Background: an optimization exercise with open tools, aiming at a short achievable clock period and few clock cycles. Do not read the settings as production practice. RTL that was checked went through simulation tests only; none was proved equivalent to the original. The series may have gaps, and a smaller design here may also do less where the tests do not look. Only the layout flow was run in runs 2 to 4; the RTL was not checked for function there.

Figure 1. Clock network drawn from the DEF (run 1).
Scale: 1 px per um.
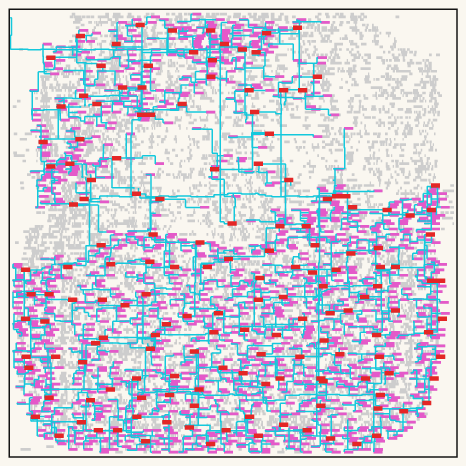
Figure 2. Placed standard cells (run 1).
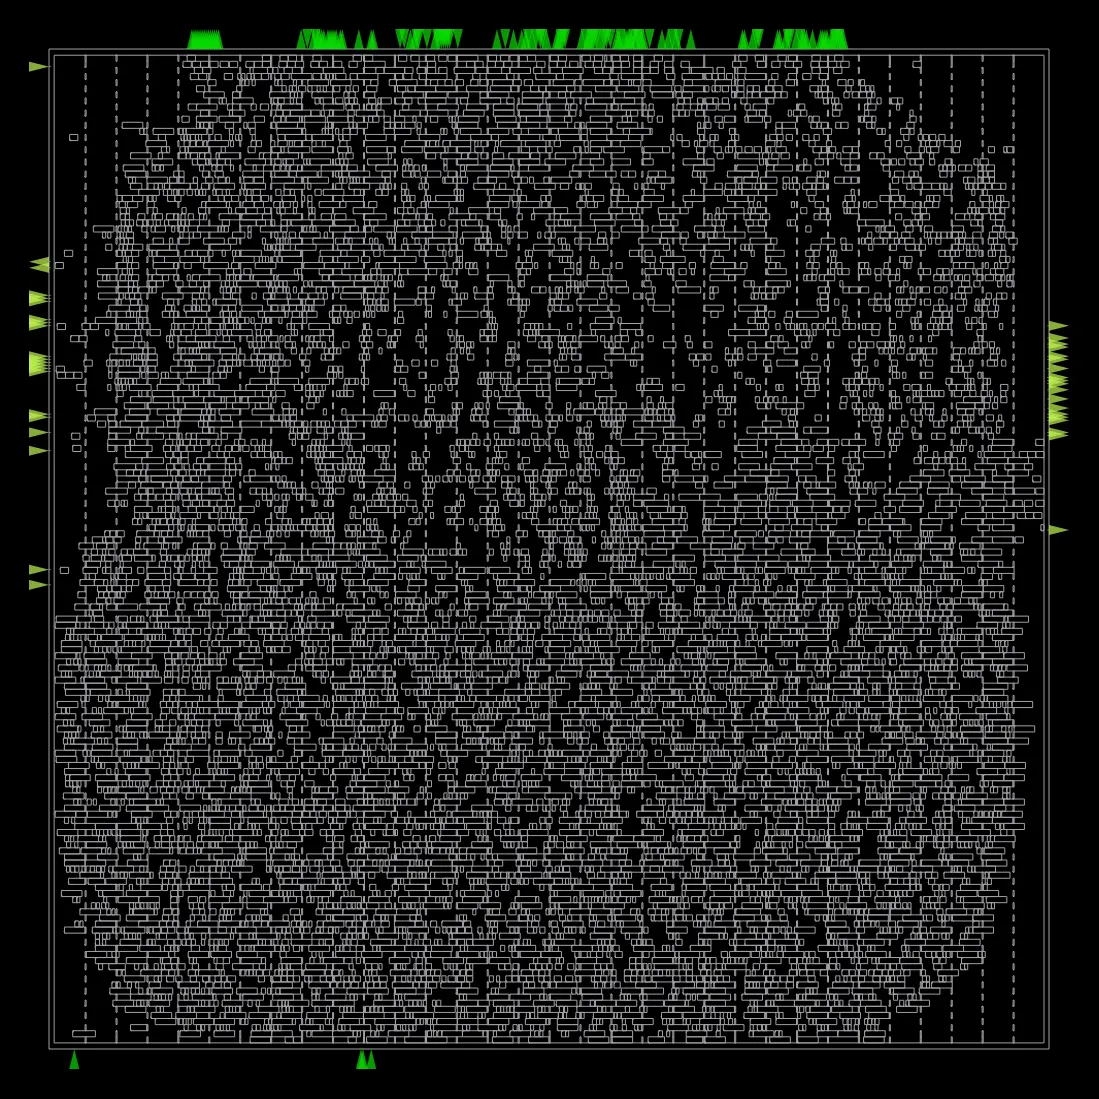
Figure 3. Port wiring (run 1).
Scale: 1 px per um.
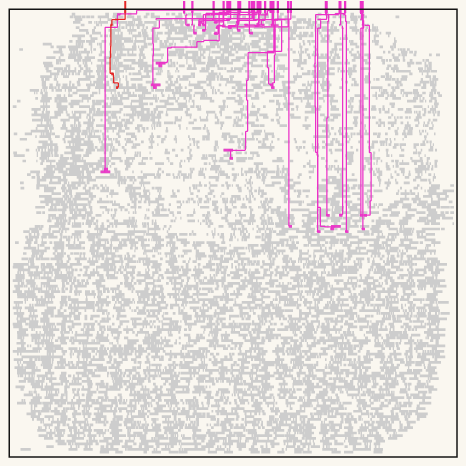
Figure 4. Sequential cells colored by instance or generate block (run 1).
Scale: 1 px per um.
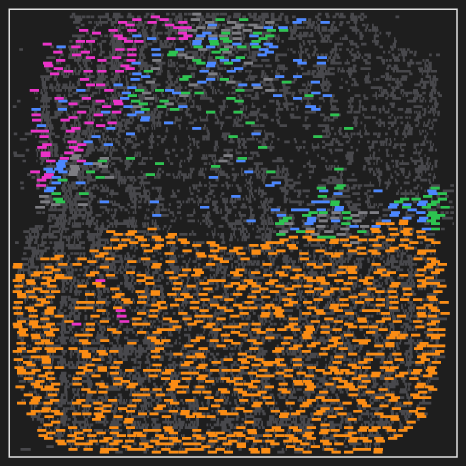
$ cat design.v
module unit_adder(
    input logic a, b, cin, 
    output logic g, p, s, cout
); 
assign g = a & b;     
assign p = a ^ b;     
assign s = p ^ cin;   
assign cout = g | (p & cin); 
endmodule 
module gp_block(
    input logic g_l, g_h, p_l, p_h, cin,  
    output logic g_hl, p_hl,  
    output logic cin_h, cin_l  
);
assign g_hl = g_h | (g_l & p_h); 
assign p_hl = p_h & p_l; 
assign cin_h = g_l  | (p_l & (cin_l)); 
assign cin_l = cin; 
endmodule
module cla(
    input logic[31:0] A, B, 
    input logic Cin, 
    output logic[31:0] S
);
logic[1:0] gp_1[31:0];  
logic[1:0] gp_2[15:0];  
logic[1:0] gp_3[7:0];
logic[1:0] gp_4[3:0];
logic[1:0] gp_5[1:0]; 
logic cin_1 [31:0];  
logic cin_2 [15:0];  
logic cin_3 [8:0];
logic cin_4 [3:0];
logic cin_5 [1:0];  
genvar k; 
generate 
    for(k = 0; k < 32; k += 1) begin
        unit_adder L1(.a(A[k]), .b(B[k]), .cin(cin_1[k]), .s(S[k]), .g(gp_1[k][1]), .p(gp_1[k][0])); 
    end
endgenerate
generate 
    for(k = 0; k < 16; k += 1) begin
        gp_block L2(.g_l(gp_1[k*2][1]), .g_h(gp_1[k*2 + 1][1]), .p_l(gp_1[k*2][0]), .p_h(gp_1[k*2 + 1][0]), .cin(cin_2[k]), 
                    .cin_l(cin_1[k * 2]), .cin_h(cin_1[k*2 + 1]),
                    .g_hl(gp_2[k][1]), .p_hl(gp_2[k][0])); 
    end
endgenerate 
generate 
    for(k = 0; k < 8; k += 1) begin
        gp_block L3(.g_l(gp_2[k*2][1]), .g_h(gp_2[k*2 + 1][1]), .p_l(gp_2[k*2][0]), .p_h(gp_2[k*2 + 1][0]), .cin(cin_3[k]), 
                    .cin_l(cin_2[k * 2]), .cin_h(cin_2[k*2 + 1]),
                    .g_hl(gp_3[k][1]), .p_hl(gp_3[k][0])); 
    end
endgenerate 
generate 
    for(k = 0; k < 4; k += 1) begin
        gp_block L4(.g_l(gp_3[k*2][1]), .g_h(gp_3[k*2 + 1][1]), .p_l(gp_3[k*2][0]), .p_h(gp_3[k*2 + 1][0]), .cin(cin_4[k]), 
                    .cin_l(cin_3[k * 2]), .cin_h(cin_3[k*2 + 1]),
                    .g_hl(gp_4[k][1]), .p_hl(gp_4[k][0])); 
    end
endgenerate 
generate 
    for(k = 0; k < 2; k += 1) begin
        gp_block L5(.g_l(gp_4[k*2][1]), .g_h(gp_4[k*2 + 1][1]), .p_l(gp_4[k*2][0]), .p_h(gp_4[k*2 + 1][0]), .cin(cin_5[k]), 
                    .cin_l(cin_4[k * 2]), .cin_h(cin_4[k*2 + 1]),
                    .g_hl(gp_5[k][1]), .p_hl(gp_5[k][0])); 
    end
endgenerate 
gp_block L6(.g_l(gp_5[0][1]), .g_h(gp_5[1][1]), .p_l(gp_5[0][0]), .p_h(gp_5[1][0]),
            .cin(Cin), .cin_l(cin_5[0]), .cin_h(cin_5[1])); 
endmodule
module arith(
    input logic[31:0] A, B, 
    input logic AFN,
    output logic[31:0] S,
    output logic z, v, n   
);
logic[31:0] B_in;  
assign B_in = B ^ {32{AFN}}; 
cla ADDER(.A(A), .B(B_in), .Cin(AFN), .S(S)); 
assign z = (S == 32'd0) ? 1'b1 : 1'b0; 
assign n = S[31] == 1'b1 ? 1'b1 : 1'b0; 
assign v = (A[31] & B_in[31] & ~S[31]) | (~A[31] & ~B_in[31] & S[31]);
endmodule 
module bool_func(
    input logic [31:0] A, B,     
    input logic [3:0] BFN,
    output logic[31:0] Y
);
always_comb begin
    for(integer i = 0; i < 32; i += 1) 
        Y[i] = BFN[{B[i], A[i]}]; 
end
endmodule
module cmp (
    input logic z, v, n, 
    input logic[1:0] CFN,
    output logic[31:0] Y
);
assign Y = CFN == 2'b01 ? {{31{1'b0}}, z} : 
           (CFN == 2'b10 ? {{31{1'b0}}, n ^ v} : 
            {{31{1'b0}}, z | (n ^ v) }
           ); 
endmodule 
module shifter(
    input logic[31:0] A, 
    input logic[4:0] B,
    input logic [1:0] SFN,
    output logic[31:0] Y
); 
logic[31:0] A_0, A_1, A_2, A_3, A_4;  
logic [31:0] A_in;  
logic extend_bit; 
assign extend_bit = SFN[1] ? A[31] : 1'b0; 
always_comb begin: A_IN_LOGIC
    if(~SFN[0])
        A_in = A; 
    else begin
        for(integer i = 0; i < 32; i += 1) begin
            A_in[i] = A[31 - i]; 
        end
    end
end
assign A_0 = B[0] ? {A_in[30:0], extend_bit} : A_in; 
assign A_1 = B[1] ? {A_0[29:0], {2{extend_bit}}} : A_0; 
assign A_2 = B[2] ? {A_1[27:0], {4{extend_bit}}} : A_1; 
assign A_3 = B[3] ? {A_2[23:0], {8{extend_bit}}} : A_2; 
assign A_4 = B[4] ? {A_3[15:0], {16{extend_bit}}} : A_3; 
always_comb begin: Y_LOGIC
    if(~SFN[0])
        Y = A_4; 
    else begin
        for(integer i = 0; i < 32; i += 1) begin
            Y[i] = A_4[31 - i]; 
        end
    end
end 
endmodule 
module alu (
    input logic [31:0] A, B,
    input logic[5:0] FN,
    output logic[31:0] Y
);
logic[31:0] shift_o, bool_o, arith_o, cmp_o;  
logic n, z, v; 
logic[31:0] sub_outputs[3:0]; 
arith ARTH (.A(A), .B(B), .AFN(FN[0]), .z(z), .v(v), .n(n), .S(arith_o)); 
shifter SHIFT(.A(A), .B(B[4:0]), .SFN(FN[1:0]), .Y(shift_o)); 
bool_func BOOL(.A(A), .B(B), .BFN(FN[3:0]), .Y(bool_o));
cmp CMP(.CFN(FN[2:1]), .Y(cmp_o), .z(z), .v(v), .n(n)); 
always_comb begin
    Y = 32'd0; 
    case(FN[5:4])
        2'b11: Y = shift_o; 
        2'b10: Y = bool_o; 
        2'b01: Y = arith_o;
        2'b00: Y = cmp_o; 
    endcase 
end
endmodule
module le_reg(
    input logic clk, n_rst, 
    input logic[31:0] load_data, 
    input logic load_en, 
    output logic[31:0] data_out
);
always_ff @(posedge clk, negedge n_rst) begin
    if(~n_rst)
        data_out <= 'b0; 
    else if (load_en) 
        data_out <= load_data; 
end 
endmodule 
module register_file(
    input logic clk, n_rst,
    input logic[4:0] RA1, RA2, WA,
    input logic[31:0] WD,
    input logic WE,
    output logic[31:0] RD1, RD2
);
logic[31:0] WA_dec; 
logic[31:0] reg_outputs[31:0]; 
genvar i; 
generate 
    for(i = 0; i < 31; i += 1)
        le_reg REGX(.clk(clk), .n_rst(n_rst), .load_en(WE & WA_dec[i]), .load_data(WD), .data_out(reg_outputs[i])); 
endgenerate 
always_comb begin: READING_REGISTERS
    RD1 = 'b0; 
    RD2 = 'b0; 
    if(RA1 != 5'd31)
        RD1 = reg_outputs[RA1]; 
    if(RA2 != 5'd31)
        RD2 = reg_outputs[RA2]; 
end
always_comb begin: WA_DECODER_LOGIC
    WA_dec = 'b0; 
    WA_dec[WA] = 1'b1; 
end
endmodule 
module control (
    input logic[5:0] op_code,
    input logic Z, 
    input logic RESET, IRQ, 
    output logic[5:0] ALUFN,
    output logic ASEL, BSEL,
    output logic MOE, MWR, 
    output logic[2:0] PCSEL, 
    output logic RA2SEL,
    output logic WASEL,
    output logic[1:0] WDSEL,
    output logic WERF
);
enum logic[5:0] {CMPEQ = 6'b000011, CMPLT = 6'b000101, CMPLE = 6'b000111,
                 ADD = 6'b010000, SUB = 6'b010001, SHL = 6'b110000,
                 SHR = 6'b110001, SRA = 6'b110011, AFN = 6'b101010, 
                 AND = 6'b101000, OR = 6'b101110, XOR = 6'b100110, XNOR = 6'b101001} ALU_OP; 
always_comb begin
    if(RESET) begin
        ASEL = 1'b0;
        BSEL = 1'b0;
        MOE = 1'b0; 
        MWR = 1'b0; 
        PCSEL = 3'b00; 
        RA2SEL = 1'b0; 
        WASEL = 1'b0; 
        WDSEL = 2'b00;
        WERF = 1'b0; 
        ALUFN = AFN; 
    end
    else if(IRQ) begin
        ASEL = 1'b0;
        BSEL = 1'b0;
        MOE = 1'b0; 
        MWR = 1'b0; 
        PCSEL = 3'b100; 
        RA2SEL = 1'b0; 
        WASEL = 1'b1; 
        WDSEL = 2'b00;
        WERF = 1'b1; 
        ALUFN = AFN; 
    end 
    else begin
        case(op_code)
            6'h0: begin
                ASEL = 1'b0;
                BSEL = 1'b0;
                MOE = 1'b0; 
                MWR = 1'b0; 
                PCSEL = 3'b00; 
                RA2SEL = 1'b0; 
                WASEL = 1'b0; 
                WDSEL = 2'b00;
                WERF = 1'b0; 
                ALUFN = AFN; 
            end 
            6'h20: begin
                ASEL = 1'b0;
                BSEL = 1'b0;
                MOE = 1'b0; 
                MWR = 1'b0; 
                PCSEL = 3'b00; 
                RA2SEL = 1'b0; 
                WASEL = 1'b0; 
                WDSEL = 2'b01;
                WERF = 1'b1; 
                ALUFN = ADD; 
            end
            6'h21: begin
                ASEL = 1'b0;
                BSEL = 1'b0;
                MOE = 1'b0; 
                MWR = 1'b0; 
                PCSEL = 3'b00; 
                RA2SEL = 1'b0; 
                WASEL = 1'b0; 
                WDSEL = 2'b01;
                WERF = 1'b1; 
                ALUFN = SUB; 
            end
            6'h28: begin
                ASEL = 1'b0;
                BSEL = 1'b0;
                MOE = 1'b0; 
                MWR = 1'b0; 
                PCSEL = 3'b00; 
                RA2SEL = 1'b0; 
                WASEL = 1'b0; 
                WDSEL = 2'b01;
                WERF = 1'b1; 
                ALUFN = AND; 
            end
            6'h24: begin
                ASEL = 1'b0;
                BSEL = 1'b0;
                MOE = 1'b0; 
                MWR = 1'b0; 
                PCSEL = 3'b00; 
                RA2SEL = 1'b0; 
                WASEL = 1'b0; 
                WDSEL = 2'b01;
                WERF = 1'b1; 
                ALUFN = CMPEQ; 
            end
            6'h26: begin
                ASEL = 1'b0;
                BSEL = 1'b0;
                MOE = 1'b0; 
                MWR = 1'b0; 
                PCSEL = 3'b00; 
                RA2SEL = 1'b0; 
                WASEL = 1'b0; 
                WDSEL = 2'b01;
                WERF = 1'b1; 
                ALUFN = CMPLE; 
            end
            6'h25: begin
                ASEL = 1'b0;
                BSEL = 1'b0;
                MOE = 1'b0; 
                MWR = 1'b0; 
                PCSEL = 3'b00; 
                RA2SEL = 1'b0; 
                WASEL = 1'b0; 
                WDSEL = 2'b01;
                WERF = 1'b1; 
                ALUFN = CMPLT; 
            end
            6'h29: begin
                ASEL = 1'b0;
                BSEL = 1'b0;
                MOE = 1'b0; 
                MWR = 1'b0; 
                PCSEL = 3'b00; 
                RA2SEL = 1'b0; 
                WASEL = 1'b0; 
                WDSEL = 2'b01;
                WERF = 1'b1; 
                ALUFN = OR; 
            end
            6'h2C: begin
                ASEL = 1'b0;
                BSEL = 1'b0;
                MOE = 1'b0; 
                MWR = 1'b0; 
                PCSEL = 3'b00; 
                RA2SEL = 1'b0; 
                WASEL = 1'b0; 
                WDSEL = 2'b01;
                WERF = 1'b1; 
                ALUFN = SHL; 
            end
            6'h2D: begin
                ASEL = 1'b0;
                BSEL = 1'b0;
                MOE = 1'b0; 
                MWR = 1'b0; 
                PCSEL = 3'b00; 
                RA2SEL = 1'b0; 
                WASEL = 1'b0; 
                WDSEL = 2'b01;
                WERF = 1'b1; 
                ALUFN = SHR; 
            end
            6'h2E: begin
                ASEL = 1'b0;
                BSEL = 1'b0;
                MOE = 1'b0; 
                MWR = 1'b0; 
                PCSEL = 3'b00; 
                RA2SEL = 1'b0; 
                WASEL = 1'b0; 
                WDSEL = 2'b01;
                WERF = 1'b1; 
                ALUFN = SRA; 
            end
            6'h2A: begin
                ASEL = 1'b0;
                BSEL = 1'b0;
                MOE = 1'b0; 
                MWR = 1'b0; 
                PCSEL = 3'b00; 
                RA2SEL = 1'b0; 
                WASEL = 1'b0; 
                WDSEL = 2'b01;
                WERF = 1'b1; 
                ALUFN = XOR; 
            end
            6'h2B: begin
                ASEL = 1'b0;
                BSEL = 1'b0;
                MOE = 1'b0; 
                MWR = 1'b0; 
                PCSEL = 3'b00; 
                RA2SEL = 1'b0; 
                WASEL = 1'b0; 
                WDSEL = 2'b01;
                WERF = 1'b1; 
                ALUFN = XNOR; 
            end
            6'h30: begin
                ASEL = 1'b0;
                BSEL = 1'b1;
                MOE = 1'b0; 
                MWR = 1'b0; 
                PCSEL = 3'b00; 
                RA2SEL = 1'b0; 
                WASEL = 1'b0; 
                WDSEL = 2'b01;
                WERF = 1'b1; 
                ALUFN = ADD; 
            end
            6'h31: begin
                ASEL = 1'b0;
                BSEL = 1'b1;
                MOE = 1'b0; 
                MWR = 1'b0; 
                PCSEL = 3'b00; 
                RA2SEL = 1'b0; 
                WASEL = 1'b0; 
                WDSEL = 2'b01;
                WERF = 1'b1; 
                ALUFN = SUB; 
            end
            6'h38: begin
                ASEL = 1'b0;
                BSEL = 1'b1;
                MOE = 1'b0; 
                MWR = 1'b0; 
                PCSEL = 3'b00; 
                RA2SEL = 1'b0; 
                WASEL = 1'b0; 
                WDSEL = 2'b01;
                WERF = 1'b1; 
                ALUFN = AND; 
            end
            6'h34: begin
                ASEL = 1'b0;
                BSEL = 1'b1;
                MOE = 1'b0; 
                MWR = 1'b0; 
                PCSEL = 3'b00; 
                RA2SEL = 1'b0; 
                WASEL = 1'b0; 
                WDSEL = 2'b01;
                WERF = 1'b1; 
                ALUFN = CMPEQ; 
            end
            6'h36: begin
            ASEL = 1'b0;
                BSEL = 1'b1;
                MOE = 1'b0; 
                MWR = 1'b0; 
                PCSEL = 3'b00; 
                RA2SEL = 1'b0; 
                WASEL = 1'b0; 
                WDSEL = 2'b01;
                WERF = 1'b1; 
                ALUFN = CMPLE; 
            end
            6'h35: begin
                ASEL = 1'b0;
                BSEL = 1'b1;
                MOE = 1'b0; 
                MWR = 1'b0; 
                PCSEL = 3'b00; 
                RA2SEL = 1'b0; 
                WASEL = 1'b0; 
                WDSEL = 2'b01;
                WERF = 1'b1; 
                ALUFN = CMPLT; 
            end
            6'h39: begin
                ASEL = 1'b0;
                BSEL = 1'b1;
                MOE = 1'b0; 
                MWR = 1'b0; 
                PCSEL = 3'b00; 
                RA2SEL = 1'b0; 
                WASEL = 1'b0; 
                WDSEL = 2'b01;
                WERF = 1'b1; 
                ALUFN = OR; 
            end
            6'h3C: begin
                ASEL = 1'b0;
                BSEL = 1'b1;
                MOE = 1'b0; 
                MWR = 1'b0; 
                PCSEL = 3'b00; 
                RA2SEL = 1'b0; 
                WASEL = 1'b0; 
                WDSEL = 2'b01;
                WERF = 1'b1; 
                ALUFN = SHL; 
            end
            6'h3D: begin
                ASEL = 1'b0;
                BSEL = 1'b1;
                MOE = 1'b0; 
                MWR = 1'b0; 
                PCSEL = 3'b00; 
                RA2SEL = 1'b0; 
                WASEL = 1'b0; 
                WDSEL = 2'b01;
                WERF = 1'b1; 
                ALUFN = SHR; 
            end
            6'h3E: begin
                ASEL = 1'b0;
                BSEL = 1'b1;
                MOE = 1'b0; 
                MWR = 1'b0; 
                PCSEL = 3'b00; 
                RA2SEL = 1'b0; 
                WASEL = 1'b0; 
                WDSEL = 2'b01;
                WERF = 1'b1; 
                ALUFN = SRA; 
            end
            6'h3A: begin
                ASEL = 1'b0;
                BSEL = 1'b1;
                MOE = 1'b0; 
                MWR = 1'b0; 
                PCSEL = 3'b00; 
                RA2SEL = 1'b0; 
                WASEL = 1'b0; 
                WDSEL = 2'b01;
                WERF = 1'b1; 
                ALUFN = XOR; 
            end
            6'h3B: begin
                ASEL = 1'b0;
                BSEL = 1'b1;
                MOE = 1'b0; 
                MWR = 1'b0; 
                PCSEL = 3'b00; 
                RA2SEL = 1'b0; 
                WASEL = 1'b0; 
                WDSEL = 2'b01;
                WERF = 1'b1; 
                ALUFN = XNOR; 
            end
            6'h18: begin
                ASEL = 1'b0;
                BSEL = 1'b1;
                MOE = 1'b1; 
                MWR = 1'b0; 
                PCSEL = 3'b00; 
                RA2SEL = 1'b0; 
                WASEL = 1'b0; 
                WDSEL = 2'b10;
                WERF = 1'b1; 
                ALUFN = ADD; 
            end
            6'h19: begin
                ASEL = 1'b0;
                BSEL = 1'b1;
                MOE = 1'b0; 
                MWR = 1'b1; 
                PCSEL = 3'b00; 
                RA2SEL = 1'b1; 
                WASEL = 1'b0; 
                WDSEL = 2'b00;
                WERF = 1'b0; 
                ALUFN = ADD; 
            end
            6'h1F: begin
                ASEL = 1'b1;
                BSEL = 1'b0;
                MOE = 1'b1; 
                MWR = 1'b0; 
                PCSEL = 3'b00; 
                RA2SEL = 1'b0; 
                WASEL = 1'b0; 
                WDSEL = 2'b10;
                WERF = 1'b1; 
                ALUFN = AFN; 
            end
            6'h1B: begin
                ASEL = 1'b0;
                BSEL = 1'b0;
                MOE = 1'b0; 
                MWR = 1'b0; 
                PCSEL = 3'b10; 
                RA2SEL = 1'b0; 
                WASEL = 1'b0; 
                WDSEL = 2'b00;
                WERF = 1'b1; 
                ALUFN = AFN; 
            end
            6'h1C: begin
                ASEL = 1'b0;
                BSEL = 1'b0;
                MOE = 1'b0; 
                MWR = 1'b0; 
                PCSEL = Z ? 3'b01: 3'b00; 
                RA2SEL = 1'b0; 
                WASEL = 1'b0; 
                WDSEL = 2'b00;
                WERF = 1'b1; 
                ALUFN = AFN; 
            end 
            6'h1D: begin
                ASEL = 1'b0;
                BSEL = 1'b0;
                MOE = 1'b0; 
                MWR = 1'b0; 
                PCSEL = Z ? 3'b0 : 3'b1; 
                RA2SEL = 1'b0; 
                WASEL = 1'b0; 
                WDSEL = 2'b00;
                WERF = 1'b1; 
                ALUFN = XNOR; 
            end
            default: begin
                ASEL = 1'b0;
                BSEL = 1'b0;
                MOE = 1'b0; 
                MWR = 1'b0; 
                PCSEL = 3'b11; 
                RA2SEL = 1'b0; 
                WASEL = 1'b1; 
                WDSEL = 2'b00;
                WERF = 1'b1; 
                ALUFN = AFN; 
            end 
        endcase 
    end
end 
endmodule
module IF(
    input logic clk, n_rst,
    input logic bt, jt, irq, stall, reset, RF_exp, 
    input logic[31:0] rd1, 
    input logic[31:0] id, 
    input logic[31:0] pc_offset,
    output logic[31:0] pc,
    output logic[31:0] id_RF, pc_RF
);
localparam BNE_XP = 32'h77df0000;
localparam NOP = 32'h83fff800; 
localparam Reset = 32'h80000000;  
localparam Illop = 32'h80000004;   
localparam XAdr  = 32'h80000008;  
logic[31:0] next_pc;
logic[31:0] next_id_RF;  
logic[31:0] pc_incr;
assign pc_incr = pc + 32'd4;
always_ff @(posedge clk, negedge n_rst) begin: REG_LOGIC_WITH_STALLS
    if(~n_rst) begin
        pc <= 'b0; 
        id_RF <= NOP; 
        pc_RF <= 'b0; 
    end
    else begin
        pc <= stall ? pc : next_pc;
        id_RF <= stall ? id_RF : next_id_RF; 
        pc_RF <= stall ? pc_RF : {pc[31], pc_incr[30:0]}; 
    end
end
always_comb begin: NEXT_PC_LOGIC
    next_pc = {pc[31], pc_incr[30:0]};  
    if(reset)
        next_pc = Reset; 
    else if(RF_exp)
        next_pc = Illop; 
    else if(jt) begin
        next_pc = {pc[31] & rd1[31], rd1[30:0]}; 
    end
    else if(bt) 
        next_pc = {pc[31], pc_offset[30:0]}; 
    else if(irq && ~pc[31])  
        next_pc = XAdr; 
end 
always_comb begin: ID_RF_LOGIC
    next_id_RF = id; 
    if(bt || jt || RF_exp) begin
        next_id_RF = NOP; 
    end
    else if(irq && ~pc[31]) begin  
        next_id_RF = BNE_XP; 
    end
end
endmodule 
module RF(
    input clk, n_rst, 
    input logic[31:0] pc_RF, id_RF, 
    input logic[31:0] y, 
    input logic[31:0] pc_MEM, id_MEM, y_MEM,
    input logic[31:0] pc_WB, id_WB, wd,
    input logic[31:0] rd1, rd2, 
    output logic[31:0] pc_ALU, id_ALU, 
    output logic stall, 
    output logic[31:0] a_ALU, b_ALU, d_ALU, 
    output logic[4:0] ra1, ra2,
    output logic bt, jt, RF_exp, 
    output logic[31:0] pc_offset,
    output logic[31:0] jt_addr
);
localparam BNE_XP = 32'h77df0000;
localparam NOP = 32'h83fff800; 
logic[31:0] next_id_ALU, next_a_ALU, next_b_ALU; 
logic[31:0] rd1_bypass, rd2_bypass; 
logic z, ASEL, BSEL, RA2SEL; 
logic[2:0] PCSEL; 
logic[5:0] op_code; 
logic[4:0] Ra, Rb, Rc; 
logic[15:0] C; 
logic[31:0] SXT_C ;  
control CRTL(
    .op_code (op_code),
    .Z(z),
    .RESET(1'b0),
    .IRQ(1'b0), 
    .ASEL(ASEL), .BSEL(BSEL), 
    .RA2SEL(RA2SEL), 
    .PCSEL(PCSEL)
);
assign Ra = id_RF[20:16];
assign op_code = id_RF[31:26];
assign Rb = id_RF[15:11];
assign Rc = id_RF[25:21]; 
assign C = id_RF[15:0]; 
assign SXT_C = {{16{C[15]}}, C}; 
assign z = ~(|rd1_bypass); 
assign jt_addr = rd1_bypass; 
assign pc_offset = pc_RF + (SXT_C << 2); 
assign jt = op_code == 6'h1B ? 1'b1 : 1'b0; 
assign bt = (op_code == 6'h1c && z) || (op_code == 6'h1d && ~z) ? 1'b1 : 1'b0; 
assign next_a_ALU = ASEL ? pc_offset : rd1_bypass; 
assign next_b_ALU = BSEL ? SXT_C : rd2_bypass; 
assign ra1 = Ra; 
assign ra2 = RA2SEL ? Rc : Rb; 
assign RF_exp = (PCSEL == 3'b011) ? 1'b1 : 1'b0; 
logic wr_ALU, wr_MEM, wr_WB; 
assign wr_ALU = id_ALU[31:26] != 6'h19 && id_ALU[31:26] != 6'h00; 
assign wr_MEM = id_MEM[31:26] != 6'h19 && id_MEM[31:26] != 6'h00; 
assign wr_WB = id_WB[31:26] != 6'h19 && id_WB[31:26] != 6'h00; 
always_ff @(posedge clk, negedge n_rst) begin: REG_LOGIC
    if(~n_rst) begin
        pc_ALU <= 'b0; 
        id_ALU <= NOP; 
        a_ALU <= 'b0; 
        b_ALU <= 'b0; 
        d_ALU <= 'b0; 
    end
    else begin
        pc_ALU <= pc_RF; 
        id_ALU <= next_id_ALU; 
        a_ALU <= next_a_ALU; 
        b_ALU <= next_b_ALU; 
        d_ALU <= rd2_bypass; 
    end 
end
always_comb begin: STALL_LOGIC 
    rd1_bypass = rd1; 
    rd2_bypass = rd2; 
    stall = 1'b0; 
    if(op_code != 6'd0) begin
        if(Ra == id_ALU[25:21] && Ra != 5'd31 && wr_ALU) begin
            if(id_ALU[31:26] == 6'h18 || id_ALU[31:26] == 6'h1f) begin
                stall = 1'b1; 
            end  
            else if(id_ALU[31:26] != 6'h19) begin  
                if(id_ALU[31:26] == 6'h1c || id_ALU[31:26] == 6'h1d || id_ALU[31:26] == 6'h1b)
                    rd1_bypass = pc_ALU; 
                else begin  
                    rd1_bypass = y; 
                end
            end
        end  
        else if(Ra == id_MEM[25:21] && Ra != 5'd31 && wr_MEM) begin 
            if(id_MEM[31:26] == 6'h18 || id_MEM[31:26] == 6'h1f) begin
                stall = 1'b1; 
            end  
            else if(id_MEM[31:26] != 6'h19) begin  
                if(id_MEM[31:26] == 6'h1c || id_MEM[31:26] == 6'h1d || id_MEM[31:26] == 6'h1b)
                    rd1_bypass = pc_MEM; 
                else begin  
                    rd1_bypass = y_MEM; 
                end
            end
        end  
        else if(Ra == id_WB[25:21] && Ra != 5'd31 && wr_WB) begin 
            if(id_WB[31:26] != 6'h19) begin  
                if(id_WB[31:26] == 6'h1c || id_WB[31:26] == 6'h1d || id_WB[31:26] == 6'h1b)
                    rd1_bypass = pc_WB; 
                else begin  
                    rd1_bypass = wd; 
                end
            end
        end
        if(op_code[5:4] == 2'b10) begin
            if(Rb == id_ALU[25:21] && Rb != 5'd31 && wr_ALU) begin
                if(id_ALU[31:26] == 6'h18 || id_ALU[31:26] == 6'h1f) begin
                    stall = 1'b1; 
                end  
                else if(id_ALU[31:26] != 6'h19) begin  
                    if(id_ALU[31:26] == 6'h1c || id_ALU[31:26] == 6'h1d || id_ALU[31:26] == 6'h1b)
                        rd2_bypass = pc_ALU; 
                    else begin  
                        rd2_bypass = y; 
                    end
                end
            end  
            else if(Rb == id_MEM[25:21] && Rb != 5'd31 && wr_MEM) begin 
                if(id_MEM[31:26] == 6'h18 || id_MEM[31:26] == 6'h1f) begin
                    stall = 1'b1; 
                end  
                else if(id_MEM[31:26] != 6'h19) begin  
                    if(id_MEM[31:26] == 6'h1c || id_MEM[31:26] == 6'h1d || id_MEM[31:26] == 6'h1b)
                        rd2_bypass = pc_MEM; 
                    else begin  
                        rd2_bypass = y_MEM; 
                    end
                end
            end  
            else if(Rb == id_WB[25:21] && Rb != 5'd31 && wr_WB) begin 
                if(id_WB[31:26] != 6'h19) begin  
                    if(id_WB[31:26] == 6'h1c || id_WB[31:26] == 6'h1d || id_WB[31:26] == 6'h1b)
                        rd2_bypass = pc_WB; 
                    else begin  
                        rd2_bypass = wd; 
                    end
                end
            end
        end
        if(op_code == 6'h19) begin
            if(Rc == id_ALU[25:21] && Rc != 5'd31 && wr_ALU) begin
                if(id_ALU[31:26] == 6'h18 || id_ALU[31:26] == 6'h1f) begin
                    stall = 1'b1; 
                end  
                else if(id_ALU[31:26] != 6'h19) begin  
                    if(id_ALU[31:26] == 6'h1c || id_ALU[31:26] == 6'h1d || id_ALU[31:26] == 6'h1b)
                        rd2_bypass = pc_ALU; 
                    else begin  
                        rd2_bypass = y; 
                    end
                end
            end  
            else if(Rc == id_MEM[25:21] && Rc != 5'd31 && wr_MEM) begin 
                if(id_MEM[31:26] == 6'h18 || id_MEM[31:26] == 6'h1f) begin
                    stall = 1'b1; 
                end  
                else if(id_MEM[31:26] != 6'h19) begin  
                    if(id_MEM[31:26] == 6'h1c || id_MEM[31:26] == 6'h1d || id_MEM[31:26] == 6'h1b)
                        rd2_bypass = pc_MEM; 
                    else begin  
                        rd2_bypass = y_MEM; 
                    end
                end
            end  
            else if(Rc == id_WB[25:21] && Rc != 5'd31 && wr_WB) begin 
                if(id_WB[31:26] != 6'h19) begin  
                    if(id_WB[31:26] == 6'h1c || id_WB[31:26] == 6'h1d || id_WB[31:26] == 6'h1b)
                        rd2_bypass = pc_WB; 
                    else begin  
                        rd2_bypass = wd; 
                    end
                end
            end
        end 
    end 
end
always_comb begin: ID_ALU_LOGIC
    next_id_ALU = id_RF; 
    if(stall)
        next_id_ALU = NOP; 
    else if(RF_exp)
        next_id_ALU = BNE_XP; 
end
endmodule
module ALU(
    input logic clk, n_rst, 
    input logic[31:0] id_ALU, pc_ALU, a_ALU, b_ALU, d_ALU,
    output logic[31:0] y, y_MEM, pc_MEM, id_MEM, d_MEM
); 
localparam NOP = 32'h83fff800; 
logic[5:0] ALUFN; 
always_ff @(posedge clk, negedge n_rst) begin
    if(~n_rst) begin
        pc_MEM <= 'b0; 
        id_MEM <= NOP; 
        y_MEM <= 'b0; 
        d_MEM <= 'b0; 
    end
    else begin
        y_MEM <= y; 
        pc_MEM <= pc_ALU; 
        id_MEM <= id_ALU; 
        d_MEM <= d_ALU; 
    end
end 
alu alu(
    .A(a_ALU),
    .B(b_ALU),
    .FN(ALUFN), 
    .Y(y)
); 
control CTRL(
    .op_code(id_ALU[31:26]),
    .Z(1'b0), 
    .RESET(1'b0),
    .IRQ(1'b0),
    .ALUFN(ALUFN)
); 
endmodule 
module MEM (
    input logic clk, n_rst, 
    input logic[31:0] pc_MEM, id_MEM, y_MEM, 
    output logic[31:0] pc_WB, id_WB, y_WB,
    output logic MWR
); 
localparam NOP = 32'h83fff800; 
always_ff @(posedge clk, negedge n_rst) begin
    if(~n_rst) begin
        pc_WB <= 'b0; 
        id_WB <= NOP; 
        y_WB <= 'b0; 
    end
    else begin
        pc_WB <= pc_MEM; 
        id_WB <= id_MEM; 
        y_WB <= y_MEM; 
    end
end
control CTRL(
    .op_code(id_MEM[31:26]), 
    .Z(1'b0), 
    .RESET(1'b0),
    .IRQ(1'b0),
    .MWR(MWR)
); 
endmodule 
module WB(
    input logic clk, n_rst, 
    input logic[31:0] pc_WB, id_WB, y_WB, MRD, 
    output logic[4:0] wa, 
    output logic[31:0] wd, 
    output logic WERF 
);
assign wa = id_WB[25:21]; 
logic[1:0] WDSEL; 
control CTRL(
    .op_code(id_WB[31:26]), 
    .Z(1'b0), 
    .RESET(1'b0),
    .IRQ(1'b0),
    .WERF(WERF), 
    .WDSEL(WDSEL)
);
always_comb begin
    case(WDSEL)
    2'b00: wd = pc_WB; 
    2'b01: wd = y_WB; 
    2'b10: wd = MRD; 
    default: wd = 'b0; 
    endcase
end
endmodule 
module cpu (
    input logic clk, n_rst,
    input logic RESET, IRQ,
    input logic[31:0] ID,  
    input logic[31:0] MRD,  
    output logic[31:0] IA,  
    output logic[31:0] MWD,  
    output logic[31:0] MA,
    output logic MWR, MOE
);
logic bt, jt, stall, RF_exp; 
logic[31:0] rd1, rd2; 
logic[31:0] pc_offset; 
logic[31:0] jt_addr;  
logic[31:0] id_RF, pc_RF; 
logic[31:0] y, pc_MEM, id_MEM, y_MEM, pc_WB, id_WB, wd, y_WB; 
logic[31:0] pc_ALU, id_ALU, a_ALU, b_ALU, d_ALU, d_MEM; 
logic[4:0] ra1, ra2, wa;
logic WERF; 
assign MOE = 1'b1; 
assign MA = y_MEM; 
assign MWD = d_MEM; 
IF INSTRUCTION_FETCH(
    .clk(clk), .n_rst(n_rst),
    .bt(bt), .jt(jt), .irq(IRQ), .stall(stall), .reset(RESET), .RF_exp(RF_exp), 
    .rd1(jt_addr), 
    .id(ID), 
    .pc_offset(pc_offset),
    .pc(IA),
    .id_RF(id_RF), .pc_RF(pc_RF)
);
RF REGISTER_FILE_STAGE(.*);
ALU ALU(.*); 
MEM MEMORY_STAGE(.*);
WB WRITE_BACK(.*);
register_file REG_FILE(
    .clk(clk), .n_rst(n_rst),
    .RA1(ra1), .RA2(ra2), .WA(wa),
    .WD(wd),
    .WE(WERF),
    .RD1(rd1), .RD2(rd2)
);
endmodule 
$ cat run.sh
#!/bin/bash
# synth_recipe.tcl (not shown) runs the flow's synth.tcl, then flattens the netlist and writes it again
# the make line also repeats each setting of config.mk as NAME=value (left out here)
make -C /OpenROAD-flow-scripts/flow DESIGN_CONFIG=/design/flow/config.mk WORK_HOME=/design/flow/orfs CLKGATE_MAP_FILE= SYNTH_SCRIPT=/design/flow/synth_recipe.tcl finish
$ cat config.mk
export PLATFORM = sky130hd
export DESIGN_NAME = cpu
export DESIGN_NICKNAME = cpu
export VERILOG_FILES = /design/flow/design.v
export SDC_FILE = /design/flow/constraint.sdc
export NUM_CORES = 8
export LEC_CHECK = 0
export CAP_MARGIN = 20
export CORE_MARGIN = 2
export CORE_UTILIZATION = 40
export SETUP_SLACK_MARGIN = 2
export SLEW_MARGIN = 20
$ cat constraint.sdc
create_clock -name core_clock -period 10.5 [get_ports {clk}]
set_input_delay 2.1000 -clock core_clock [delete_from_list [all_inputs] [get_ports {clk}]]
set_output_delay 2.1000 -clock core_clock [all_outputs]
set_load 0.01 [all_outputs]
==> results by group, run 1 <==
Logic synthesis
  • EDFF count, synth: 0
  • Unique cell type count in the Yosys netlist: 112
  • Synth area leader: dfrtp_1
  • Synth area leaders: dfrtp_1 (44%), a22oi_1 (5.8%), o21ai_0 (5.7%)
  • XOR/XNOR Fraction of Synth Area: 1.66%
  • Post-synth ARST share: 100%
  • Post-synthesis simple-gate area fraction: between 15 and 20%
  • Mux contribution to synthesized area: about 2.8%
  • Top cell type's share of synthesized area: 44.0%
  • Largest family of logic cells by synthesized area: compound AO/OA/AOI/OAI gates
  • Syn Inst Count: ~9000
  • Post-Syn Area per Cell: about 8.7 um^2
  • Top-count cell post-synth: dfrtp_1
  • Synth Warn #: 55
  • Synthesized area: slightly below 80000 um^2
  • Ys flop type: dfrtp_1
  • Adder-Cell Fraction of Synth Area: ~1.4%
  • Synth Area in Compound Gates: approximately 29%
  • Register area share after synthesis: approximately 45%
  • Most frequent cells after synthesis: dfrtp_1 (1375), nand2_1 (1142), nor2_1 (941), o21ai_0 (896), a21oi_1 (838)
  • Synth Register Bits: 1409

Clock network
  • PostCTS Resize Cnt: 39
  • Post-CTS repair timing setup buffer count: 9
  • Reg clk slew, reported paths: around 0.06 ns
  • Clock sinks: ~1400
  • Clock Path Buffers: 3
  • Total CTS buffers: between 150 and 200
  • CTS tree: built
  • CTS root buffer: clkbuf_16
  • Hold Buf Count CTS: 0
  • Clock latency on the worst-skew pair: 0.89 ns
  • H-tree depth: 4

Worst setup path
  • Setup crit start kind: flip-flop
  • Crit path capture type: flip-flop
  • R2R cell count: 41
  • Highest-delay cell along the critical path: or4b_4
  • Critical-path maximum fanout: 11
  • Flop2flop setup slack: 1.36 ns
  • Worst Setup SP: REGISTER_FILE_STAGE.id_ALU[27]
  • Reg-to-Reg End: INSTRUCTION_FETCH.pc[10]
  • Worst EP required: between 10 and 15 ns
  • R2r startpoint: REGISTER_FILE_STAGE.id_ALU[27]
  • Buf/Inv on CP: 2
  • CP arrival: slightly below 10 ns
  • CP endpoint: INSTRUCTION_FETCH.pc[10]
  • Critical path class: reg2reg
  • Top Family by Delay on Critical Path: compound AO/OA/AOI/OAI gates
  • Largest stage delay on the critical path: roughly 0.46 ns
  • Critical Path Stages: 41

STA
  • Total Neg Setup Slack: 0 ns
  • Worst slew pin tran: about 1.4 ns
  • Final setup viols: 0
  • Hold Vio Cnt, Final: 0
  • Min Tclk post-route: 9.14 ns
  • Final Skew: between 0.08 and 0.09 ns
  • RSZ-0062 raised after global routing: true
  • Fmax achieved: 109 MHz
  • Setup ws final: 1.36 ns
  • Period utilization: 87.0%
  • Max_slew headroom: 4.25%
  • Slew Viols, Final: 0

Finish
  • P&R area growth vs syn: 16.1%
  • Multi-input combinational cell area: between 40000 and 50000 um^2
  • Largest register FFs: around 990
  • Final net count: 9072
  • Most common cell after layout, fill and taps aside: dfrtp_1
  • Commonest non-fill, non-tap cells in the layout: dfrtp_1 (1369), nand2_1 (1129), o21ai_0 (884)
  • Fill cell count: 18638
  • Final core area utilization: between 40% and 50%
  • Most flop-heavy register: REG_FILE.genblk1.REGX.data_out
  • Reg area: between 30000 and 40000 um^2
  • Share of cells above drive strength 1: between 10% and 20%

Outcome
  • Status: timing/DRC/antenna clean

Routing
  • Max layer used: met5
  • WL per Instance: between 40 and 50 um
  • Met1 wire length: 183000 um
  • ANT nets after route: 0
  • Initial DRC Count: ~18000
  • DR vias: roughly 87000
  • DR pass1 iterations: 12
  • DR WL met3: between 80000 and 90000 um
  • Post-Route WL: 499000 um
  • DRC errors left: 0
  • DR WL met2: roughly 180000 um
  • Routed vias/inst: between 7 and 8

Floorplan
  • # rows: around 160
  • Io pins: around 170
  • Die width: 446 um
  • Initial Utilization: 40.2%
  • Chip height: around 450 um
  • Die ar.: 199000 um^2

Global routing
  • Initial antenna violation count: 56
  • Vias in the first global route: between 70000 and 80000
  • Global-route wire length before repair: 671000 um
  • Global Route Usage Sum: between 40% and 50%
  • Grt total ovfl: 0
  • Largest net degree at the start of global routing: around 160

Placement
  • Final HPWL DP: ~330000 um
  • Pre-CTS WS: 0.594 ns
  • Final Wtd Congestion: 1.05
  • Number of I/O port buffers: ~160

Min path
  • Hold path cells: 0
  • Worst Hold Class: reg2reg
  • Hold Path Origin: ALU.pc_MEM[17]
  • Hold Path End: MEMORY_STAGE.pc_WB[17]

Run
  • Number of max-cap violations: 0
Testbench counts for the RTL of run 1, summed over its fixed seeds: cycles 91,595.
Back to the opening pictures, Figure 1:
[magenta] flip-flops | count: 1409
[cyan] clock wires | length: 19800 um
[red] clock drivers | count: 159
routed clock nets: 160

Back to the opening pictures, Figure 2:
Core Region: 195000 um^2
# Taps: 2542
sequential cell count: 1409

Back to the opening pictures, Figure 3:
[magenta] `MRD` | bits: 32 | direction: input | end cells: 37 | buffers: 32 | wire: 3690 um
[red] `RESET` | bits: 1 | direction: input | end cells: 3 | buffers: 1 | wire: 105 um

Back to the opening pictures, Figure 4:
[orange] `REG_FILE` | flops: 992
[blue] `REGISTER_FILE_STAGE` | flops: 139
[magenta] `INSTRUCTION_FETCH` | flops: 96 | where: upper left
[green] `ALU` | flops: 107
not colored: 75

-- run 1: per-layer routing --
layer	GRT usage [%]	up-vias
li1	-	33228
met1	61.7	42460
met2	61.7	8633
met3	27.2	2536
met4	33.2	52
met5	4.37	-
-- run 1: logic make-up after synthesis --
group                      count (synthesis)
AOI/OAI and AO/OA                       3436
and+or+nand+nor                         2870
DFF                                     1409
buffers and inverters                    854
muxes                                    171
xor gates and xnor gates                 148
adders and majority gates                 81
other                                      1
-- run 1: layout make-up --
class	instances	area share, %
inverter	59	0.244
clock inverter	68	1.06
tap	2542	3.50
multi-input combinational	6707	45.4
timing repair buffer	587	5.63
clock buffer	229	5.12
antenna	73	0.201
sequential	1409	38.9
-- run 1: per-stage QoR --
step,cell area [um^2],hold slack (ns),instances
after floorplan,78300,0.331,8970
after global placement,84400,0.333,11284
after detailed placement,84500,0.335,11286
after CTS,90400,0.349,11594
after global routing,90700,0.350,11610
final,90800,0.346,11674
## Run 2: files that changed since run 1, shown whole
==> design.v <==
module cpu (
    input  logic        clk, n_rst,
    input  logic        RESET, IRQ,
    input  logic [31:0] ID,
    input  logic [31:0] MRD,
    output logic [31:0] IA,
    output logic [31:0] MWD,
    output logic [31:0] MA,
    output logic        MWR, MOE
);
assign MOE = 1'b1;
localparam int NB = 8;              
logic [31:0] pc_F;
logic [NB-1:0] btb_v;
logic [31:0]   btb_tag [NB];
logic [31:0]   btb_tgt [NB];
logic [1:0]    btb_cnt [NB];
logic [2:0]    btb_rr;
logic        valid_D;
logic [31:0] ir_D, pc_D, pc4_D, ptgt_D;
logic        ptk_D;
logic        valid_E;
logic [31:0] a_E, b_E, sd_E, pc_E, pc4_E, tgt_E, ptgt_E;
logic        ptk_E, tgtok_E;
logic [4:0]  rc_E;
logic        we_E, ld_E, st_E, beq_E, bne_E, jmp_E, ctl_E, ill_E;
logic        r_add_E, r_cmp_E, r_bool_E, r_sh_E, r_link_E;
logic        sub_E;
logic [1:0]  cfn_E;      
logic [1:0]  sfn_E;      
logic [1:0]  bfn_E;      
logic        fa_y_E, fa_l_E, fb_y_E, fb_l_E, fs_y_E, fs_l_E;
logic        we_M, ldf_M;
logic [4:0]  rc_M;
logic [31:0] y_M, sd_M;
logic        mwr_M;
logic        bupd_M, btk_M;
logic [31:0] bpc_M, btgt_M;
logic        we_W, ldf_W;
logic [4:0]  rc_W;
logic [31:0] y_W;
logic        we_X, ldf_X;
logic [4:0]  rc_X;
logic [31:0] y_X, ld_X;
logic [31:0] rf [31];
logic [30:0] rv;
logic irq_r, reset_r;
logic [NB-1:0] hit_M;
assign IA  = pc_F;
assign MA  = y_M;
assign MWD = sd_M;
assign MWR = mwr_M;
logic [31:0] a, b, sd;
assign a  = fa_y_E ? y_M : (fa_l_E ? ld_X : a_E);
assign b  = fb_y_E ? y_M : (fb_l_E ? ld_X : b_E);
assign sd = fs_y_E ? y_M : (fs_l_E ? ld_X : sd_E);
logic [31:0] sum, shl, shr, bres, shres, res;
logic        eq, lt, cmpb;
assign sum = a + (b ^ {32{sub_E}}) + {31'b0, sub_E};
assign eq  = (a == b);
assign lt  = (a[31] != b[31]) ? a[31] : (a[30:0] < b[30:0]);
always_comb begin
    case (cfn_E)
        2'b00:   cmpb = eq;
        2'b01:   cmpb = lt;
        default: cmpb = lt | eq;
    endcase
end
assign shl  = a << b[4:0];
logic [63:0] shr64;
assign shr64 = {{32{sfn_E[1] & a[31]}}, a} >> b[4:0];
assign shr  = shr64[31:0];
always_comb begin
    case (sfn_E)
        2'b00:   shres = shl;
        default: shres = shr;
    endcase
end
always_comb begin
    case (bfn_E)
        2'b00:   bres = a & b;
        2'b01:   bres = a | b;
        2'b10:   bres = a ^ b;
        default: bres = ~(a ^ b);
    endcase
end
logic irq_sel, irq_take, trap, exec_E;
assign irq_sel  = irq_r & ~pc4_E[31];
assign irq_take = valid_E & irq_sel & ~reset_r;
assign trap     = valid_E & ill_E & ~irq_sel & ~reset_r;
assign exec_E   = valid_E & ~irq_sel & ~reset_r & ~ill_E;
assign res = ({32{r_add_E  & ~irq_sel}} & sum)
           | ({32{r_cmp_E  & ~irq_sel}} & {31'b0, cmpb})
           | ({32{r_bool_E & ~irq_sel}} & bres)
           | ({32{r_sh_E   & ~irq_sel}} & shres)
           | ({32{r_link_E |  irq_sel}} & pc4_E);
logic        az, br_tk, jmp_ok, mis, redirect;
logic [31:0] jtgt, ctgt, rtgt;
assign az     = (a == 32'b0);
assign br_tk  = (beq_E & az) | (bne_E & ~az);
assign jtgt   = {pc4_E[31] & a[31], a[30:0]};
assign jmp_ok = (jtgt == ptgt_E);
always_comb begin
    if (ptk_E)
        mis = jmp_E ? ~jmp_ok : ~(br_tk & tgtok_E);
    else
        mis = jmp_E | br_tk;
end
assign ctgt = jmp_E ? jtgt : (br_tk ? tgt_E : pc4_E);
assign redirect = reset_r | irq_take | trap | (exec_E & mis);
always_comb begin
    if (reset_r)       rtgt = 32'h8000_0000;
    else if (irq_take) rtgt = 32'h8000_0008;
    else if (trap)     rtgt = 32'h8000_0004;
    else               rtgt = ctgt;
end
logic [5:0]  op;
logic [4:0]  rc, ra, rb, r2;
logic [31:0] sxt;
logic        is_alu, is_aluc, is_ld, is_st, is_jmp, is_beq, is_bne, is_ldr, is_nop, legal;
logic        use_a, use_2, use_lit, writes;
logic [4:0]  dst;
logic        we_d;
logic [3:0]  fn;
logic        alu_fn_ok;
assign op  = ir_D[31:26];
assign rc  = ir_D[25:21];
assign ra  = ir_D[20:16];
assign rb  = ir_D[15:11];
assign sxt = {{16{ir_D[15]}}, ir_D[15:0]};
assign fn  = op[3:0];
always_comb begin
    case (fn)
        4'h0, 4'h1, 4'h4, 4'h5, 4'h6, 4'h8, 4'h9, 4'hA, 4'hB, 4'hC, 4'hD, 4'hE: alu_fn_ok = 1'b1;
        default: alu_fn_ok = 1'b0;
    endcase
end
assign is_alu  = op[5] & alu_fn_ok;
assign is_aluc = is_alu & op[4];
assign is_ld   = (op == 6'h18);
assign is_st   = (op == 6'h19);
assign is_jmp  = (op == 6'h1B);
assign is_beq  = (op == 6'h1C);
assign is_bne  = (op == 6'h1D);
assign is_ldr  = (op == 6'h1F);
assign is_nop  = (op == 6'h00);
assign legal   = is_alu | is_ld | is_st | is_jmp | is_beq | is_bne | is_ldr | is_nop;
assign use_a   = is_alu | is_ld | is_st | is_jmp | is_beq | is_bne;
assign use_2   = (is_alu & ~op[4]) | is_st;
assign r2      = is_st ? rc : rb;
assign use_lit = is_aluc | is_ld | is_st;
assign writes  = is_alu | is_ld | is_ldr | is_jmp | is_beq | is_bne | ~legal;
assign dst     = legal ? rc : 5'd30;
assign we_d    = writes & (dst != 5'd31);
logic mE_a, mM_a, mW_a, mX_a, mE_2, mM_2, mW_2, mX_2;
assign mE_a = valid_E & we_E & (rc_E == ra);
assign mM_a = we_M & (rc_M == ra);
assign mW_a = we_W & (rc_W == ra);
assign mX_a = we_X & (rc_X == ra);
assign mE_2 = valid_E & we_E & (rc_E == r2);
assign mM_2 = we_M & (rc_M == r2);
assign mW_2 = we_W & (rc_W == r2);
assign mX_2 = we_X & (rc_X == r2);
logic stall;
assign stall = valid_D & (
      (use_a & ((mE_a & ld_E) | (~mE_a & mM_a & ldf_M)))
    | (use_2 & ((mE_2 & ld_E) | (~mE_2 & mM_2 & ldf_M))));
logic [31:0] rfa, rf2, va, v2, vb;
logic        rva, rv2;
assign rfa = (ra == 5'd31) ? 32'b0 : rf[ra];
assign rf2 = (r2 == 5'd31) ? 32'b0 : rf[r2];
assign rva = (ra != 5'd31) & rv[ra];
assign rv2 = (r2 != 5'd31) & rv[r2];
logic sM_a, sW_a, sXl_a, sXy_a, sR_a, sM_2, sW_2, sXl_2, sXy_2, sR_2;
assign sM_a  = use_a & ~mE_a & mM_a;
assign sW_a  = use_a & ~mE_a & ~mM_a & mW_a & ~ldf_W;
assign sXl_a = use_a & ~mE_a & ~mM_a & ~mW_a & mX_a & ldf_X;
assign sXy_a = use_a & ~mE_a & ~mM_a & ~mW_a & mX_a & ~ldf_X;
assign sR_a  = use_a & ~mE_a & ~mM_a & ~mW_a & ~mX_a & rva;
assign sM_2  = use_2 & ~mE_2 & mM_2;
assign sW_2  = use_2 & ~mE_2 & ~mM_2 & mW_2 & ~ldf_W;
assign sXl_2 = use_2 & ~mE_2 & ~mM_2 & ~mW_2 & mX_2 & ldf_X;
assign sXy_2 = use_2 & ~mE_2 & ~mM_2 & ~mW_2 & mX_2 & ~ldf_X;
assign sR_2  = use_2 & ~mE_2 & ~mM_2 & ~mW_2 & ~mX_2 & rv2;
assign va = ({32{sM_a}} & y_M) | ({32{sW_a}} & y_W) | ({32{sXl_a}} & ld_X)
          | ({32{sXy_a}} & y_X) | ({32{sR_a}} & rfa);
assign v2 = ({32{sM_2}} & y_M) | ({32{sW_2}} & y_W) | ({32{sXl_2}} & ld_X)
          | ({32{sXy_2}} & y_X) | ({32{sR_2}} & rf2);
logic [31:0] tsum, tgt_d;
assign tsum  = pc4_D + {sxt[29:0], 2'b00};
assign tgt_d = {pc4_D[31], tsum[30:0]};
assign vb    = is_ldr ? tsum : (use_lit ? sxt : v2);
logic [31:0] pc4_F, ptgt_F, npc;
logic        ptk_F;
logic [NB-1:0] hit_F;
assign pc4_F = {pc_F[31], pc_F[30:0] + 31'd4};
always_comb begin
    ptk_F  = 1'b0;
    ptgt_F = 32'b0;
    for (int i = 0; i < NB; i++) begin
        hit_F[i] = btb_v[i] & (btb_tag[i] == pc_F) & btb_cnt[i][1];
        ptk_F  = ptk_F | hit_F[i];
        ptgt_F = ptgt_F | ({32{hit_F[i]}} & btb_tgt[i]);
    end
end
always_comb begin
    if (redirect)   npc = rtgt;
    else if (stall) npc = pc_F;
    else if (ptk_F) npc = ptgt_F;
    else            npc = pc4_F;
end
always_ff @(posedge clk, negedge n_rst) begin
    if (~n_rst) begin
        pc_F    <= 32'b0;
        valid_D <= 1'b0;
        valid_E <= 1'b0;
        we_M    <= 1'b0;
        mwr_M   <= 1'b0;
        bupd_M  <= 1'b0;
        we_W    <= 1'b0;
        we_X    <= 1'b0;
        irq_r   <= 1'b0;
        reset_r <= 1'b0;
        rv      <= 31'b0;
        btb_v   <= '0;
        btb_rr  <= 3'b0;
    end else begin
        pc_F    <= npc;
        valid_D <= redirect ? 1'b0 : (stall ? valid_D : 1'b1);
        valid_E <= valid_D & ~stall & ~redirect;
        we_M    <= valid_E & ~reset_r & (irq_sel | we_E);
        mwr_M   <= exec_E & st_E;
        bupd_M  <= exec_E & ctl_E;
        we_W    <= we_M;
        we_X    <= we_W;
        irq_r   <= IRQ;
        reset_r <= RESET;
        if (we_X) rv[rc_X] <= 1'b1;
        if (bupd_M & ~(|hit_M) & btk_M) begin
            btb_v[btb_rr] <= 1'b1;
            btb_rr        <= btb_rr + 3'd1;
        end
    end
end
always_comb
    for (int i = 0; i < NB; i++) hit_M[i] = btb_v[i] & (btb_tag[i] == bpc_M);
always_ff @(posedge clk) begin
    for (int i = 0; i < NB; i++) begin
        if (bupd_M & hit_M[i]) begin
            if (btk_M) begin
                btb_tgt[i] <= btgt_M;
                if (btb_cnt[i] != 2'b11) btb_cnt[i] <= btb_cnt[i] + 2'd1;
            end else begin
                if (btb_cnt[i] != 2'b00) btb_cnt[i] <= btb_cnt[i] - 2'd1;
            end
        end else if (bupd_M & ~(|hit_M) & btk_M & (btb_rr == 3'(i))) begin
            btb_tag[i] <= bpc_M;
            btb_tgt[i] <= btgt_M;
            btb_cnt[i] <= 2'b10;
        end
    end
end
always_ff @(posedge clk) begin
    if (~stall) begin
        ir_D   <= ID;
        pc_D   <= pc_F;
        pc4_D  <= pc4_F;
        ptk_D  <= ptk_F;
        ptgt_D <= ptgt_F;
    end
    a_E     <= va;
    b_E     <= vb;
    sd_E    <= v2;
    pc_E    <= pc_D;
    pc4_E   <= pc4_D;
    tgt_E   <= tgt_d;
    ptgt_E  <= ptgt_D;
    ptk_E   <= ptk_D;
    tgtok_E <= (ptgt_D == tgt_d);
    rc_E    <= dst;
    we_E    <= we_d;
    ld_E    <= is_ld | is_ldr;
    st_E    <= is_st;
    beq_E   <= is_beq;
    bne_E   <= is_bne;
    jmp_E   <= is_jmp;
    ctl_E   <= is_beq | is_bne | is_jmp;
    ill_E   <= ~legal;
    r_add_E  <= (is_alu & (fn[3:1] == 3'b000)) | is_ld | is_st | is_ldr;
    r_cmp_E  <= is_alu & (fn[3:2] == 2'b01);
    r_bool_E <= is_alu & (fn[3:2] == 2'b10);
    r_sh_E   <= is_alu & (fn[3:2] == 2'b11);
    r_link_E <= is_jmp | is_beq | is_bne | ~legal;
    sub_E   <= is_alu & (fn[3:1] == 3'b000) & fn[0];
    cfn_E   <= (fn[1:0] == 2'b00) ? 2'b00 : ((fn[1:0] == 2'b01) ? 2'b01 : 2'b10);
    sfn_E   <= fn[1:0];
    bfn_E   <= fn[1:0];
    fa_y_E  <= use_a & mE_a;
    fa_l_E  <= use_a & ~mE_a & ~mM_a & mW_a & ldf_W;
    fb_y_E  <= use_2 & ~is_st & mE_2;
    fb_l_E  <= use_2 & ~is_st & ~mE_2 & ~mM_2 & mW_2 & ldf_W;
    fs_y_E  <= use_2 & is_st & mE_2;
    fs_l_E  <= use_2 & is_st & ~mE_2 & ~mM_2 & mW_2 & ldf_W;
    rc_M   <= irq_sel ? 5'd30 : rc_E;
    ldf_M  <= ld_E & ~irq_sel;
    y_M    <= res;
    sd_M   <= sd;
    btk_M  <= br_tk | jmp_E;
    bpc_M  <= pc_E;
    btgt_M <= ctgt;
    rc_W  <= rc_M;
    ldf_W <= ldf_M;
    y_W   <= y_M;
    rc_X  <= rc_W;
    ldf_X <= ldf_W;
    y_X   <= y_W;
    ld_X  <= MRD;
    if (we_X) rf[rc_X] <= ldf_X ? ld_X : y_X;
end
endmodule
==> config.mk <==
export PLATFORM = sky130hd
export DESIGN_NAME = cpu
export DESIGN_NICKNAME = cpu
export VERILOG_FILES = /design/flow/design.v
export SDC_FILE = /design/flow/constraint.sdc
export NUM_CORES = 8
export LEC_CHECK = 0
export CAP_MARGIN = 20
export CORE_MARGIN = 2
export CORE_UTILIZATION = 40
export SETUP_SLACK_MARGIN = 5
export SLEW_MARGIN = 20
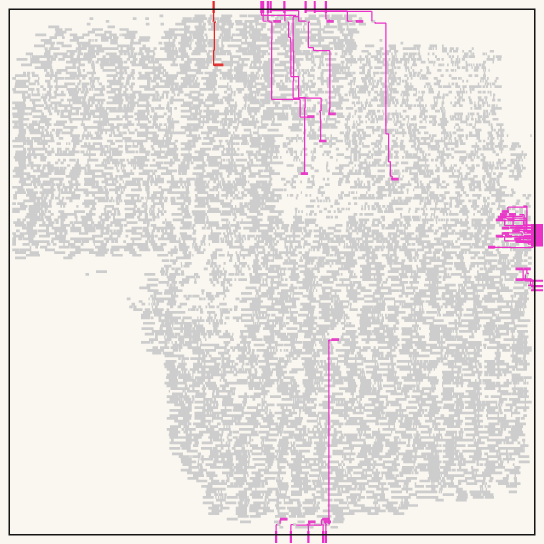
Figure 5: run 2, port wiring.
Scale: 1 px per um.
[magenta] `MRD` | bits: 32 | direction: input | end cells: 32 | buffers: 32 | wire: 2000 um
[red] `RESET` | bits: 1 | direction: input | end cells: 1 | buffers: 1 | wire: 60.0 um

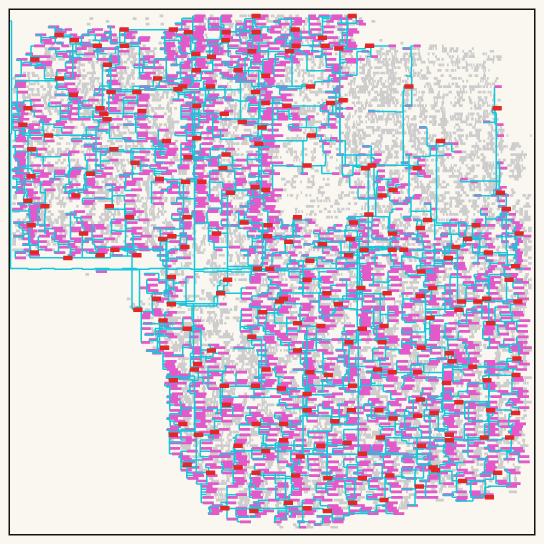
Figure 6: run 2, clock network drawn from the DEF.
Scale: 1 px per um.
[red] clock drivers | count: 235
[cyan] clock wires | length: 28.0 mm
[magenta] flip-flops | count: 2227
routed clock nets: 236
flops lie: spread over the die

==> run 2 against run 1 <==
  * Final cell count grew 8.2%
  * Die area increased by 38%
  * Critical path type unchanged
  * Highest routed layer unchanged
==> results by group, run 2 <==
Outcome
  • Status: timing/DRC/antenna clean

Worst setup path
  • Critical-path maximum fanout: 32 (+21)
  • Top Family by Delay on Critical Path: multiplexers
  • Worst Setup SP: fa_l_E
  • Crit path capture type: flip-flop
  • Worst EP required: 11.28 ns (+0.05 ns)
  • Largest stage delay on the critical path: 0.95 ns (+0.49 ns)
  • CP arrival: 6.09 ns (-3.78 ns)
  • Buf/Inv on CP: 2 (unchanged)
  • Setup crit start kind: flip-flop
  • R2r startpoint: fa_l_E

Logic synthesis
  • XOR/XNOR Fraction of Synth Area: 6.02% (+4.4 points)
  • Mux contribution to synthesized area: 10.4% (+7.6 points)
  • Synth Area in Compound Gates: 10.9% (-18 points)
  • Unique cell type count in the Yosys netlist: 108 (-3.6%)
  • Synth Register Bits: 2227 (+58%)
  • Top-count cell post-synth: edfxtp_1
  • Register area share after synthesis: 56.8% (+12 points)
  • Synth area leader: edfxtp_1
  • Largest family of logic cells by synthesized area: compound AO/OA/AOI/OAI gates
  • Ys flop type: edfxtp_1
  • Synth Warn #: 4 (-93%)
  • Post-Syn Area per Cell: 12.3 um^2 (+41%)

Finish
  • Diode count: 26 (-64%)
  • Seq area share: 50.3% (+11 points)
  • Final core area utilization: 45.5% (-1.2 points)
  • Largest class: flip-flops and latches
  • Fin cells: 12626 (+8.2%)
  • Logic inverters: 189 (+220%)
  • Largest register FFs: 992 (unchanged)
  • Design area: 122000 um^2 (+35%)
  • Comb_multi_in: 5772 (-14%)
  • Non-clock buffer share of cell area: 3.00% (-2.6 points)
  • Multi-input combinational cell area: 43900 um^2 (+6.7%)
  • Commonest non-fill, non-tap cells in the layout: edfxtp_1 (1646), nand2_1 (1132), xnor2_1 (545)
  • Sequential cell count: 2227 (+58%)
  • Fill cell count: 24142 (+30%)
  • Clock buffer cells: 322 (+41%)
  • Final net count: 9087 (+0.17%)
  • P&R area growth vs syn: 12.9%
  • Share of cells above drive strength 1: 12.8% (+0.76 points)
  • Multi-input gate share of total cell area: 36.0% (-9.4 points)

Placement
  • Final Wtd Congestion: 1.01 (-3.5%)
  • Cell count after placement: 12162 (+7.8%)
  • DP Area: 114000 um^2 (+35%)
  • Final HPWL DP: 276000 um (-18%)
  • Pre-CTS WS: 4.47 ns (+3.87 ns)

Global routing
  • Global-route wire length before repair: 586000 um (-13%)
  • Initial antenna violation count: 29 (-48%)
  • Largest net degree at the start of global routing: 150 (-5.1%)

Clock network
  • Clock latency on the worst-skew pair: 0.94 ns (+0.05 ns)
  • Clock sinks: 2227 (+58%)
  • Hold Buf Count CTS: 0 (unchanged)
  • CTS root buffer: clkbuf_16
  • Clock Path Buffers: 4 (+1)
  • CTS tree: built
  • Total CTS buffers: 235 (+48%)
  • H-tree depth: 4 (unchanged)

Routing
  • DRC errors left: 0 (unchanged)
  • Routed vias/inst: 6.40 (-14%)
  • Post-Route WL: 422000 um (-15%)
  • DR vias: 80783 (-7.0%)
  • WL per Instance: 33.4 um (-22%)
  • DR pass1 iterations: 10 (-2)

Floorplan
  • Core Region: 268000 um^2 (+38%)
  • Chip height: 524 um (+17%)
  • Die ar.: 275000 um^2 (+38%)
  • Io pins: 166 (unchanged)
  • # rows: 190 (+17%)
  • Die width: 524 um (+17%)
  • # Taps: 3552 (+40%)

STA
  • Final hold slack: 0.263 ns (-0.0833 ns)
  • Final setup viols: 0 (unchanged)
  • Worst slew pin tran: 1.32 ns (-0.110 ns)
  • RSZ-0062 raised after global routing: false
  • Hold Vio Cnt, Final: 0 (unchanged)
  • Min Tclk post-route: 5.31 ns (-3.83 ns)
  • Max_slew headroom: 11.3% (+7.0 points)

Min path
  • Hold Path Origin: pc_D[15]

Run
  • Number of max-cap violations: 0 (unchanged)
==> run 2: what timing repair did <==
item | 4_1_cts | 5_1_grt
setup buffers | 0 | 1
setup endpoints to repair | 89 | 92
hold endpoints to repair | 0 | 0
resized for setup | 8 | 8
==> run 2: routing by layer <==
layer | routed length, um | share of wire [%] | up-vias | GRT usage [%]
li1 | - | - | 33603 | -
met1 | 167000 | 40 | 40876 | 40.9
met2 | 184000 | 44 | 5341 | 44.7
met3 | 45100 | 11 | 949 | 5.94
met4 | 25400 | 6.0 | 14 | 15.9
met5 | 99 | 0.023 | - | 0
==> run 2: cell families after synthesis <==
kind of cell             after synthesis
other                                  1
AO/OA/AOI/OAI                       1675
flip-flops                          2227
adder cells (fa/ha/maj)              171
buffers and inverters                825
XOR/XNOR                             739
multiplexers                         733
AND/OR/NAND/NOR                     2453
==> run 2: path summary, 6_finish.rpt <==
path	to	slack (ns)	depth (start not counted)
setup reg to reg	pc_F[24]	5.19	11
setup / recovery	pc_F[24]	5.19	11
hold reg to reg	pc_E[15]	0.26	0
max in group asynchronous	rv[21]	8.36	2
hold / removal	pc_E[15]	0.26	0
min in group asynchronous	btb_v[3]	1.02	1
## Run 3: what changed since run 2
--- a/design.v
+++ b/design.v
@@ -18,8 +18,5 @@
 logic [2:0]    btb_rr;
-logic        valid_D;
-logic [31:0] ir_D, pc_D, pc4_D, ptgt_D;
-logic        ptk_D;
 logic        valid_E;
 logic [31:0] a_E, b_E, sd_E, pc_E, pc4_E, tgt_E, ptgt_E;
-logic        ptk_E, tgtok_E;
+logic        ptk_E;
 logic [4:0]  rc_E;
@@ -68,12 +65,7 @@
 end
-assign shl  = a << b[4:0];
 logic [63:0] shr64;
+assign shl   = a << b[4:0];
 assign shr64 = {{32{sfn_E[1] & a[31]}}, a} >> b[4:0];
-assign shr  = shr64[31:0];
-always_comb begin
-    case (sfn_E)
-        2'b00:   shres = shl;
-        default: shres = shr;
-    endcase
-end
+assign shr   = shr64[31:0];
+assign shres = (sfn_E == 2'b00) ? shl : shr;
 always_comb begin
@@ -96,3 +88,3 @@
            | ({32{r_link_E |  irq_sel}} & pc4_E);
-logic        az, br_tk, jmp_ok, mis, redirect;
+logic        az, br_tk, mis, redirect;
 logic [31:0] jtgt, ctgt, rtgt;
@@ -101,6 +93,5 @@
 assign jtgt   = {pc4_E[31] & a[31], a[30:0]};
-assign jmp_ok = (jtgt == ptgt_E);
 always_comb begin
     if (ptk_E)
-        mis = jmp_E ? ~jmp_ok : ~(br_tk & tgtok_E);
+        mis = jmp_E ? (jtgt != ptgt_E) : ~(br_tk & (tgt_E == ptgt_E));
     else
@@ -125,7 +116,7 @@
 logic        alu_fn_ok;
-assign op  = ir_D[31:26];
-assign rc  = ir_D[25:21];
-assign ra  = ir_D[20:16];
-assign rb  = ir_D[15:11];
-assign sxt = {{16{ir_D[15]}}, ir_D[15:0]};
+assign op  = ID[31:26];
+assign rc  = ID[25:21];
+assign ra  = ID[20:16];
+assign rb  = ID[15:11];
+assign sxt = {{16{ID[15]}}, ID[15:0]};
 assign fn  = op[3:0];
@@ -164,34 +155,30 @@
 logic stall;
-assign stall = valid_D & (
-      (use_a & ((mE_a & ld_E) | (~mE_a & mM_a & ldf_M)))
-    | (use_2 & ((mE_2 & ld_E) | (~mE_2 & mM_2 & ldf_M))));
-logic [31:0] rfa, rf2, va, v2, vb;
+assign stall = (use_a & ((mE_a & ld_E) | (~mE_a & mM_a & ldf_M)))
+             | (use_2 & ((mE_2 & ld_E) | (~mE_2 & mM_2 & ldf_M)));
+logic [31:0] rfa, rf2, va, v2, vb, wd_X;
 logic        rva, rv2;
-assign rfa = (ra == 5'd31) ? 32'b0 : rf[ra];
-assign rf2 = (r2 == 5'd31) ? 32'b0 : rf[r2];
-assign rva = (ra != 5'd31) & rv[ra];
-assign rv2 = (r2 != 5'd31) & rv[r2];
-logic sM_a, sW_a, sXl_a, sXy_a, sR_a, sM_2, sW_2, sXl_2, sXy_2, sR_2;
-assign sM_a  = use_a & ~mE_a & mM_a;
-assign sW_a  = use_a & ~mE_a & ~mM_a & mW_a & ~ldf_W;
-assign sXl_a = use_a & ~mE_a & ~mM_a & ~mW_a & mX_a & ldf_X;
-assign sXy_a = use_a & ~mE_a & ~mM_a & ~mW_a & mX_a & ~ldf_X;
-assign sR_a  = use_a & ~mE_a & ~mM_a & ~mW_a & ~mX_a & rva;
-assign sM_2  = use_2 & ~mE_2 & mM_2;
-assign sW_2  = use_2 & ~mE_2 & ~mM_2 & mW_2 & ~ldf_W;
-assign sXl_2 = use_2 & ~mE_2 & ~mM_2 & ~mW_2 & mX_2 & ldf_X;
-assign sXy_2 = use_2 & ~mE_2 & ~mM_2 & ~mW_2 & mX_2 & ~ldf_X;
-assign sR_2  = use_2 & ~mE_2 & ~mM_2 & ~mW_2 & ~mX_2 & rv2;
-assign va = ({32{sM_a}} & y_M) | ({32{sW_a}} & y_W) | ({32{sXl_a}} & ld_X)
-          | ({32{sXy_a}} & y_X) | ({32{sR_a}} & rfa);
-assign v2 = ({32{sM_2}} & y_M) | ({32{sW_2}} & y_W) | ({32{sXl_2}} & ld_X)
-          | ({32{sXy_2}} & y_X) | ({32{sR_2}} & rf2);
-logic [31:0] tsum, tgt_d;
-assign tsum  = pc4_D + {sxt[29:0], 2'b00};
-assign tgt_d = {pc4_D[31], tsum[30:0]};
+assign rfa  = (ra == 5'd31) ? 32'b0 : rf[ra];
+assign rf2  = (r2 == 5'd31) ? 32'b0 : rf[r2];
+assign rva  = (ra != 5'd31) & rv[ra];
+assign rv2  = (r2 != 5'd31) & rv[r2];
+assign wd_X = ldf_X ? ld_X : y_X;
+logic sM_a, sW_a, sX_a, sR_a, sM_2, sW_2, sX_2, sR_2;
+assign sM_a = use_a & ~mE_a & mM_a;
+assign sW_a = use_a & ~mE_a & ~mM_a & mW_a & ~ldf_W;
+assign sX_a = use_a & ~mE_a & ~mM_a & ~mW_a & mX_a;
+assign sR_a = use_a & ~mE_a & ~mM_a & ~mW_a & ~mX_a & rva;
+assign sM_2 = use_2 & ~mE_2 & mM_2;
+assign sW_2 = use_2 & ~mE_2 & ~mM_2 & mW_2 & ~ldf_W;
+assign sX_2 = use_2 & ~mE_2 & ~mM_2 & ~mW_2 & mX_2;
+assign sR_2 = use_2 & ~mE_2 & ~mM_2 & ~mW_2 & ~mX_2 & rv2;
+assign va = ({32{sM_a}} & y_M) | ({32{sW_a}} & y_W) | ({32{sX_a}} & wd_X) | ({32{sR_a}} & rfa);
+assign v2 = ({32{sM_2}} & y_M) | ({32{sW_2}} & y_W) | ({32{sX_2}} & wd_X) | ({32{sR_2}} & rf2);
+logic [31:0] pc4_F, tsum, tgt_d;
+assign pc4_F = {pc_F[31], pc_F[30:0] + 31'd4};
+assign tsum  = pc4_F + {sxt[29:0], 2'b00};
+assign tgt_d = {pc4_F[31], tsum[30:0]};
 assign vb    = is_ldr ? tsum : (use_lit ? sxt : v2);
-logic [31:0] pc4_F, ptgt_F, npc;
+logic [31:0] ptgt_F, npc;
 logic        ptk_F;
 logic [NB-1:0] hit_F;
-assign pc4_F = {pc_F[31], pc_F[30:0] + 31'd4};
 always_comb begin
@@ -214,3 +201,2 @@
         pc_F    <= 32'b0;
-        valid_D <= 1'b0;
         valid_E <= 1'b0;
@@ -228,4 +214,3 @@
         pc_F    <= npc;
-        valid_D <= redirect ? 1'b0 : (stall ? valid_D : 1'b1);
-        valid_E <= valid_D & ~stall & ~redirect;
+        valid_E <= ~stall & ~redirect;
         we_M    <= valid_E & ~reset_r & (irq_sel | we_E);
@@ -263,9 +248,2 @@
 always_ff @(posedge clk) begin
-    if (~stall) begin
-        ir_D   <= ID;
-        pc_D   <= pc_F;
-        pc4_D  <= pc4_F;
-        ptk_D  <= ptk_F;
-        ptgt_D <= ptgt_F;
-    end
     a_E     <= va;
@@ -273,8 +251,7 @@
     sd_E    <= v2;
-    pc_E    <= pc_D;
-    pc4_E   <= pc4_D;
+    pc_E    <= pc_F;
+    pc4_E   <= pc4_F;
     tgt_E   <= tgt_d;
-    ptgt_E  <= ptgt_D;
-    ptk_E   <= ptk_D;
-    tgtok_E <= (ptgt_D == tgt_d);
+    ptgt_E  <= ptgt_F;
+    ptk_E   <= ptk_F;
     rc_E    <= dst;
@@ -317,3 +294,3 @@
     ld_X  <= MRD;
-    if (we_X) rf[rc_X] <= ldf_X ? ld_X : y_X;
+    if (we_X) rf[rc_X] <= wd_X;
 end
==> flow/run.sh (new file) <==
#!/bin/bash
set -euo pipefail
MARGIN=7.5
bash standard.sh synth > log_1_synth.txt 2>&1
bash standard.sh SETUP_SLACK_MARGIN=$MARGIN finish > log_2_layout.txt 2>&1
==> standard.sh (new file) <==
#!/bin/bash
# synth_recipe.tcl (not shown) runs the flow's synth.tcl, then flattens the netlist and writes it again
# the make line also repeats each setting of config.mk as NAME=value (left out here)
make -C /OpenROAD-flow-scripts/flow DESIGN_CONFIG=/design/flow/config.mk WORK_HOME=/design/flow/orfs CLKGATE_MAP_FILE= SYNTH_SCRIPT=/design/flow/synth_recipe.tcl "${@:-finish}"
removed: run.sh
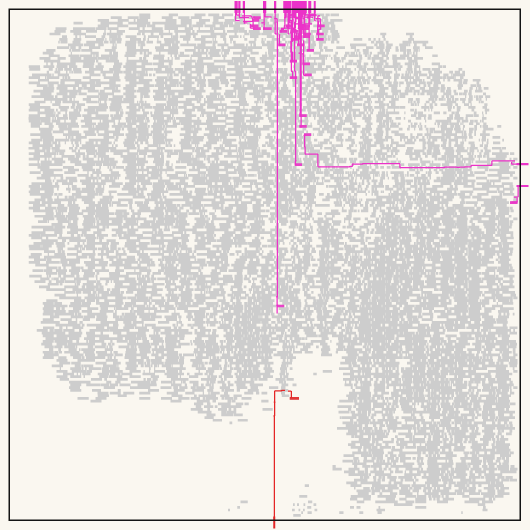
Figure 7: run 3, port wiring.
Scale: 1 px per um.
[magenta] `MRD` | bits: 32 | direction: input | end cells: 32 | buffers: 32 | wire: 1880 um
[red] `RESET` | bits: 1 | direction: input | end cells: 1 | buffers: 1 | wire: 149 um

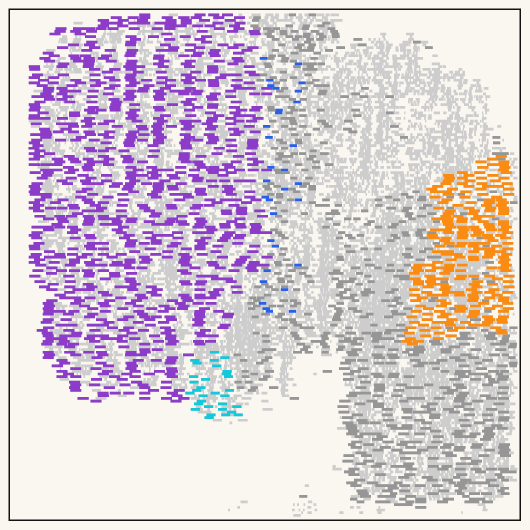
Figure 8: run 3, where the registers sit.
Scale: 1 px per um.
[orange] `btb_tgt` | flops: 256 | where: middle right
[blue] `y_W` | flops: 32
[cyan] `rv` | flops: 31 | where: bottom center
[purple] `rf` | flops: 992
not colored: 782
final core area utilization: 53.1%
Reg area: 57800 um^2
Seq area share: 42.8%

==> run 3 against run 2 <==
  * Still clean
  * Core utilization grew 7.6 points
  * First-iteration DRC count rose by 18%
  * Count of clock-buffer cells in the layout fell by 28
  * Synthesized cell count down 6.6%
  * Fmax increased by 16%
  * Clock skew down 0.019 ns
  * Die area fell by 5.5%
  * Synthesized area shrank 5.5%
  * Sequential cell count down 134
  * Largest cell class unchanged
==> results by group, run 3 <==
Routing
  • DR pass1 iterations: 9 (-1)
  • DR vias: 84462 (+4.6%)
  • DRC errors left: 0 (unchanged)
  • Post-Route WL: 476000 um (+13%)
  • Initial DRC Count: between 10000 and 15000
  • Routed vias/inst: 6.58 (+2.9%)
  • WL per Instance: 37.1 um (+11%)

Worst setup path
  • Critical path class: in2reg
  • Critical-path maximum fanout: 8 (-75%)
  • Largest stage delay on the critical path: 0.61 ns (-0.34 ns)
  • CP arrival: 5.28 ns (-0.81 ns)
  • CP endpoint: b_E[4]
  • Setup crit start kind: input port
  • Buf/Inv on CP: 4 (+2)
  • Flop2flop setup slack: 6.15 ns (+0.96 ns)
  • Critical Path Stages: 14 (+3)
  • R2r startpoint: pc_F[5]
  • R2R cell count: 19 (+8)
  • Worst Setup SP: ID[28]
  • Worst EP required: 11.21 ns (-0.07 ns)
  • Reg-to-Reg End: b_E[26]
  • Highest-delay cell along the critical path: or4_4
  • Top Family by Delay on Critical Path: simple AND/OR/NAND/NOR gates
  • Crit path capture type: flip-flop
  • Critical path, cell by cell: buf_12 -> nand4bb_4 -> o21ai_4 -> buf_12 -> a21oi_2 -> nand4b_1 -> or4_4 -> and4_4 -> and2_4 -> buf_6 -> buf_16 -> a222oi_1 -> nor2b_2 -> a21oi_2

STA
  • Final Skew: 0.0960 ns
  • Worst slew pin tran: 1.26 ns (-0.0567 ns)
  • Max_slew headroom: 14.8% (+3.5 points)
  • Final hold slack: 0.318 ns (+0.0556 ns)
  • Final setup viols: 0 (unchanged)
  • Hold Vio Cnt, Final: 0 (unchanged)
  • Min Tclk post-route: 4.57 ns (-0.743 ns)
  • Fmax achieved: between 200 and 250 MHz
  • Total Neg Setup Slack: 0 ns
  • Slew Viols, Final: 0
  • Setup ws final: ~5.9 ns
  • RSZ-0062 raised after global routing: true

Logic synthesis
  • Post-synthesis simple-gate area fraction: around 10%
  • Top cell type's share of synthesized area: 44.7%
  • Synthesized area: just over 100000 um^2
  • Post-Syn Area per Cell: 12.4 um^2 (+1.2%)
  • EDFF count, synth: between 1500 and 2000
  • Unique cell type count in the Yosys netlist: 97 (-10%)
  • XOR/XNOR Fraction of Synth Area: 6.44% (+0.42 points)
  • Synth Warn #: 4 (unchanged)
  • Adder-Cell Fraction of Synth Area: between 2 and 2.5%
  • Most frequent cells after synthesis: edfxtp_1 (1520), nand2_1 (900), dfxtp_1 (491), clkbuf_1 (397), xor2_1 (384)
  • Synth Register Bits: 2093 (-6.0%)
  • Largest family of logic cells by synthesized area: multiplexers
  • Top-count cell post-synth: edfxtp_1
  • Synth Area in Compound Gates: 10.3% (-0.60 points)
  • Post-synth ARST share: roughly 3.9%
  • Syn Inst Count: roughly 8200
  • Ys flop type: edfxtp_1
  • Register area share after synthesis: 56.3% (-0.55 points)
  • Synth area leader: edfxtp_1
  • Mux contribution to synthesized area: 11.8% (+1.4 points)

Floorplan
  • # rows: 185 (-2.6%)
  • Io pins: 166 (unchanged)
  • Die ar.: 260000 um^2 (-5.5%)
  • Die width: 510 um (-2.8%)
  • Initial Utilization: about two fifths
  • Core Region: 254000 um^2 (-5.3%)
  • Chip height: 510 um (-2.8%)

Global routing
  • Grt total ovfl: 0
  • Largest net degree at the start of global routing: 75 (-50%)
  • Global Route Usage Sum: 34.4%
  • Initial antenna violation count: 48 (+66%)
  • Vias in the first global route: 78490
  • Global-route wire length before repair: 625000 um (+6.7%)

Placement
  • Final HPWL DP: 248000 um (-10%)
  • Cell count after placement: 11388 (-6.4%)
  • Pre-CTS WS: 2.92 ns (-1.54 ns)
  • Final Wtd Congestion: 0.969 (-4.5%)
  • DP Area: 109000 um^2 (-4.7%)

Finish
  • Share of cells above drive strength 1: 32.8% (+20 points)
  • Most common cell after layout, fill and taps aside: edfxtp_1
  • Final net count: 9464 (+4.1%)
  • Commonest non-fill, non-tap cells in the layout: edfxtp_1 (1520), nand2_1 (879), buf_4 (656)
  • P&R area growth vs syn: 32.1%
  • Fin cells: 12830 (+1.6%)
  • Design area: 135000 um^2 (+11%)
  • Regs by FF count: rf x992, btb_tag x256, btb_tgt x256
  • Fill cell count: 20620 (-15%)
  • Largest register FFs: 992 (unchanged)

Min path
  • Worst Hold Class: reg2reg

Clock network
  • H-tree depth: 4 (unchanged)
  • CTS root buffer: clkbuf_16
  • Clock Path Buffers: 3 (-1)
  • Clock sinks: 2093 (-6.0%)
  • Post-CTS repair timing setup buffer count: 581 (+581)
  • Hold Buf Count CTS: 0 (unchanged)
  • PostCTS Resize Cnt: 1816 (+1808)
  • Clock latency on the worst-skew pair: 0.93 ns (about the same)
  • CTS tree: built
  • Total CTS buffers: 217 (-7.7%)

Run
  • Number of max-cap violations: 0 (unchanged)

Outcome
  • Status: timing/DRC/antenna clean
==> run 3: per-layer routing <==
metal / global-route usage [%] / vias up / share of wire [%]
met3: 9.45 / 1917 / 13
met1: 41.6 / 42028 / 33
li1: - / 33492 / -
met5: 0 / - / 0.040
met4: 26.9 / 23 / 10
met2: 52.0 / 7002 / 44
==> run 3: final cells by class <==
class,count,area [um^2],share of cell area [%]
clock inverter,112,1280,0.952
inverter,176,785,0.581
sequential,2093,57800,42.8
timing repair inverter,9,68.8,0.0510
clock buffer,294,5990,4.43
timing repair buffer,1349,16900,12.5
antenna,52,130,0.0964
multi-input combinational,5379,47800,35.4
tap,3366,4210,3.12
==> run 3: how the worst min path moves through the flow <==
stage | start | to | slack, ns | cells past startpoint
global route | pc_E[14] | bpc_M[14] | 0.32 | 0
global placement | pc_E[29] | bpc_M[29] | 0.31 | 0
CTS | pc_E[28] | bpc_M[28] | 0.31 | 0
floorplan | pc_E[10] | bpc_M[10] | 0.31 | 0
detailed placement | pc_E[14] | bpc_M[14] | 0.31 | 0
finish | y_W[1] | y_X[1] | 0.32 | 0
## Run 4: what changed since run 3
--- a/design.v
+++ b/design.v
@@ -38,5 +38,2 @@
 logic [31:0] y_W;
-logic        we_X, ldf_X;
-logic [4:0]  rc_X;
-logic [31:0] y_X, ld_X;
 logic [31:0] rf [31];
@@ -50,5 +47,5 @@
 logic [31:0] a, b, sd;
-assign a  = fa_y_E ? y_M : (fa_l_E ? ld_X : a_E);
-assign b  = fb_y_E ? y_M : (fb_l_E ? ld_X : b_E);
-assign sd = fs_y_E ? y_M : (fs_l_E ? ld_X : sd_E);
+assign a  = fa_y_E ? y_M : (fa_l_E ? MRD : a_E);
+assign b  = fb_y_E ? y_M : (fb_l_E ? MRD : b_E);
+assign sd = fs_y_E ? y_M : (fs_l_E ? MRD : sd_E);
 logic [31:0] sum, shl, shr, bres, shres, res;
@@ -145,3 +142,3 @@
 assign we_d    = writes & (dst != 5'd31);
-logic mE_a, mM_a, mW_a, mX_a, mE_2, mM_2, mW_2, mX_2;
+logic mE_a, mM_a, mW_a, mE_2, mM_2, mW_2;
 assign mE_a = valid_E & we_E & (rc_E == ra);
@@ -149,3 +146,2 @@
 assign mW_a = we_W & (rc_W == ra);
-assign mX_a = we_X & (rc_X == ra);
 assign mE_2 = valid_E & we_E & (rc_E == r2);
@@ -153,7 +149,5 @@
 assign mW_2 = we_W & (rc_W == r2);
-assign mX_2 = we_X & (rc_X == r2);
 logic stall;
-assign stall = (use_a & ((mE_a & ld_E) | (~mE_a & mM_a & ldf_M)))
-             | (use_2 & ((mE_2 & ld_E) | (~mE_2 & mM_2 & ldf_M)));
-logic [31:0] rfa, rf2, va, v2, vb, wd_X;
+assign stall = ld_E & ((use_a & mE_a) | (use_2 & mE_2));
+logic [31:0] rfa, rf2, va, v2, vb, wd_W;
 logic        rva, rv2;
@@ -163,14 +157,12 @@
 assign rv2  = (r2 != 5'd31) & rv[r2];
-assign wd_X = ldf_X ? ld_X : y_X;
-logic sM_a, sW_a, sX_a, sR_a, sM_2, sW_2, sX_2, sR_2;
-assign sM_a = use_a & ~mE_a & mM_a;
-assign sW_a = use_a & ~mE_a & ~mM_a & mW_a & ~ldf_W;
-assign sX_a = use_a & ~mE_a & ~mM_a & ~mW_a & mX_a;
-assign sR_a = use_a & ~mE_a & ~mM_a & ~mW_a & ~mX_a & rva;
-assign sM_2 = use_2 & ~mE_2 & mM_2;
-assign sW_2 = use_2 & ~mE_2 & ~mM_2 & mW_2 & ~ldf_W;
-assign sX_2 = use_2 & ~mE_2 & ~mM_2 & ~mW_2 & mX_2;
-assign sR_2 = use_2 & ~mE_2 & ~mM_2 & ~mW_2 & ~mX_2 & rv2;
-assign va = ({32{sM_a}} & y_M) | ({32{sW_a}} & y_W) | ({32{sX_a}} & wd_X) | ({32{sR_a}} & rfa);
-assign v2 = ({32{sM_2}} & y_M) | ({32{sW_2}} & y_W) | ({32{sX_2}} & wd_X) | ({32{sR_2}} & rf2);
+assign wd_W = ldf_W ? MRD : y_W;
+logic sM_a, sW_a, sR_a, sM_2, sW_2, sR_2;
+assign sM_a = use_a & ~mE_a & mM_a & ~ldf_M;
+assign sW_a = use_a & ~mE_a & ~mM_a & mW_a;
+assign sR_a = use_a & ~mE_a & ~mM_a & ~mW_a & rva;
+assign sM_2 = use_2 & ~mE_2 & mM_2 & ~ldf_M;
+assign sW_2 = use_2 & ~mE_2 & ~mM_2 & mW_2;
+assign sR_2 = use_2 & ~mE_2 & ~mM_2 & ~mW_2 & rv2;
+assign va = ({32{sM_a}} & y_M) | ({32{sW_a}} & wd_W) | ({32{sR_a}} & rfa);
+assign v2 = ({32{sM_2}} & y_M) | ({32{sW_2}} & wd_W) | ({32{sR_2}} & rf2);
 logic [31:0] pc4_F, tsum, tgt_d;
@@ -206,3 +198,2 @@
         we_W    <= 1'b0;
-        we_X    <= 1'b0;
         irq_r   <= 1'b0;
@@ -219,6 +210,5 @@
         we_W    <= we_M;
-        we_X    <= we_W;
         irq_r   <= IRQ;
         reset_r <= RESET;
-        if (we_X) rv[rc_X] <= 1'b1;
+        if (we_W) rv[rc_W] <= 1'b1;
         if (bupd_M & ~(|hit_M) & btk_M) begin
@@ -275,7 +265,7 @@
     fa_y_E  <= use_a & mE_a;
-    fa_l_E  <= use_a & ~mE_a & ~mM_a & mW_a & ldf_W;
+    fa_l_E  <= use_a & ~mE_a & mM_a & ldf_M;
     fb_y_E  <= use_2 & ~is_st & mE_2;
-    fb_l_E  <= use_2 & ~is_st & ~mE_2 & ~mM_2 & mW_2 & ldf_W;
+    fb_l_E  <= use_2 & ~is_st & ~mE_2 & mM_2 & ldf_M;
     fs_y_E  <= use_2 & is_st & mE_2;
-    fs_l_E  <= use_2 & is_st & ~mE_2 & ~mM_2 & mW_2 & ldf_W;
+    fs_l_E  <= use_2 & is_st & ~mE_2 & mM_2 & ldf_M;
     rc_M   <= irq_sel ? 5'd30 : rc_E;
@@ -290,7 +280,3 @@
     y_W   <= y_M;
-    rc_X  <= rc_W;
-    ldf_X <= ldf_W;
-    y_X   <= y_W;
-    ld_X  <= MRD;
-    if (we_X) rf[rc_X] <= wd_X;
+    if (we_W) rf[rc_W] <= wd_W;
 end
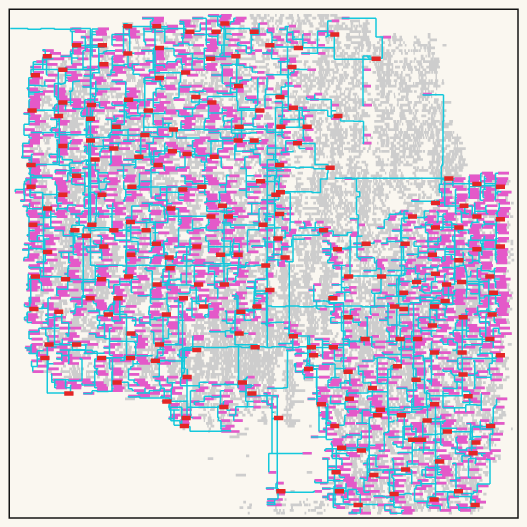
Figure 9: run 4, clock network drawn from the DEF.
Scale: 1 px per um.
Final Skew: 0.0790 ns

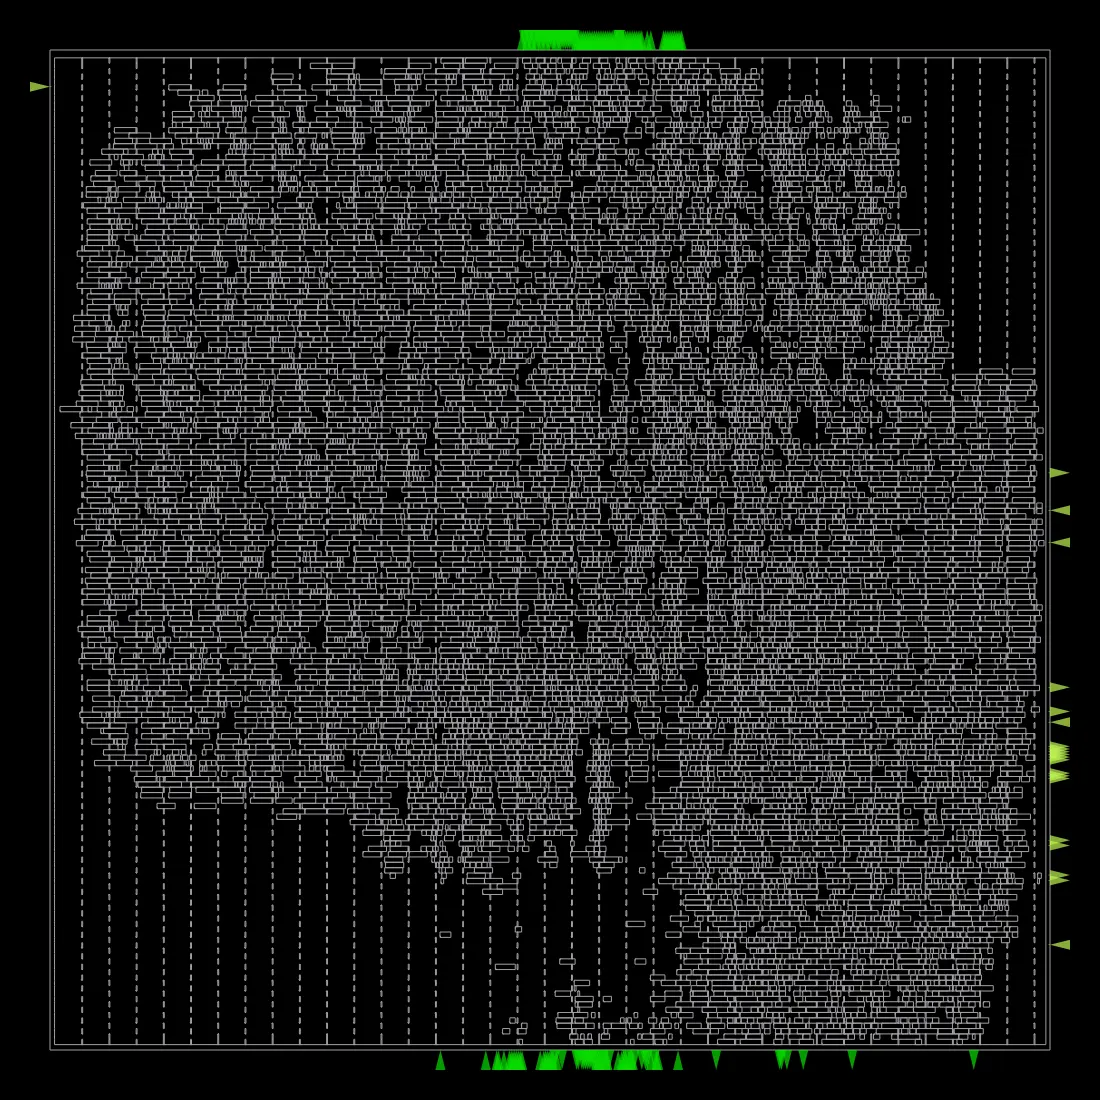
Figure 10: run 4, placed standard cells.
# Taps: 3348
Seq area share: 41.7%

==> run 4 against run 3 <==
  * Highest routed layer unchanged
  * Global-route usage increased by 1.1 points
  * Routed wire length increased by 0.80%
  * Register-to-register slack got worse by 0.12 ns
  * Critical endpoint is now y_M[10]
  * First-iteration DRC count decreased by 10%
  * Worst hold slack got worse by 0.043 ns
  * Largest cell class unchanged
  * Critical path type unchanged
  * Synthesized area decreased by 0.93%
  * Final cell count decreased by 1.1%
==> results by group, run 4 <==
Outcome
  • Status: timing/DRC/antenna clean

Logic synthesis
  • Post-synthesis simple-gate area fraction: 8.90% (-1.1 points)
  • Top cell type's share of synthesized area: 45.1% (+0.42 points)
  • EDFF count, synth: 1520 (unchanged)
  • Synthesized area: 101000 um^2 (-0.93%)
  • Unique cell type count in the Yosys netlist: 105 (+8.2%)
  • Mux contribution to synthesized area: 13.2% (+1.4 points)
  • Post-synth ARST share: 4.01% (+0.088 points)
  • Syn Inst Count: 8064 (-2.1%)
  • Most frequent cells after synthesis: edfxtp_1 (1520), nand2_1 (807), mux2i_1 (461), xnor2_1 (439), dfxtp_1 (421)
  • Post-Syn Area per Cell: 12.6 um^2 (+1.2%)
  • Adder-Cell Fraction of Synth Area: 2.13% (+0.020 points)
  • Synth area leaders: edfxtp_1 (45%), dfxtp_1 (8.3%), mux4_2 (7.5%)
  • Register area share after synthesis: 55.4% (-0.88 points)
  • Synth area leader: edfxtp_1
  • Top-count cell post-synth: edfxtp_1
  • Largest family of logic cells by synthesized area: multiplexers
  • Synth Register Bits: 2022 (-3.4%)
  • Synth Area in Compound Gates: 10.7% (+0.44 points)
  • Synth Warn #: 4 (unchanged)
  • Ys flop type: edfxtp_1
  • XOR/XNOR Fraction of Synth Area: 6.34% (-0.10 points)

Clock network
  • H-tree depth: 4 (unchanged)
  • PostCTS Resize Cnt: 2138 (+18%)
  • CTS root buffer: clkbuf_16
  • Clock latency on the worst-skew pair: 0.91 ns (-0.02 ns)
  • Post-CTS repair timing setup buffer count: 608 (+4.6%)
  • CTS tree: built
  • Clock Path Buffers: 3 (unchanged)
  • Hold Buf Count CTS: 0 (unchanged)
  • Total CTS buffers: 214 (-1.4%)
  • Clock sinks: 2022 (-3.4%)
  • Reg clk slew, reported paths: around 0.060 ns

Min path
  • Hold Path End: bpc_M[16]
  • Worst Hold Class: reg2reg
  • Hold Path Origin: pc_E[16]
  • Hold path cells: 0 (unchanged)

Finish
  • Sequential cell count: 2022 (-3.4%)
  • Commonest non-fill, non-tap cells in the layout: edfxtp_1 (1520), nand2_1 (784), buf_4 (715)
  • Final core area utilization: 53.7% (+0.55 points)
  • Most flop-heavy register: rf
  • Share of cells above drive strength 1: 34.9% (+2.0 points)
  • Bufs w/o clock: 1410 (+4.5%)
  • Design area: 135000 um^2 (about the same)
  • Comb_multi_in: 5281 (-1.8%)
  • Logic inverters: 203 (+9.7%)
  • Non-clock buffer share of cell area: 12.7% (+0.11 points)
  • P&R area growth vs syn: 33.4%
  • Diode count: 20 (-62%)
  • Largest register FFs: 992 (unchanged)
  • Largest class: flip-flops and latches
  • Multi-input combinational cell area: 49300 um^2 (+3.1%)
  • Multi-input gate share of total cell area: 36.5% (+1.1 points)
  • Clock buffer cells: 285 (-3.1%)
  • Fill cell count: 20294 (-1.6%)
  • Regs by FF count: rf x992, btb_tag x256, btb_tgt x256
  • Clock-cell share: 5.30% (-0.087 points)
  • Fin cells: 12690 (-1.1%)
  • Final net count: 9371 (-0.98%)
  • Most common cell after layout, fill and taps aside: edfxtp_1
  • Reg area: 56300 um^2 (-2.5%)

Global routing
  • Grt total ovfl: 0 (unchanged)
  • Vias in the first global route: 79067 (+0.74%)
  • Global Route Usage Sum: 35.4% (+1.1 points)
  • Global-route wire length before repair: 639000 um (+2.1%)
  • Largest net degree at the start of global routing: 73 (-2.7%)
  • Initial antenna violation count: 27 (-44%)

Floorplan
  • Io pins: 166 (unchanged)
  • Die width: 507 um (-0.46%)
  • Core Region: 252000 um^2 (-0.99%)
  • Chip height: 507 um (-0.46%)
  • # rows: 184 (-0.54%)
  • Initial Utilization: 40.2% (about the same)
  • Die ar.: 257000 um^2 (-0.92%)

STA
  • Slew Viols, Final: 0 (unchanged)
  • Hold Vio Cnt, Final: 0 (unchanged)
  • Worst slew pin tran: 1.19 ns (-0.0734 ns)
  • Total Neg Setup Slack: 0 ns (unchanged)
  • Max_slew headroom: 20.5% (+5.7 points)
  • Fmax achieved: 215 MHz (-1.6%)
  • Min Tclk post-route: 4.64 ns (+0.0752 ns)
  • Final hold slack: 0.275 ns (-0.0429 ns)
  • Period utilization: 44.2%
  • Setup ws final: 5.86 ns (-0.0752 ns)
  • RSZ-0062 raised after global routing: true
  • Final setup viols: 0 (unchanged)

Placement
  • Final Wtd Congestion: 1.00 (+3.3%)
  • Cell count after placement: 11227 (-1.4%)
  • Final HPWL DP: 260000 um (+4.6%)
  • DP Area: 108000 um^2 (-0.79%)
  • Number of I/O port buffers: 164
  • Pre-CTS WS: 2.66 ns (-0.266 ns)

Routing
  • ANT nets after route: 0
  • DR pass1 iterations: 7 (-2)
  • Post-Route WL: 480000 um (+0.80%)
  • Initial DRC Count: 12886 (-10%)
  • DR vias: 83300 (-1.4%)
  • DRC errors left: 0 (unchanged)
  • WL per Instance: 37.8 um (+1.9%)
  • Routed vias/inst: 6.56 (-0.29%)

Worst setup path
  • R2r startpoint: fb_l_E
  • R2R cell count: 16 (-3)
  • Critical path, cell by cell: buf_8 -> mux2_4 -> o21ai_4 -> nor2_4 -> a21o_1 -> fa_2 -> a21oi_4 -> nor3_2 -> o21ai_2 -> buf_6 -> buf_6 -> nand2_4 -> xor2_1 -> a222oi_1 -> o21ai_1
  • Setup crit start kind: input port
  • Worst EP required: 11.15 ns (-0.06 ns)
  • Buf/Inv on CP: 3 (-1)
  • Crit path capture type: flip-flop
  • Critical path class: in2reg
  • CP arrival: 5.30 ns (+0.02 ns)
  • Top Family by Delay on Critical Path: compound AO/OA/AOI/OAI gates
  • Highest-delay cell along the critical path: a222oi_1
  • CP endpoint: y_M[10]
  • Largest stage delay on the critical path: 0.75 ns (+0.14 ns)
  • Reg-to-Reg End: y_M[10]
  • Crit-path most repeated cell: buf_6
  • Critical-path maximum fanout: 4 (-4)
  • Critical Path Stages: 15 (+1)
  • Flop2flop setup slack: 6.03 ns (-0.12 ns)
  • Worst Setup SP: MRD[0]

Run
  • Number of max-cap violations: 0 (unchanged)
-- run 4: cell count changes in the layout (fill, tap and decap cells not counted), sizes merged, moves of 50 or more --
| cell | before | now |
|---|---|---|
| a311oi | 186 | 78 |
| xor2 | 384 | 294 |
| nand2 | 911 | 826 |
| a222oi | 74 | 18 |
| mux2i | 361 | 475 |
| xnor2 | 368 | 439 |
| nor3 | 152 | 102 |
| dfxtp | 491 | 421 |
| buf | 1234 | 1314 |
| a31oi | 23 | 86 |
-- run 4: worst reg2reg max path: stages, from the launching register on --
cell and delay (ns):
dfxtp_2 0.31, buf_4 0.60, mux2i_4 0.40, o21a_4 0.26, buf_12 0.15, nor2_4 0.04, a21o_1 0.18, fa_2 0.38
a21oi_4 0.18, nor3_2 0.06, o21ai_2 0.12, buf_6 0.15, buf_6 0.11, nand2_4 0.06, xor2_1 0.17, a222oi_1 0.75
o21ai_1 0.29
-- run 4: per-layer routing --
metal	track usage, %	share of wire, %
met5	0	0.019
met4	29.6	10
met3	9.31	12
met2	53.8	44
met1	42.3	34
==> run 5: too many edits to list; what changed since run 4 <==
design.v: 283 -> 364 lines; modules unchanged: 0
  cpu: edited, 283 -> 350 lines
  zero32: new, 3 lines
  mux4x32: new, 3 lines
  sel2x32: new, 3 lines
  add32: new, 5 lines
==> module zero32 as of run 5 <==
module zero32 (input logic [31:0] x, output logic z);
assign z = ~(|x);
endmodule
==> module sel2x32 as of run 5 <==
module sel2x32 (input logic [31:0] d0, d1, rest, input logic s0, s1, output logic [31:0] y);
assign y = ({32{s0}} & d0) | ({32{s1}} & d1) | rest;
endmodule
==> module mux4x32 as of run 5 <==
module mux4x32 (input logic [31:0] d0, d1, d2, d3, input logic s0, s1, output logic [31:0] y);
assign y = s1 ? (s0 ? d3 : d2) : (s0 ? d1 : d0);
endmodule
==> module add32 as of run 5 <==
module add32 (input logic [31:0] a, b, input logic ci, output logic [31:0] s);
logic [32:0] s33;
assign s33 = {a, ci} + {b, ci};
assign s   = s33[32:1];
endmodule
--- a/config.mk
+++ b/config.mk
@@ -6,7 +6,10 @@
 export NUM_CORES = 8
 export LEC_CHECK = 0
-export CAP_MARGIN = 20
+export CAP_MARGIN = 50
 export CORE_MARGIN = 2
 export CORE_UTILIZATION = 40
+export PLACE_DENSITY = 0.45
 export SETUP_SLACK_MARGIN = 5
-export SLEW_MARGIN = 20
+export SLEW_MARGIN = 50
+export SYNTH_HIERARCHICAL = 1
+export SYNTH_MINIMUM_KEEP_SIZE = 0
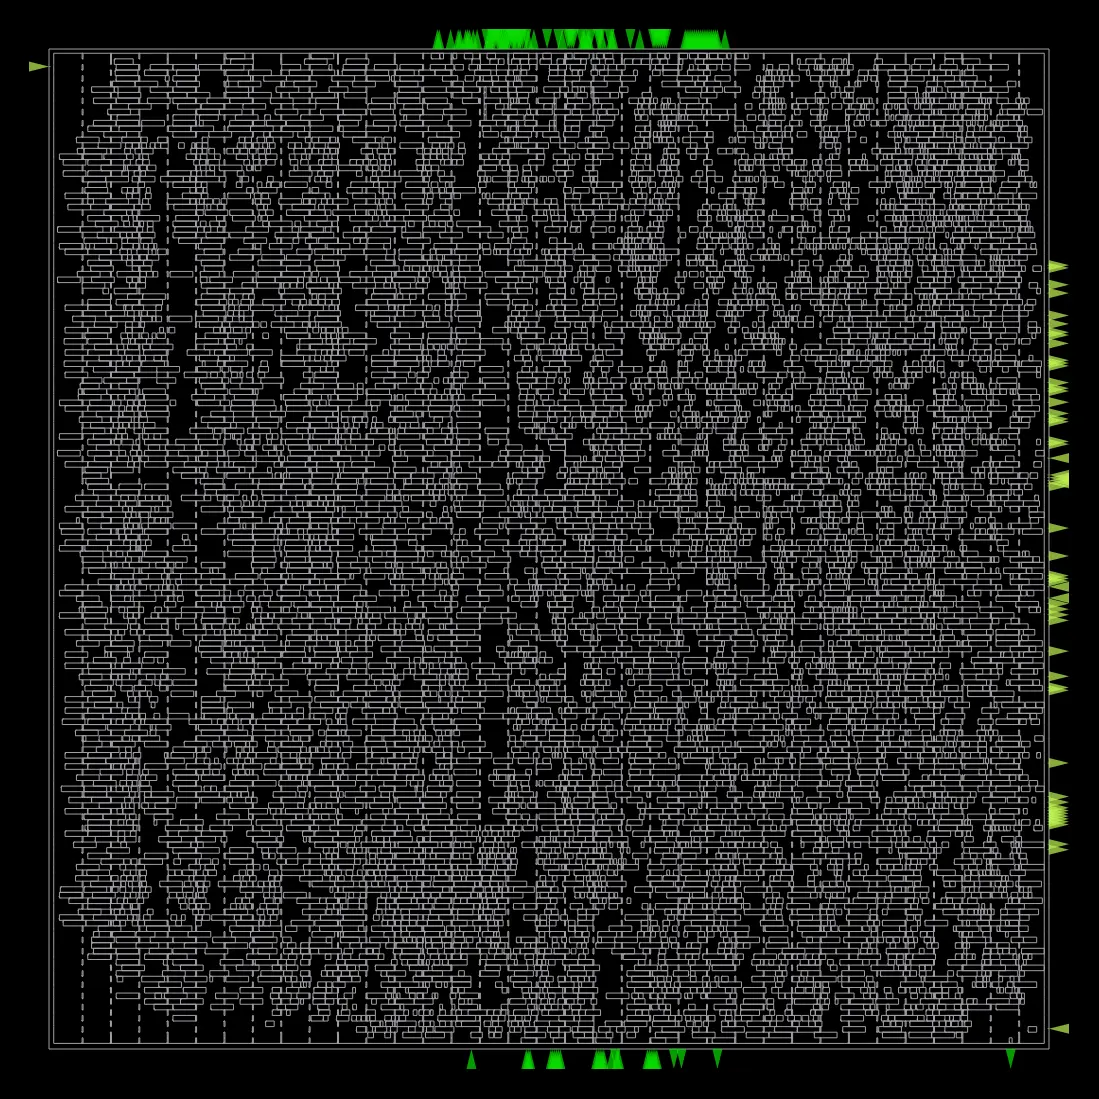
Figure 11: run 5, placed standard cells.
Core Region: 232000 um^2
# rows: 177
sequential cell count: 1893
fill cell count: 19449

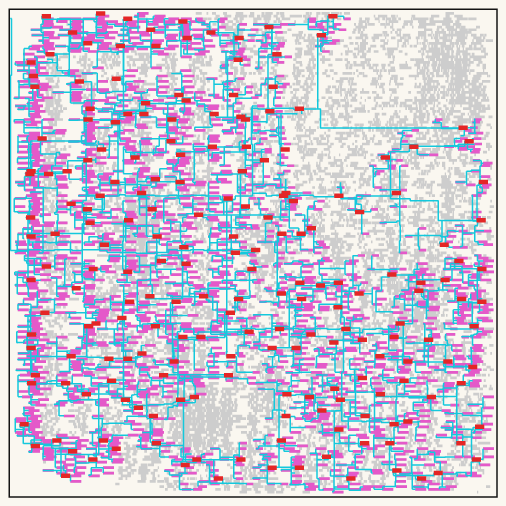
Figure 12: run 5, clock network drawn from the DEF.
Scale: 1 px per um.
[magenta] flip-flops | count: 1893
[cyan] clock wires | length: 25.5 mm
[red] clock drivers | count: 206
routed clock nets: 207
flops lie: spread over the die
Final Skew: 0.0555 ns
clock latency on the worst-skew pair: 0.92 ns

==> run 5 against run 4 <==
  * Synthesized cell count is 5.4% lower
  * Sequential cell count decreased by 129
  * Global-route usage increased by 10 points
  * Final area is 8.7% lower
  * Final cell count down 7.9%
==> results by group, run 5 <==
Logic synthesis
  • Top cell type's share of synthesized area: 42.4% (-2.7 points)
  • Most frequent cells after synthesis: edfxtp_1 (1312), a22oi_1 (467), dfxtp_1 (467), clkbuf_1 (391), xor2_1 (391)
  • Register area share after synthesis: 55.5% (+0.12 points)
  • Synth Register Bits: 1893 (-6.4%)
  • Mux contribution to synthesized area: 4.31% (-8.9 points)
  • Synth Warn #: 10 (+6)
  • Post-Syn Area per Cell: 12.2 um^2 (-2.9%)
  • Adder-Cell Fraction of Synth Area: 3.40% (+1.3 points)
  • Unique cell type count in the Yosys netlist: 102 (-2.9%)
  • EDFF count, synth: 1312 (-14%)
  • Synth area leader: edfxtp_1
  • Largest family of logic cells by synthesized area: compound AO/OA/AOI/OAI gates
  • Syn Inst Count: 7627 (-5.4%)
  • Post-synthesis simple-gate area fraction: 8.81% (-0.090 points)
  • Post-synth ARST share: 6.02% (+2.0 points)
  • Synthesized area: 93000 um^2 (-8.2%)
  • Synth Area in Compound Gates: 18.4% (+7.6 points)
  • Ys flop type: edfxtp_1
  • Top-count cell post-synth: edfxtp_1
  • Synth area leaders: edfxtp_1 (42%), dfxtp_1 (10%), a22oi_1 (3.8%)
  • XOR/XNOR Fraction of Synth Area: 5.65% (-0.69 points)

Worst setup path
  • CP endpoint: c_E[24]
  • Worst EP required: 11.28 ns (+0.13 ns)
  • Setup crit start kind: input port
  • Critical path, cell by cell: buf_8 -> buf_12 -> buf_8 -> nand4_1 -> o22ai_1 -> and2_4 -> buf_12 -> buf_12 -> a222oi_1 -> nand3_1 -> or4_4 -> a221o_1
  • Flop2flop setup slack: 6.77 ns (+0.74 ns)
  • Highest-delay cell along the critical path: or4_4
  • Reg-to-Reg End: c_E[26]
  • Critical-path maximum fanout: 9 (+5)
  • R2R cell count: 9 (-7)
  • Critical Path Stages: 12 (-3)
  • Top Family by Delay on Critical Path: simple AND/OR/NAND/NOR gates
  • CP arrival: 4.70 ns (-0.60 ns)
  • Largest stage delay on the critical path: 0.63 ns (-0.12 ns)
  • R2r startpoint: b_E[0]
  • Crit-path most repeated cell: buf_12
  • Critical path class: in2reg
  • Crit path capture type: flip-flop
  • Buf/Inv on CP: 5 (+2)
  • Worst Setup SP: ID[11]

Finish
  • Largest register FFs: 992 (unchanged)
  • Diode count: 67 (+240%)
  • Reg area: 51900 um^2 (-7.9%)
  • Commonest non-fill, non-tap cells in the layout: edfxtp_1 (1312), buf_4 (445), a22oi_1 (428)
  • Multi-input gate share of total cell area: 35.3% (-1.2 points)
  • Final net count: 8698 (-7.2%)
  • Comb_multi_in: 4887 (-7.5%)
  • Design area: 123000 um^2 (-8.7%)
  • Non-clock buffer share of cell area: 12.9% (+0.22 points)
  • Regs by FF count: rf x992, btb_tag x152, btb_tgt x152
  • Logic inverters: 250 (+23%)
  • Most flop-heavy register: rf
  • Clock buffer cells: 275 (-3.5%)
  • Most common cell after layout, fill and taps aside: edfxtp_1
  • P&R area growth vs syn: 32.5%
  • Multi-input combinational cell area: 43500 um^2 (-12%)
  • Share of cells above drive strength 1: 32.7% (-2.1 points)
  • Clock-cell share: 5.70% (+0.41 points)
  • Largest class: flip-flops and latches
  • Seq area share: 42.1% (+0.39 points)
  • Bufs w/o clock: 1158 (-18%)

Global routing
  • Vias in the first global route: 78112 (-1.2%)
  • GR met1 Demand/Resource: 53.4% (+11 points)
  • Grt total ovfl: 0 (unchanged)
  • Busiest grt layer: met2
  • Largest net degree at the start of global routing: 62 (-15%)
  • Initial antenna violation count: 68 (+150%)
  • Met2 usage: 67.0% (+13 points)
  • Global-route wire length before repair: 724000 um (+13%)
  • Global Route Usage Sum: 45.5% (+10 points)
  • Grt met3 use: 16.2% (+6.9 points)

STA
  • Period utilization: 37.3% (-6.9 points)
  • Min Tclk post-route: 3.92 ns (-0.724 ns)
  • Final setup viols: 0 (unchanged)
  • Hold Vio Cnt, Final: 0 (unchanged)
  • Worst slew pin tran: 0.867 ns (-0.324 ns)
  • Slew Viols, Final: 0 (unchanged)
  • Total Neg Setup Slack: 0 ns (unchanged)
  • Max_slew headroom: 41.8% (+21 points)
  • Fmax achieved: 255 MHz (+18%)
  • RSZ-0062 raised after global routing: true
  • Setup ws final: 6.58 ns (+0.724 ns)

Routing
  • WL per Instance: 47.8 um (+27%)
  • DR WL met2: 235000 um (+12%)
  • Max layer used: met5
  • DR WL met3: 73100 um (+25%)
  • DR vias: 84620 (+1.6%)
  • ANT nets after route: 0 (unchanged)
  • DRC errors left: 0 (unchanged)
  • Post-Route WL: 559000 um (+17%)
  • Met1 wire length: 190000 um (+18%)
  • Initial DRC Count: 15495 (+20%)
  • DR pass1 iterations: 14 (+7)
  • Routed vias/inst: 7.24 (+10%)

Placement
  • DP Area: 100000 um^2 (-7.4%)
  • Final Wtd Congestion: 0.986 (-1.5%)
  • Pre-CTS WS: 4.44 ns (+1.78 ns)
  • Number of I/O port buffers: 164 (unchanged)
  • Final HPWL DP: 298000 um (+15%)

Floorplan
  • Initial Utilization: 40.1% (-0.13 points)
  • Chip height: 486 um (-4.1%)
  • Io pins: 166 (unchanged)
  • # Taps: 3043 (-9.1%)
  • Die width: 486 um (-4.1%)
  • Die ar.: 236000 um^2 (-8.1%)

Clock network
  • Hold Buf Count CTS: 0 (unchanged)
  • CTS tree: built
  • CTS root buffer: clkbuf_16
  • Clock sinks: 1893 (-6.4%)
  • Total CTS buffers: 206 (-3.7%)
  • H-tree depth: 4 (unchanged)
  • Clock Path Buffers: 3 (unchanged)
  • Reg clk slew, reported paths: 0.07 ns (about the same)

Run
  • Number of max-cap violations: 0 (unchanged)

Min path
  • Worst Hold Class: reg2reg
  • Hold Path Origin: pc_E[11]
  • Hold Path End: bpc_M[11]
  • Hold path cells: 0 (unchanged)

Outcome
  • Status: timing/DRC/antenna clean
Testbench counts for the RTL of run 5, summed over its fixed seeds: cycles 80,568.
## run 5: cell count changes in the layout (fill, tap and decap cells not counted), sizes merged, moves of 91 or more
| cell | change |
|---|---|
| nand2 | -558 |
| a22oi | +363 |
| a222oi | +91 |
| edfxtp | -208 |
| o21ai | -111 |
| buf | -238 |
| a221o | +170 |
| xor2 | +97 |
| xnor2 | -231 |
| a22o | +216 |
| mux4 | -242 |
| a221oi | +212 |
| mux2i | -396 |
## run 5: metrics by stage
stage | cells | hold slack [ns] | util [%]
final | 11688 | 0.328 | 53.2
after global routing | 11652 | 0.333 | 53.1
after CTS | 11463 | 0.325 | 51.6
after detailed placement | 10491 | 0.313 | 43.1
after global placement | 10468 | 0.313 | 42.8
after floorplan | 7630 | 0.310 | -
## run 5: repair_timing
| action | in CTS | in global routing |
|---|---|---|
| endpoints found under the setup margin | 726 | 631 |
| setup buffers | 467 | 137 |
| resized for setup | 1906 | 455 |
| cloned | 115 | 16 |
| pin swaps | 340 | 252 |
## Run 6: what changed since run 5
--- a/config.mk
+++ b/config.mk
@@ -7,3 +7,3 @@
 export LEC_CHECK = 0
-export CAP_MARGIN = 50
+export CAP_MARGIN = 20
 export CORE_MARGIN = 2
@@ -12,3 +12,3 @@
 export SETUP_SLACK_MARGIN = 5
-export SLEW_MARGIN = 50
+export SLEW_MARGIN = 20
 export SYNTH_HIERARCHICAL = 1
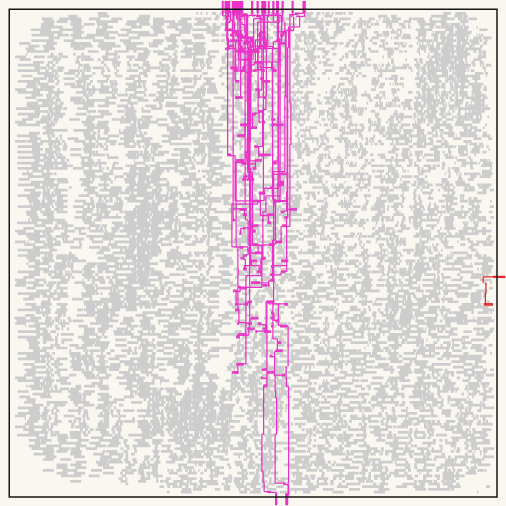
Figure 13: run 6, port wiring.
Scale: 1 px per um.
[magenta] `MRD` | bits: 32 | direction: input | end cells: 150 | buffers: 38 | wire: 7500 um
[red] `RESET` | bits: 1 | direction: input | end cells: 1 | buffers: 1 | wire: 39.6 um

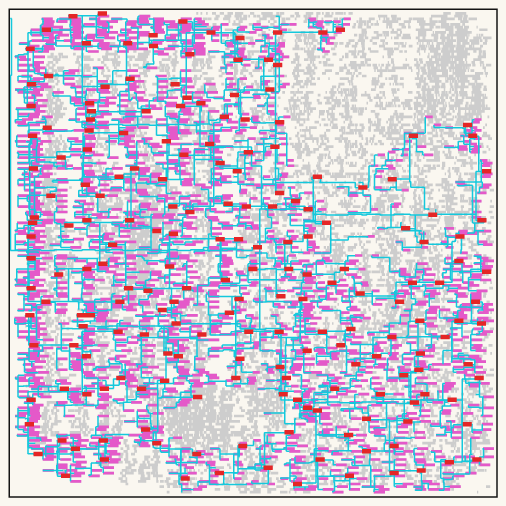
Figure 14: run 6, clock network drawn from the DEF.
Scale: 1 px per um.
Final Skew: 0.0960 ns
clock latency on the worst-skew pair: 0.91 ns

==> run 6 against run 5 <==
  * Core utilization is 0.43 points lower
  * Final area shrank 0.80%
  * Global-route usage is 0.78 points lower
  * Fmax hardly changed
  * Sequential cell count unchanged
==> results by group, run 6 <==
Outcome
  • Status: timing/DRC/antenna clean

Logic synthesis
  • Post-synthesis simple-gate area fraction: 8.81% (unchanged)
  • Adder-Cell Fraction of Synth Area: 3.40% (unchanged)
  • Top-count cell post-synth: edfxtp_1
  • Post-Syn Area per Cell: 12.2 um^2 (unchanged)
  • Ys flop type: edfxtp_1
  • Synthesized area: 93000 um^2 (unchanged)
  • Unique cell type count in the Yosys netlist: 102 (unchanged)
  • Syn Inst Count: 7627 (unchanged)
  • Mux contribution to synthesized area: 4.31% (unchanged)
  • Synth area leaders: edfxtp_1 (42%), dfxtp_1 (10%), a22oi_1 (3.8%)
  • Synth Register Bits: 1893 (unchanged)
  • XOR/XNOR Fraction of Synth Area: 5.65% (unchanged)
  • Synth area leader: edfxtp_1
  • Top cell type's share of synthesized area: 42.4% (unchanged)
  • Largest family of logic cells by synthesized area: compound AO/OA/AOI/OAI gates

Finish
  • Most common cell after layout, fill and taps aside: edfxtp_1
  • Non-clock buffer share of cell area: 12.7% (-0.19 points)
  • Largest class: flip-flops and latches
  • Logic inverters: 250 (unchanged)
  • P&R area growth vs syn: 31.4%
  • Most flop-heavy register: rf
  • Commonest non-fill, non-tap cells in the layout: edfxtp_1 (1312), buf_4 (455), a22oi_1 (430)
  • Seq area share: 42.4% (+0.32 points)
  • Diode count: 39 (-42%)
  • Multi-input combinational cell area: 43000 um^2 (-1.0%)
  • Largest register FFs: 992 (unchanged)
  • Reg area: 51800 um^2 (about the same)
  • Bufs w/o clock: 1143 (-1.3%)
  • Clock buffer cells: 264 (-4.0%)

Floorplan
  • Die ar.: 236000 um^2 (unchanged)
  • Chip height: 486 um (unchanged)
  • # Taps: 3043 (unchanged)
  • Initial Utilization: 40.1% (unchanged)
  • # rows: 177 (unchanged)
  • Io pins: 166 (unchanged)
  • Core Region: 232000 um^2 (unchanged)

Worst setup path
  • Critical Path Stages: 13 (+1)
  • Critical path class: in2reg
  • R2r startpoint: beq_E
  • Crit path capture type: flip-flop
  • Worst EP required: 11.29 ns (about the same)
  • CP endpoint: c_E[27]
  • Buf/Inv on CP: 7 (+2)
  • R2R cell count: 7 (-2)
  • Worst Setup SP: ID[11]
  • Critical-path maximum fanout: 5 (-4)
  • Flop2flop setup slack: 6.64 ns (-0.13 ns)
  • Highest-delay cell along the critical path: or4_4
  • Reg-to-Reg End: ia_F[20]
  • CP arrival: 4.71 ns (about the same)

Min path
  • Hold Path End: bpc_M[3]
  • Hold path cells: 0 (unchanged)

STA
  • Hold Vio Cnt, Final: 0 (unchanged)
  • Worst slew pin tran: 1.22 ns (+0.356 ns)
  • Setup ws final: 6.58 ns (-0.00338 ns)
  • Period utilization: 37.4% (about the same)
  • Min Tclk post-route: 3.92 ns (+0.00338 ns)
  • Final setup viols: 0 (unchanged)
  • Max_slew headroom: 18.1% (-24 points)
  • Slew Viols, Final: 0 (unchanged)
  • Total Neg Setup Slack: 0 ns (unchanged)
  • Fmax achieved: 255 MHz (about the same)

Clock network
  • H-tree depth: 4 (unchanged)
  • Total CTS buffers: 201 (-2.4%)
  • Reg clk slew, reported paths: 0.07 ns (about the same)
  • Hold Buf Count CTS: 0 (unchanged)
  • CTS root buffer: clkbuf_16
  • Clock sinks: 1893 (unchanged)

Routing
  • Met1 wire length: 188000 um (-1.2%)
  • WL per Instance: 47.4 um (-0.87%)
  • Routed vias/inst: 7.21 (-0.42%)
  • DR vias: 83866 (-0.89%)
  • Initial DRC Count: 15718 (+1.4%)
  • DR WL met3: 72300 um (-1.2%)
  • Max layer used: met5
  • ANT nets after route: 0 (unchanged)

Global routing
  • Initial antenna violation count: 52 (-24%)
  • Global Route Usage Sum: 44.7% (-0.78 points)
  • Vias in the first global route: 77536 (-0.74%)
  • Grt total ovfl: 0 (unchanged)
  • Grt met3 use: 15.6% (-0.59 points)
  • Met2 usage: 65.7% (-1.4 points)
  • Busiest grt layer: met2

Placement
  • Final HPWL DP: 294000 um (-1.1%)
  • Pre-CTS WS: 3.99 ns (-0.449 ns)
run 6: cell counts after synthesis:
Identical to the previous run, type by type.
run 6: worst register-to-register path, stage by stage (launching register included):
cell	delay, ns
dfxtp_1	0.88
buf_4	0.55
inv_1	0.45
nor2_1	0.69
o211a_1	0.27
or4_4	0.14
a21bo_4	0.21
mux4_2	0.47
run 6: kinds of logic (layout without fill, tap and decap cells):
kind of cell,after synthesis,count (layout)
XOR/XNOR,599,599
other,2,44
multiplexers,270,270
buffers and inverters,855,1774
AO/OA/AOI/OAI,2201,2201
adder cells (fa/ha/maj),234,234
AND/OR/NAND/NOR,1573,1575
flip-flops,1893,1893
run 6: per-stage QoR:
step	cell area (um^2)	utilization, %
finish	122000	52.7
global route	122000	52.7
CTS	118000	50.9
detailed placement	99200	42.8
global placement	99200	42.8
floorplan	95300	-
## Run 7: what changed since run 6
--- a/design.v
+++ b/design.v
@@ -31,3 +31,4 @@
 logic [1:0]  bfn_E;      
-logic        fa_m_E, fc_m_E;  
+logic        fa_m_E, fb_m_E, fc_m_E;  
+logic        cm_E;                     
 logic        we_M, ldf_M;
@@ -94,4 +95,19 @@
              | ({32{r_link_E |  irq_sel}} & pc4_E);
+logic [31:0] res_n;
 sel2x32 RES (.d0(sum), .d1(dif), .s0(r_add_E & ~sub_E & ~irq_sel), .s1(r_add_E & sub_E & ~irq_sel),
-             .rest(res_e), .y(res));
+             .rest(res_e), .y(res_n));
+logic [31:0] am, bm;
+logic        eqm, ltm, cmpbm;
+assign am  = fa_m_E ? MRD : a_E;
+assign bm  = fb_m_E ? MRD : b_E;
+assign eqm = (am == bm);
+assign ltm = (am[31] != bm[31]) ? am[31] : (am[30:0] < bm[30:0]);
+always_comb begin
+    case (cfn_E)
+        2'b00:   cmpbm = eqm;
+        2'b01:   cmpbm = ltm;
+        default: cmpbm = ltm | eqm;
+    endcase
+end
+assign res = {res_n[31:1], (cm_E & ~irq_sel) ? cmpbm : res_n[0]};
 logic [31:0] off, tsum, tgt, kin;
@@ -162,2 +178,4 @@
 assign br_d    = is_beq | is_bne;
+logic is_cmp;
+assign is_cmp  = is_alu & (fn[3:2] == 2'b01);
 assign use_a   = is_alu | is_ld | is_st | ctl_d;      
@@ -183,4 +201,4 @@
 logic stall;
-assign stall = (use_a & ((mE_a & ld_E) | (~br_d & ~mE_a & mM_a & ldf_M)))
-             | (use_b & ((mE_b & ld_E) | (~mE_b & mM_b & ldf_M)))
+assign stall = (use_a & ((mE_a & ld_E) | (~br_d & ~is_cmp & ~mE_a & mM_a & ldf_M)))
+             | (use_b & ((mE_b & ld_E) | (~is_cmp & ~mE_b & mM_b & ldf_M)))
              | (use_c & mE_c & ld_E);
@@ -330,3 +348,5 @@
     bfn_E   <= fn[1:0];
-    fa_m_E  <= use_a & br_d & ~mE_a & mM_a & ldf_M;
+    fa_m_E  <= use_a & (br_d | is_cmp) & ~mE_a & mM_a & ldf_M;
+    fb_m_E  <= use_b & is_cmp & ~mE_b & mM_b & ldf_M;
+    cm_E    <= is_cmp & ((use_a & ~mE_a & mM_a & ldf_M) | (use_b & ~mE_b & mM_b & ldf_M));
     fc_m_E  <= use_c & ~mE_c & mM_c & ldf_M;
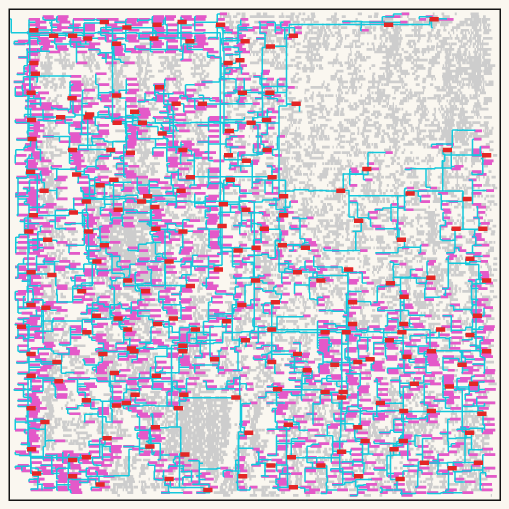
Figure 15: run 7, clock network drawn from the DEF.
Scale: 1 px per um.
[magenta] flip-flops | count: 1895
[cyan] clock wires | length: 25.4 mm
[red] clock drivers | count: 206
flops lie: spread over the die
routed clock nets: 207

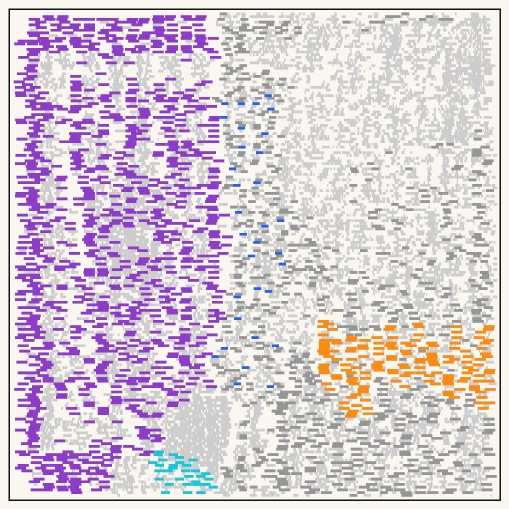
Figure 16: run 7, where the registers sit.
Scale: 1 px per um.
[cyan] `rv` | flops: 31
[purple] `rf` | flops: 992
[blue] `y_W` | flops: 32
[orange] `btb_tgt` | flops: 152 | where: lower right
not colored: 688

==> run 7 against run 6 <==
  * Still clean
  * First-iteration DRC count is 5.8% higher
  * Core utilization rose by 1.3 points
  * Register-to-register slack improved by 0.05 ns
  * Non-clock buffer count increased by 185
  * Synthesized area is 1.3% higher
  * Clock skew shrank 0.044 ns
  * Setup slack lost 0.13 ns
  * Critical path type unchanged
==> results by group, run 7 <==
Outcome
  • Status: timing/DRC/antenna clean

STA
  • Period utilization: 38.6% (+1.3 points)
  • Fmax achieved: 247 MHz (-3.3%)
  • Total Neg Setup Slack: 0 ns (unchanged)
  • Final Skew: 0.0523 ns (-0.0436 ns)
  • Hold Vio Cnt, Final: 0 (unchanged)
  • Setup ws final: 6.44 ns (-0.132 ns)
  • Max_slew headroom: 17.6% (-0.50 points)
  • Slew Viols, Final: 0 (unchanged)
  • Final setup viols: 0 (unchanged)
  • Min Tclk post-route: 4.06 ns (+0.132 ns)

Logic synthesis
  • XOR/XNOR Fraction of Synth Area: 5.58% (-0.064 points)
  • Synthesized area: 94300 um^2 (+1.3%)
  • Adder-Cell Fraction of Synth Area: 3.76% (+0.37 points)
  • Post-Syn Area per Cell: 12.0 um^2 (-2.0%)
  • Post-synthesis simple-gate area fraction: 9.19% (+0.38 points)
  • Largest family of logic cells by synthesized area: compound AO/OA/AOI/OAI gates
  • Top-count cell post-synth: edfxtp_1
  • Syn Inst Count: 7884 (+3.4%)
  • Synth area leader: edfxtp_1
  • Synth Register Bits: 1895 (+0.11%)
  • Ys flop type: edfxtp_1
  • Top cell type's share of synthesized area: 41.8% (-0.56 points)
  • Mux contribution to synthesized area: 4.49% (+0.19 points)
  • Unique cell type count in the Yosys netlist: 96 (-5.9%)

Floorplan
  • Io pins: 166 (unchanged)
  • # rows: 178 (+0.56%)
  • # Taps: 3150 (+3.5%)
  • Core Region: 235000 um^2 (+1.2%)
  • Initial Utilization: 40.2% (about the same)
  • Die ar.: 240000 um^2 (+1.3%)

Finish
  • Sequential cell count: around 1900
  • Most common cell after layout, fill and taps aside: edfxtp_1
  • Most flop-heavy register: rf
  • Seq area share: 41.0% (-1.4 points)
  • Largest register FFs: 992 (unchanged)
  • Logic inverters: 247 (-1.2%)
  • Clock buffer cells: 270 (+2.3%)
  • Commonest non-fill, non-tap cells in the layout: edfxtp_1 (1312), buf_4 (602), a22oi_1 (478)
  • Bufs w/o clock: 1328 (+16%)
  • Reg area: 52000 um^2 (+0.26%)
  • Final core area utilization: 54.0% (+1.3 points)
  • Diode count: 69 (+77%)
  • Regs by FF count: rf x992, btb_tag x152, btb_tgt x152
  • Comb_multi_in: roughly 5100
  • Non-clock buffer share of cell area: 13.8% (+1.1 points)
  • Largest class: flip-flops and latches
  • Multi-input combinational cell area: 45000 um^2 (+4.6%)
  • P&R area growth vs syn: 34.6%

Worst setup path
  • R2R cell count: 10 (+3)
  • Critical path class: in2reg
  • Crit path capture type: flip-flop
  • CP arrival: 4.83 ns (+0.12 ns)
  • Flop2flop setup slack: 6.69 ns (+0.05 ns)
  • CP endpoint: b_E[3]
  • Worst EP required: 11.28 ns (about the same)
  • R2r startpoint: lit_E[14]
  • Worst Setup SP: ID[31]

Clock network
  • CTS root buffer: clkbuf_16
  • H-tree depth: 4 (unchanged)
  • Hold Buf Count CTS: 0 (unchanged)
  • Clock Path Buffers: 3
  • Clock latency on the worst-skew pair: 0.91 ns (about the same)
  • Reg clk slew, reported paths: 0.06 ns (about the same)
  • Clock sinks: 1895 (+0.11%)
  • Total CTS buffers: 206 (+2.5%)

Placement
  • Pre-CTS WS: 4.18 ns (+0.198 ns)
  • Final Wtd Congestion: about 1
  • Cell count after placement: roughly 11000
  • DP Area: 101000 um^2 (+1.7%)
  • Final HPWL DP: 309000 um (+5.1%)

Routing
  • Initial DRC Count: 16629 (+5.8%)
  • DR vias: 88550 (+5.6%)
  • ANT nets after route: 0 (unchanged)
  • WL per Instance: 48.2 um (+1.6%)
  • Routed vias/inst: 7.26 (+0.65%)

Global routing
  • Grt total ovfl: 0 (unchanged)
  • Initial antenna violation count: 74 (+42%)
  • Vias in the first global route: 80282 (+3.5%)

Min path
  • Worst Hold Class: reg2reg
  • Hold path cells: 0 (unchanged)
  • Hold Path End: bpc_M[6]
Testbench counts for the RTL of run 7, summed over its fixed seeds: cycles 78,291.
[run 7: cell count changes after synthesis, sizes merged, moves of 34 or more]
cell    previous run  this run
a221o            192       148
a22oi            467       577
xnor2            208       290
xor2             391       311
nand3            216       270
buf              215       170
a22o             279       245
clkbuf           391       451
nand2            268       360
[run 7: what timing repair did]
item | CTS | global route
gates resized for setup | 2180 | 366
setup buffers | 593 | 198
pin swaps | 428 | 288
gates cloned | 119 | 15
setup endpoints to repair | 1156 | 777
[run 7: critical path, stage by stage]
cell and delay (ns):
buf_6 0.10, buf_12 0.13, buf_6 0.11, nand3b_1 0.13
buf_4 0.14, or2_4 0.16, o22ai_4 0.07, and2_4 0.19
buf_12 0.15, buf_16 0.18, a22o_1 0.21, a221oi_2 0.21
nand4_1 0.15, or3_4 0.42, a221o_1 0.33
[run 7: routing by layer]
layer / GRT usage (%) / part of all wire, % / up-vias
li1: - / - / 32958
met1: 55.7 / 34 / 44225
met4: 36.6 / 9.9 / 50
met2: 67.9 / 41 / 8503
met5: 1.17 / 0.17 / -
met3: 20.3 / 14 / 2814

==> port drivers added, routing unchanged <==
Ports are ideal in the flow. The routed layouts listed here were re-timed in OpenROAD. Step 1, drivers: a clkbuf_16 drives clk and a buf_2 each remaining input, both assumed. Step 2 times the ports against the registers' clock, not the clock port: input delays grow and output delays shrink by t, the midpoint of the rising clock arrivals with the driver on. Slacks: ideal ports / drivers / drivers and shift; pairs: ideal ports / drivers.
| run | t, ns | slack for setup (ns) | worst register clock-pin slew, ns | worst slew at a driven data input, ns | cell pins on the clock port's net |
|---|---|---|---|---|---|
| run 1 | 0.945 | 1.360 / 1.360 / 1.360 | 0.07 / 0.07 | 0.11 | 1 |
| run 2 | 0.970 | 5.189 / 5.189 / 5.189 | 0.07 / 0.07 | 0.22 | 1 |
| run 3 | 0.973 | 5.932 / 5.786 / 4.813 | 0.08 / 0.08 | 0.40 | 1 |
| run 4 | 0.989 | 5.857 / 5.822 / 4.832 | 0.08 / 0.08 | 0.40 | 1 |
| run 5 | 0.995 | 6.580 / 6.607 / 5.612 | 0.07 / 0.07 | 0.20 | 1 |
| run 6 | 0.971 | 6.577 / 6.538 / 5.567 | 0.07 / 0.07 | 0.25 | 1 |
| run 7 | 0.988 | 6.445 / 6.512 / 5.524 | 0.07 / 0.07 | 0.20 | 1 |
After both steps every run listed still meets setup and hold. For run 3, which loses most, drivers alone change the setup slack by -0.146 ns; drivers and shift together by -1.119 ns.
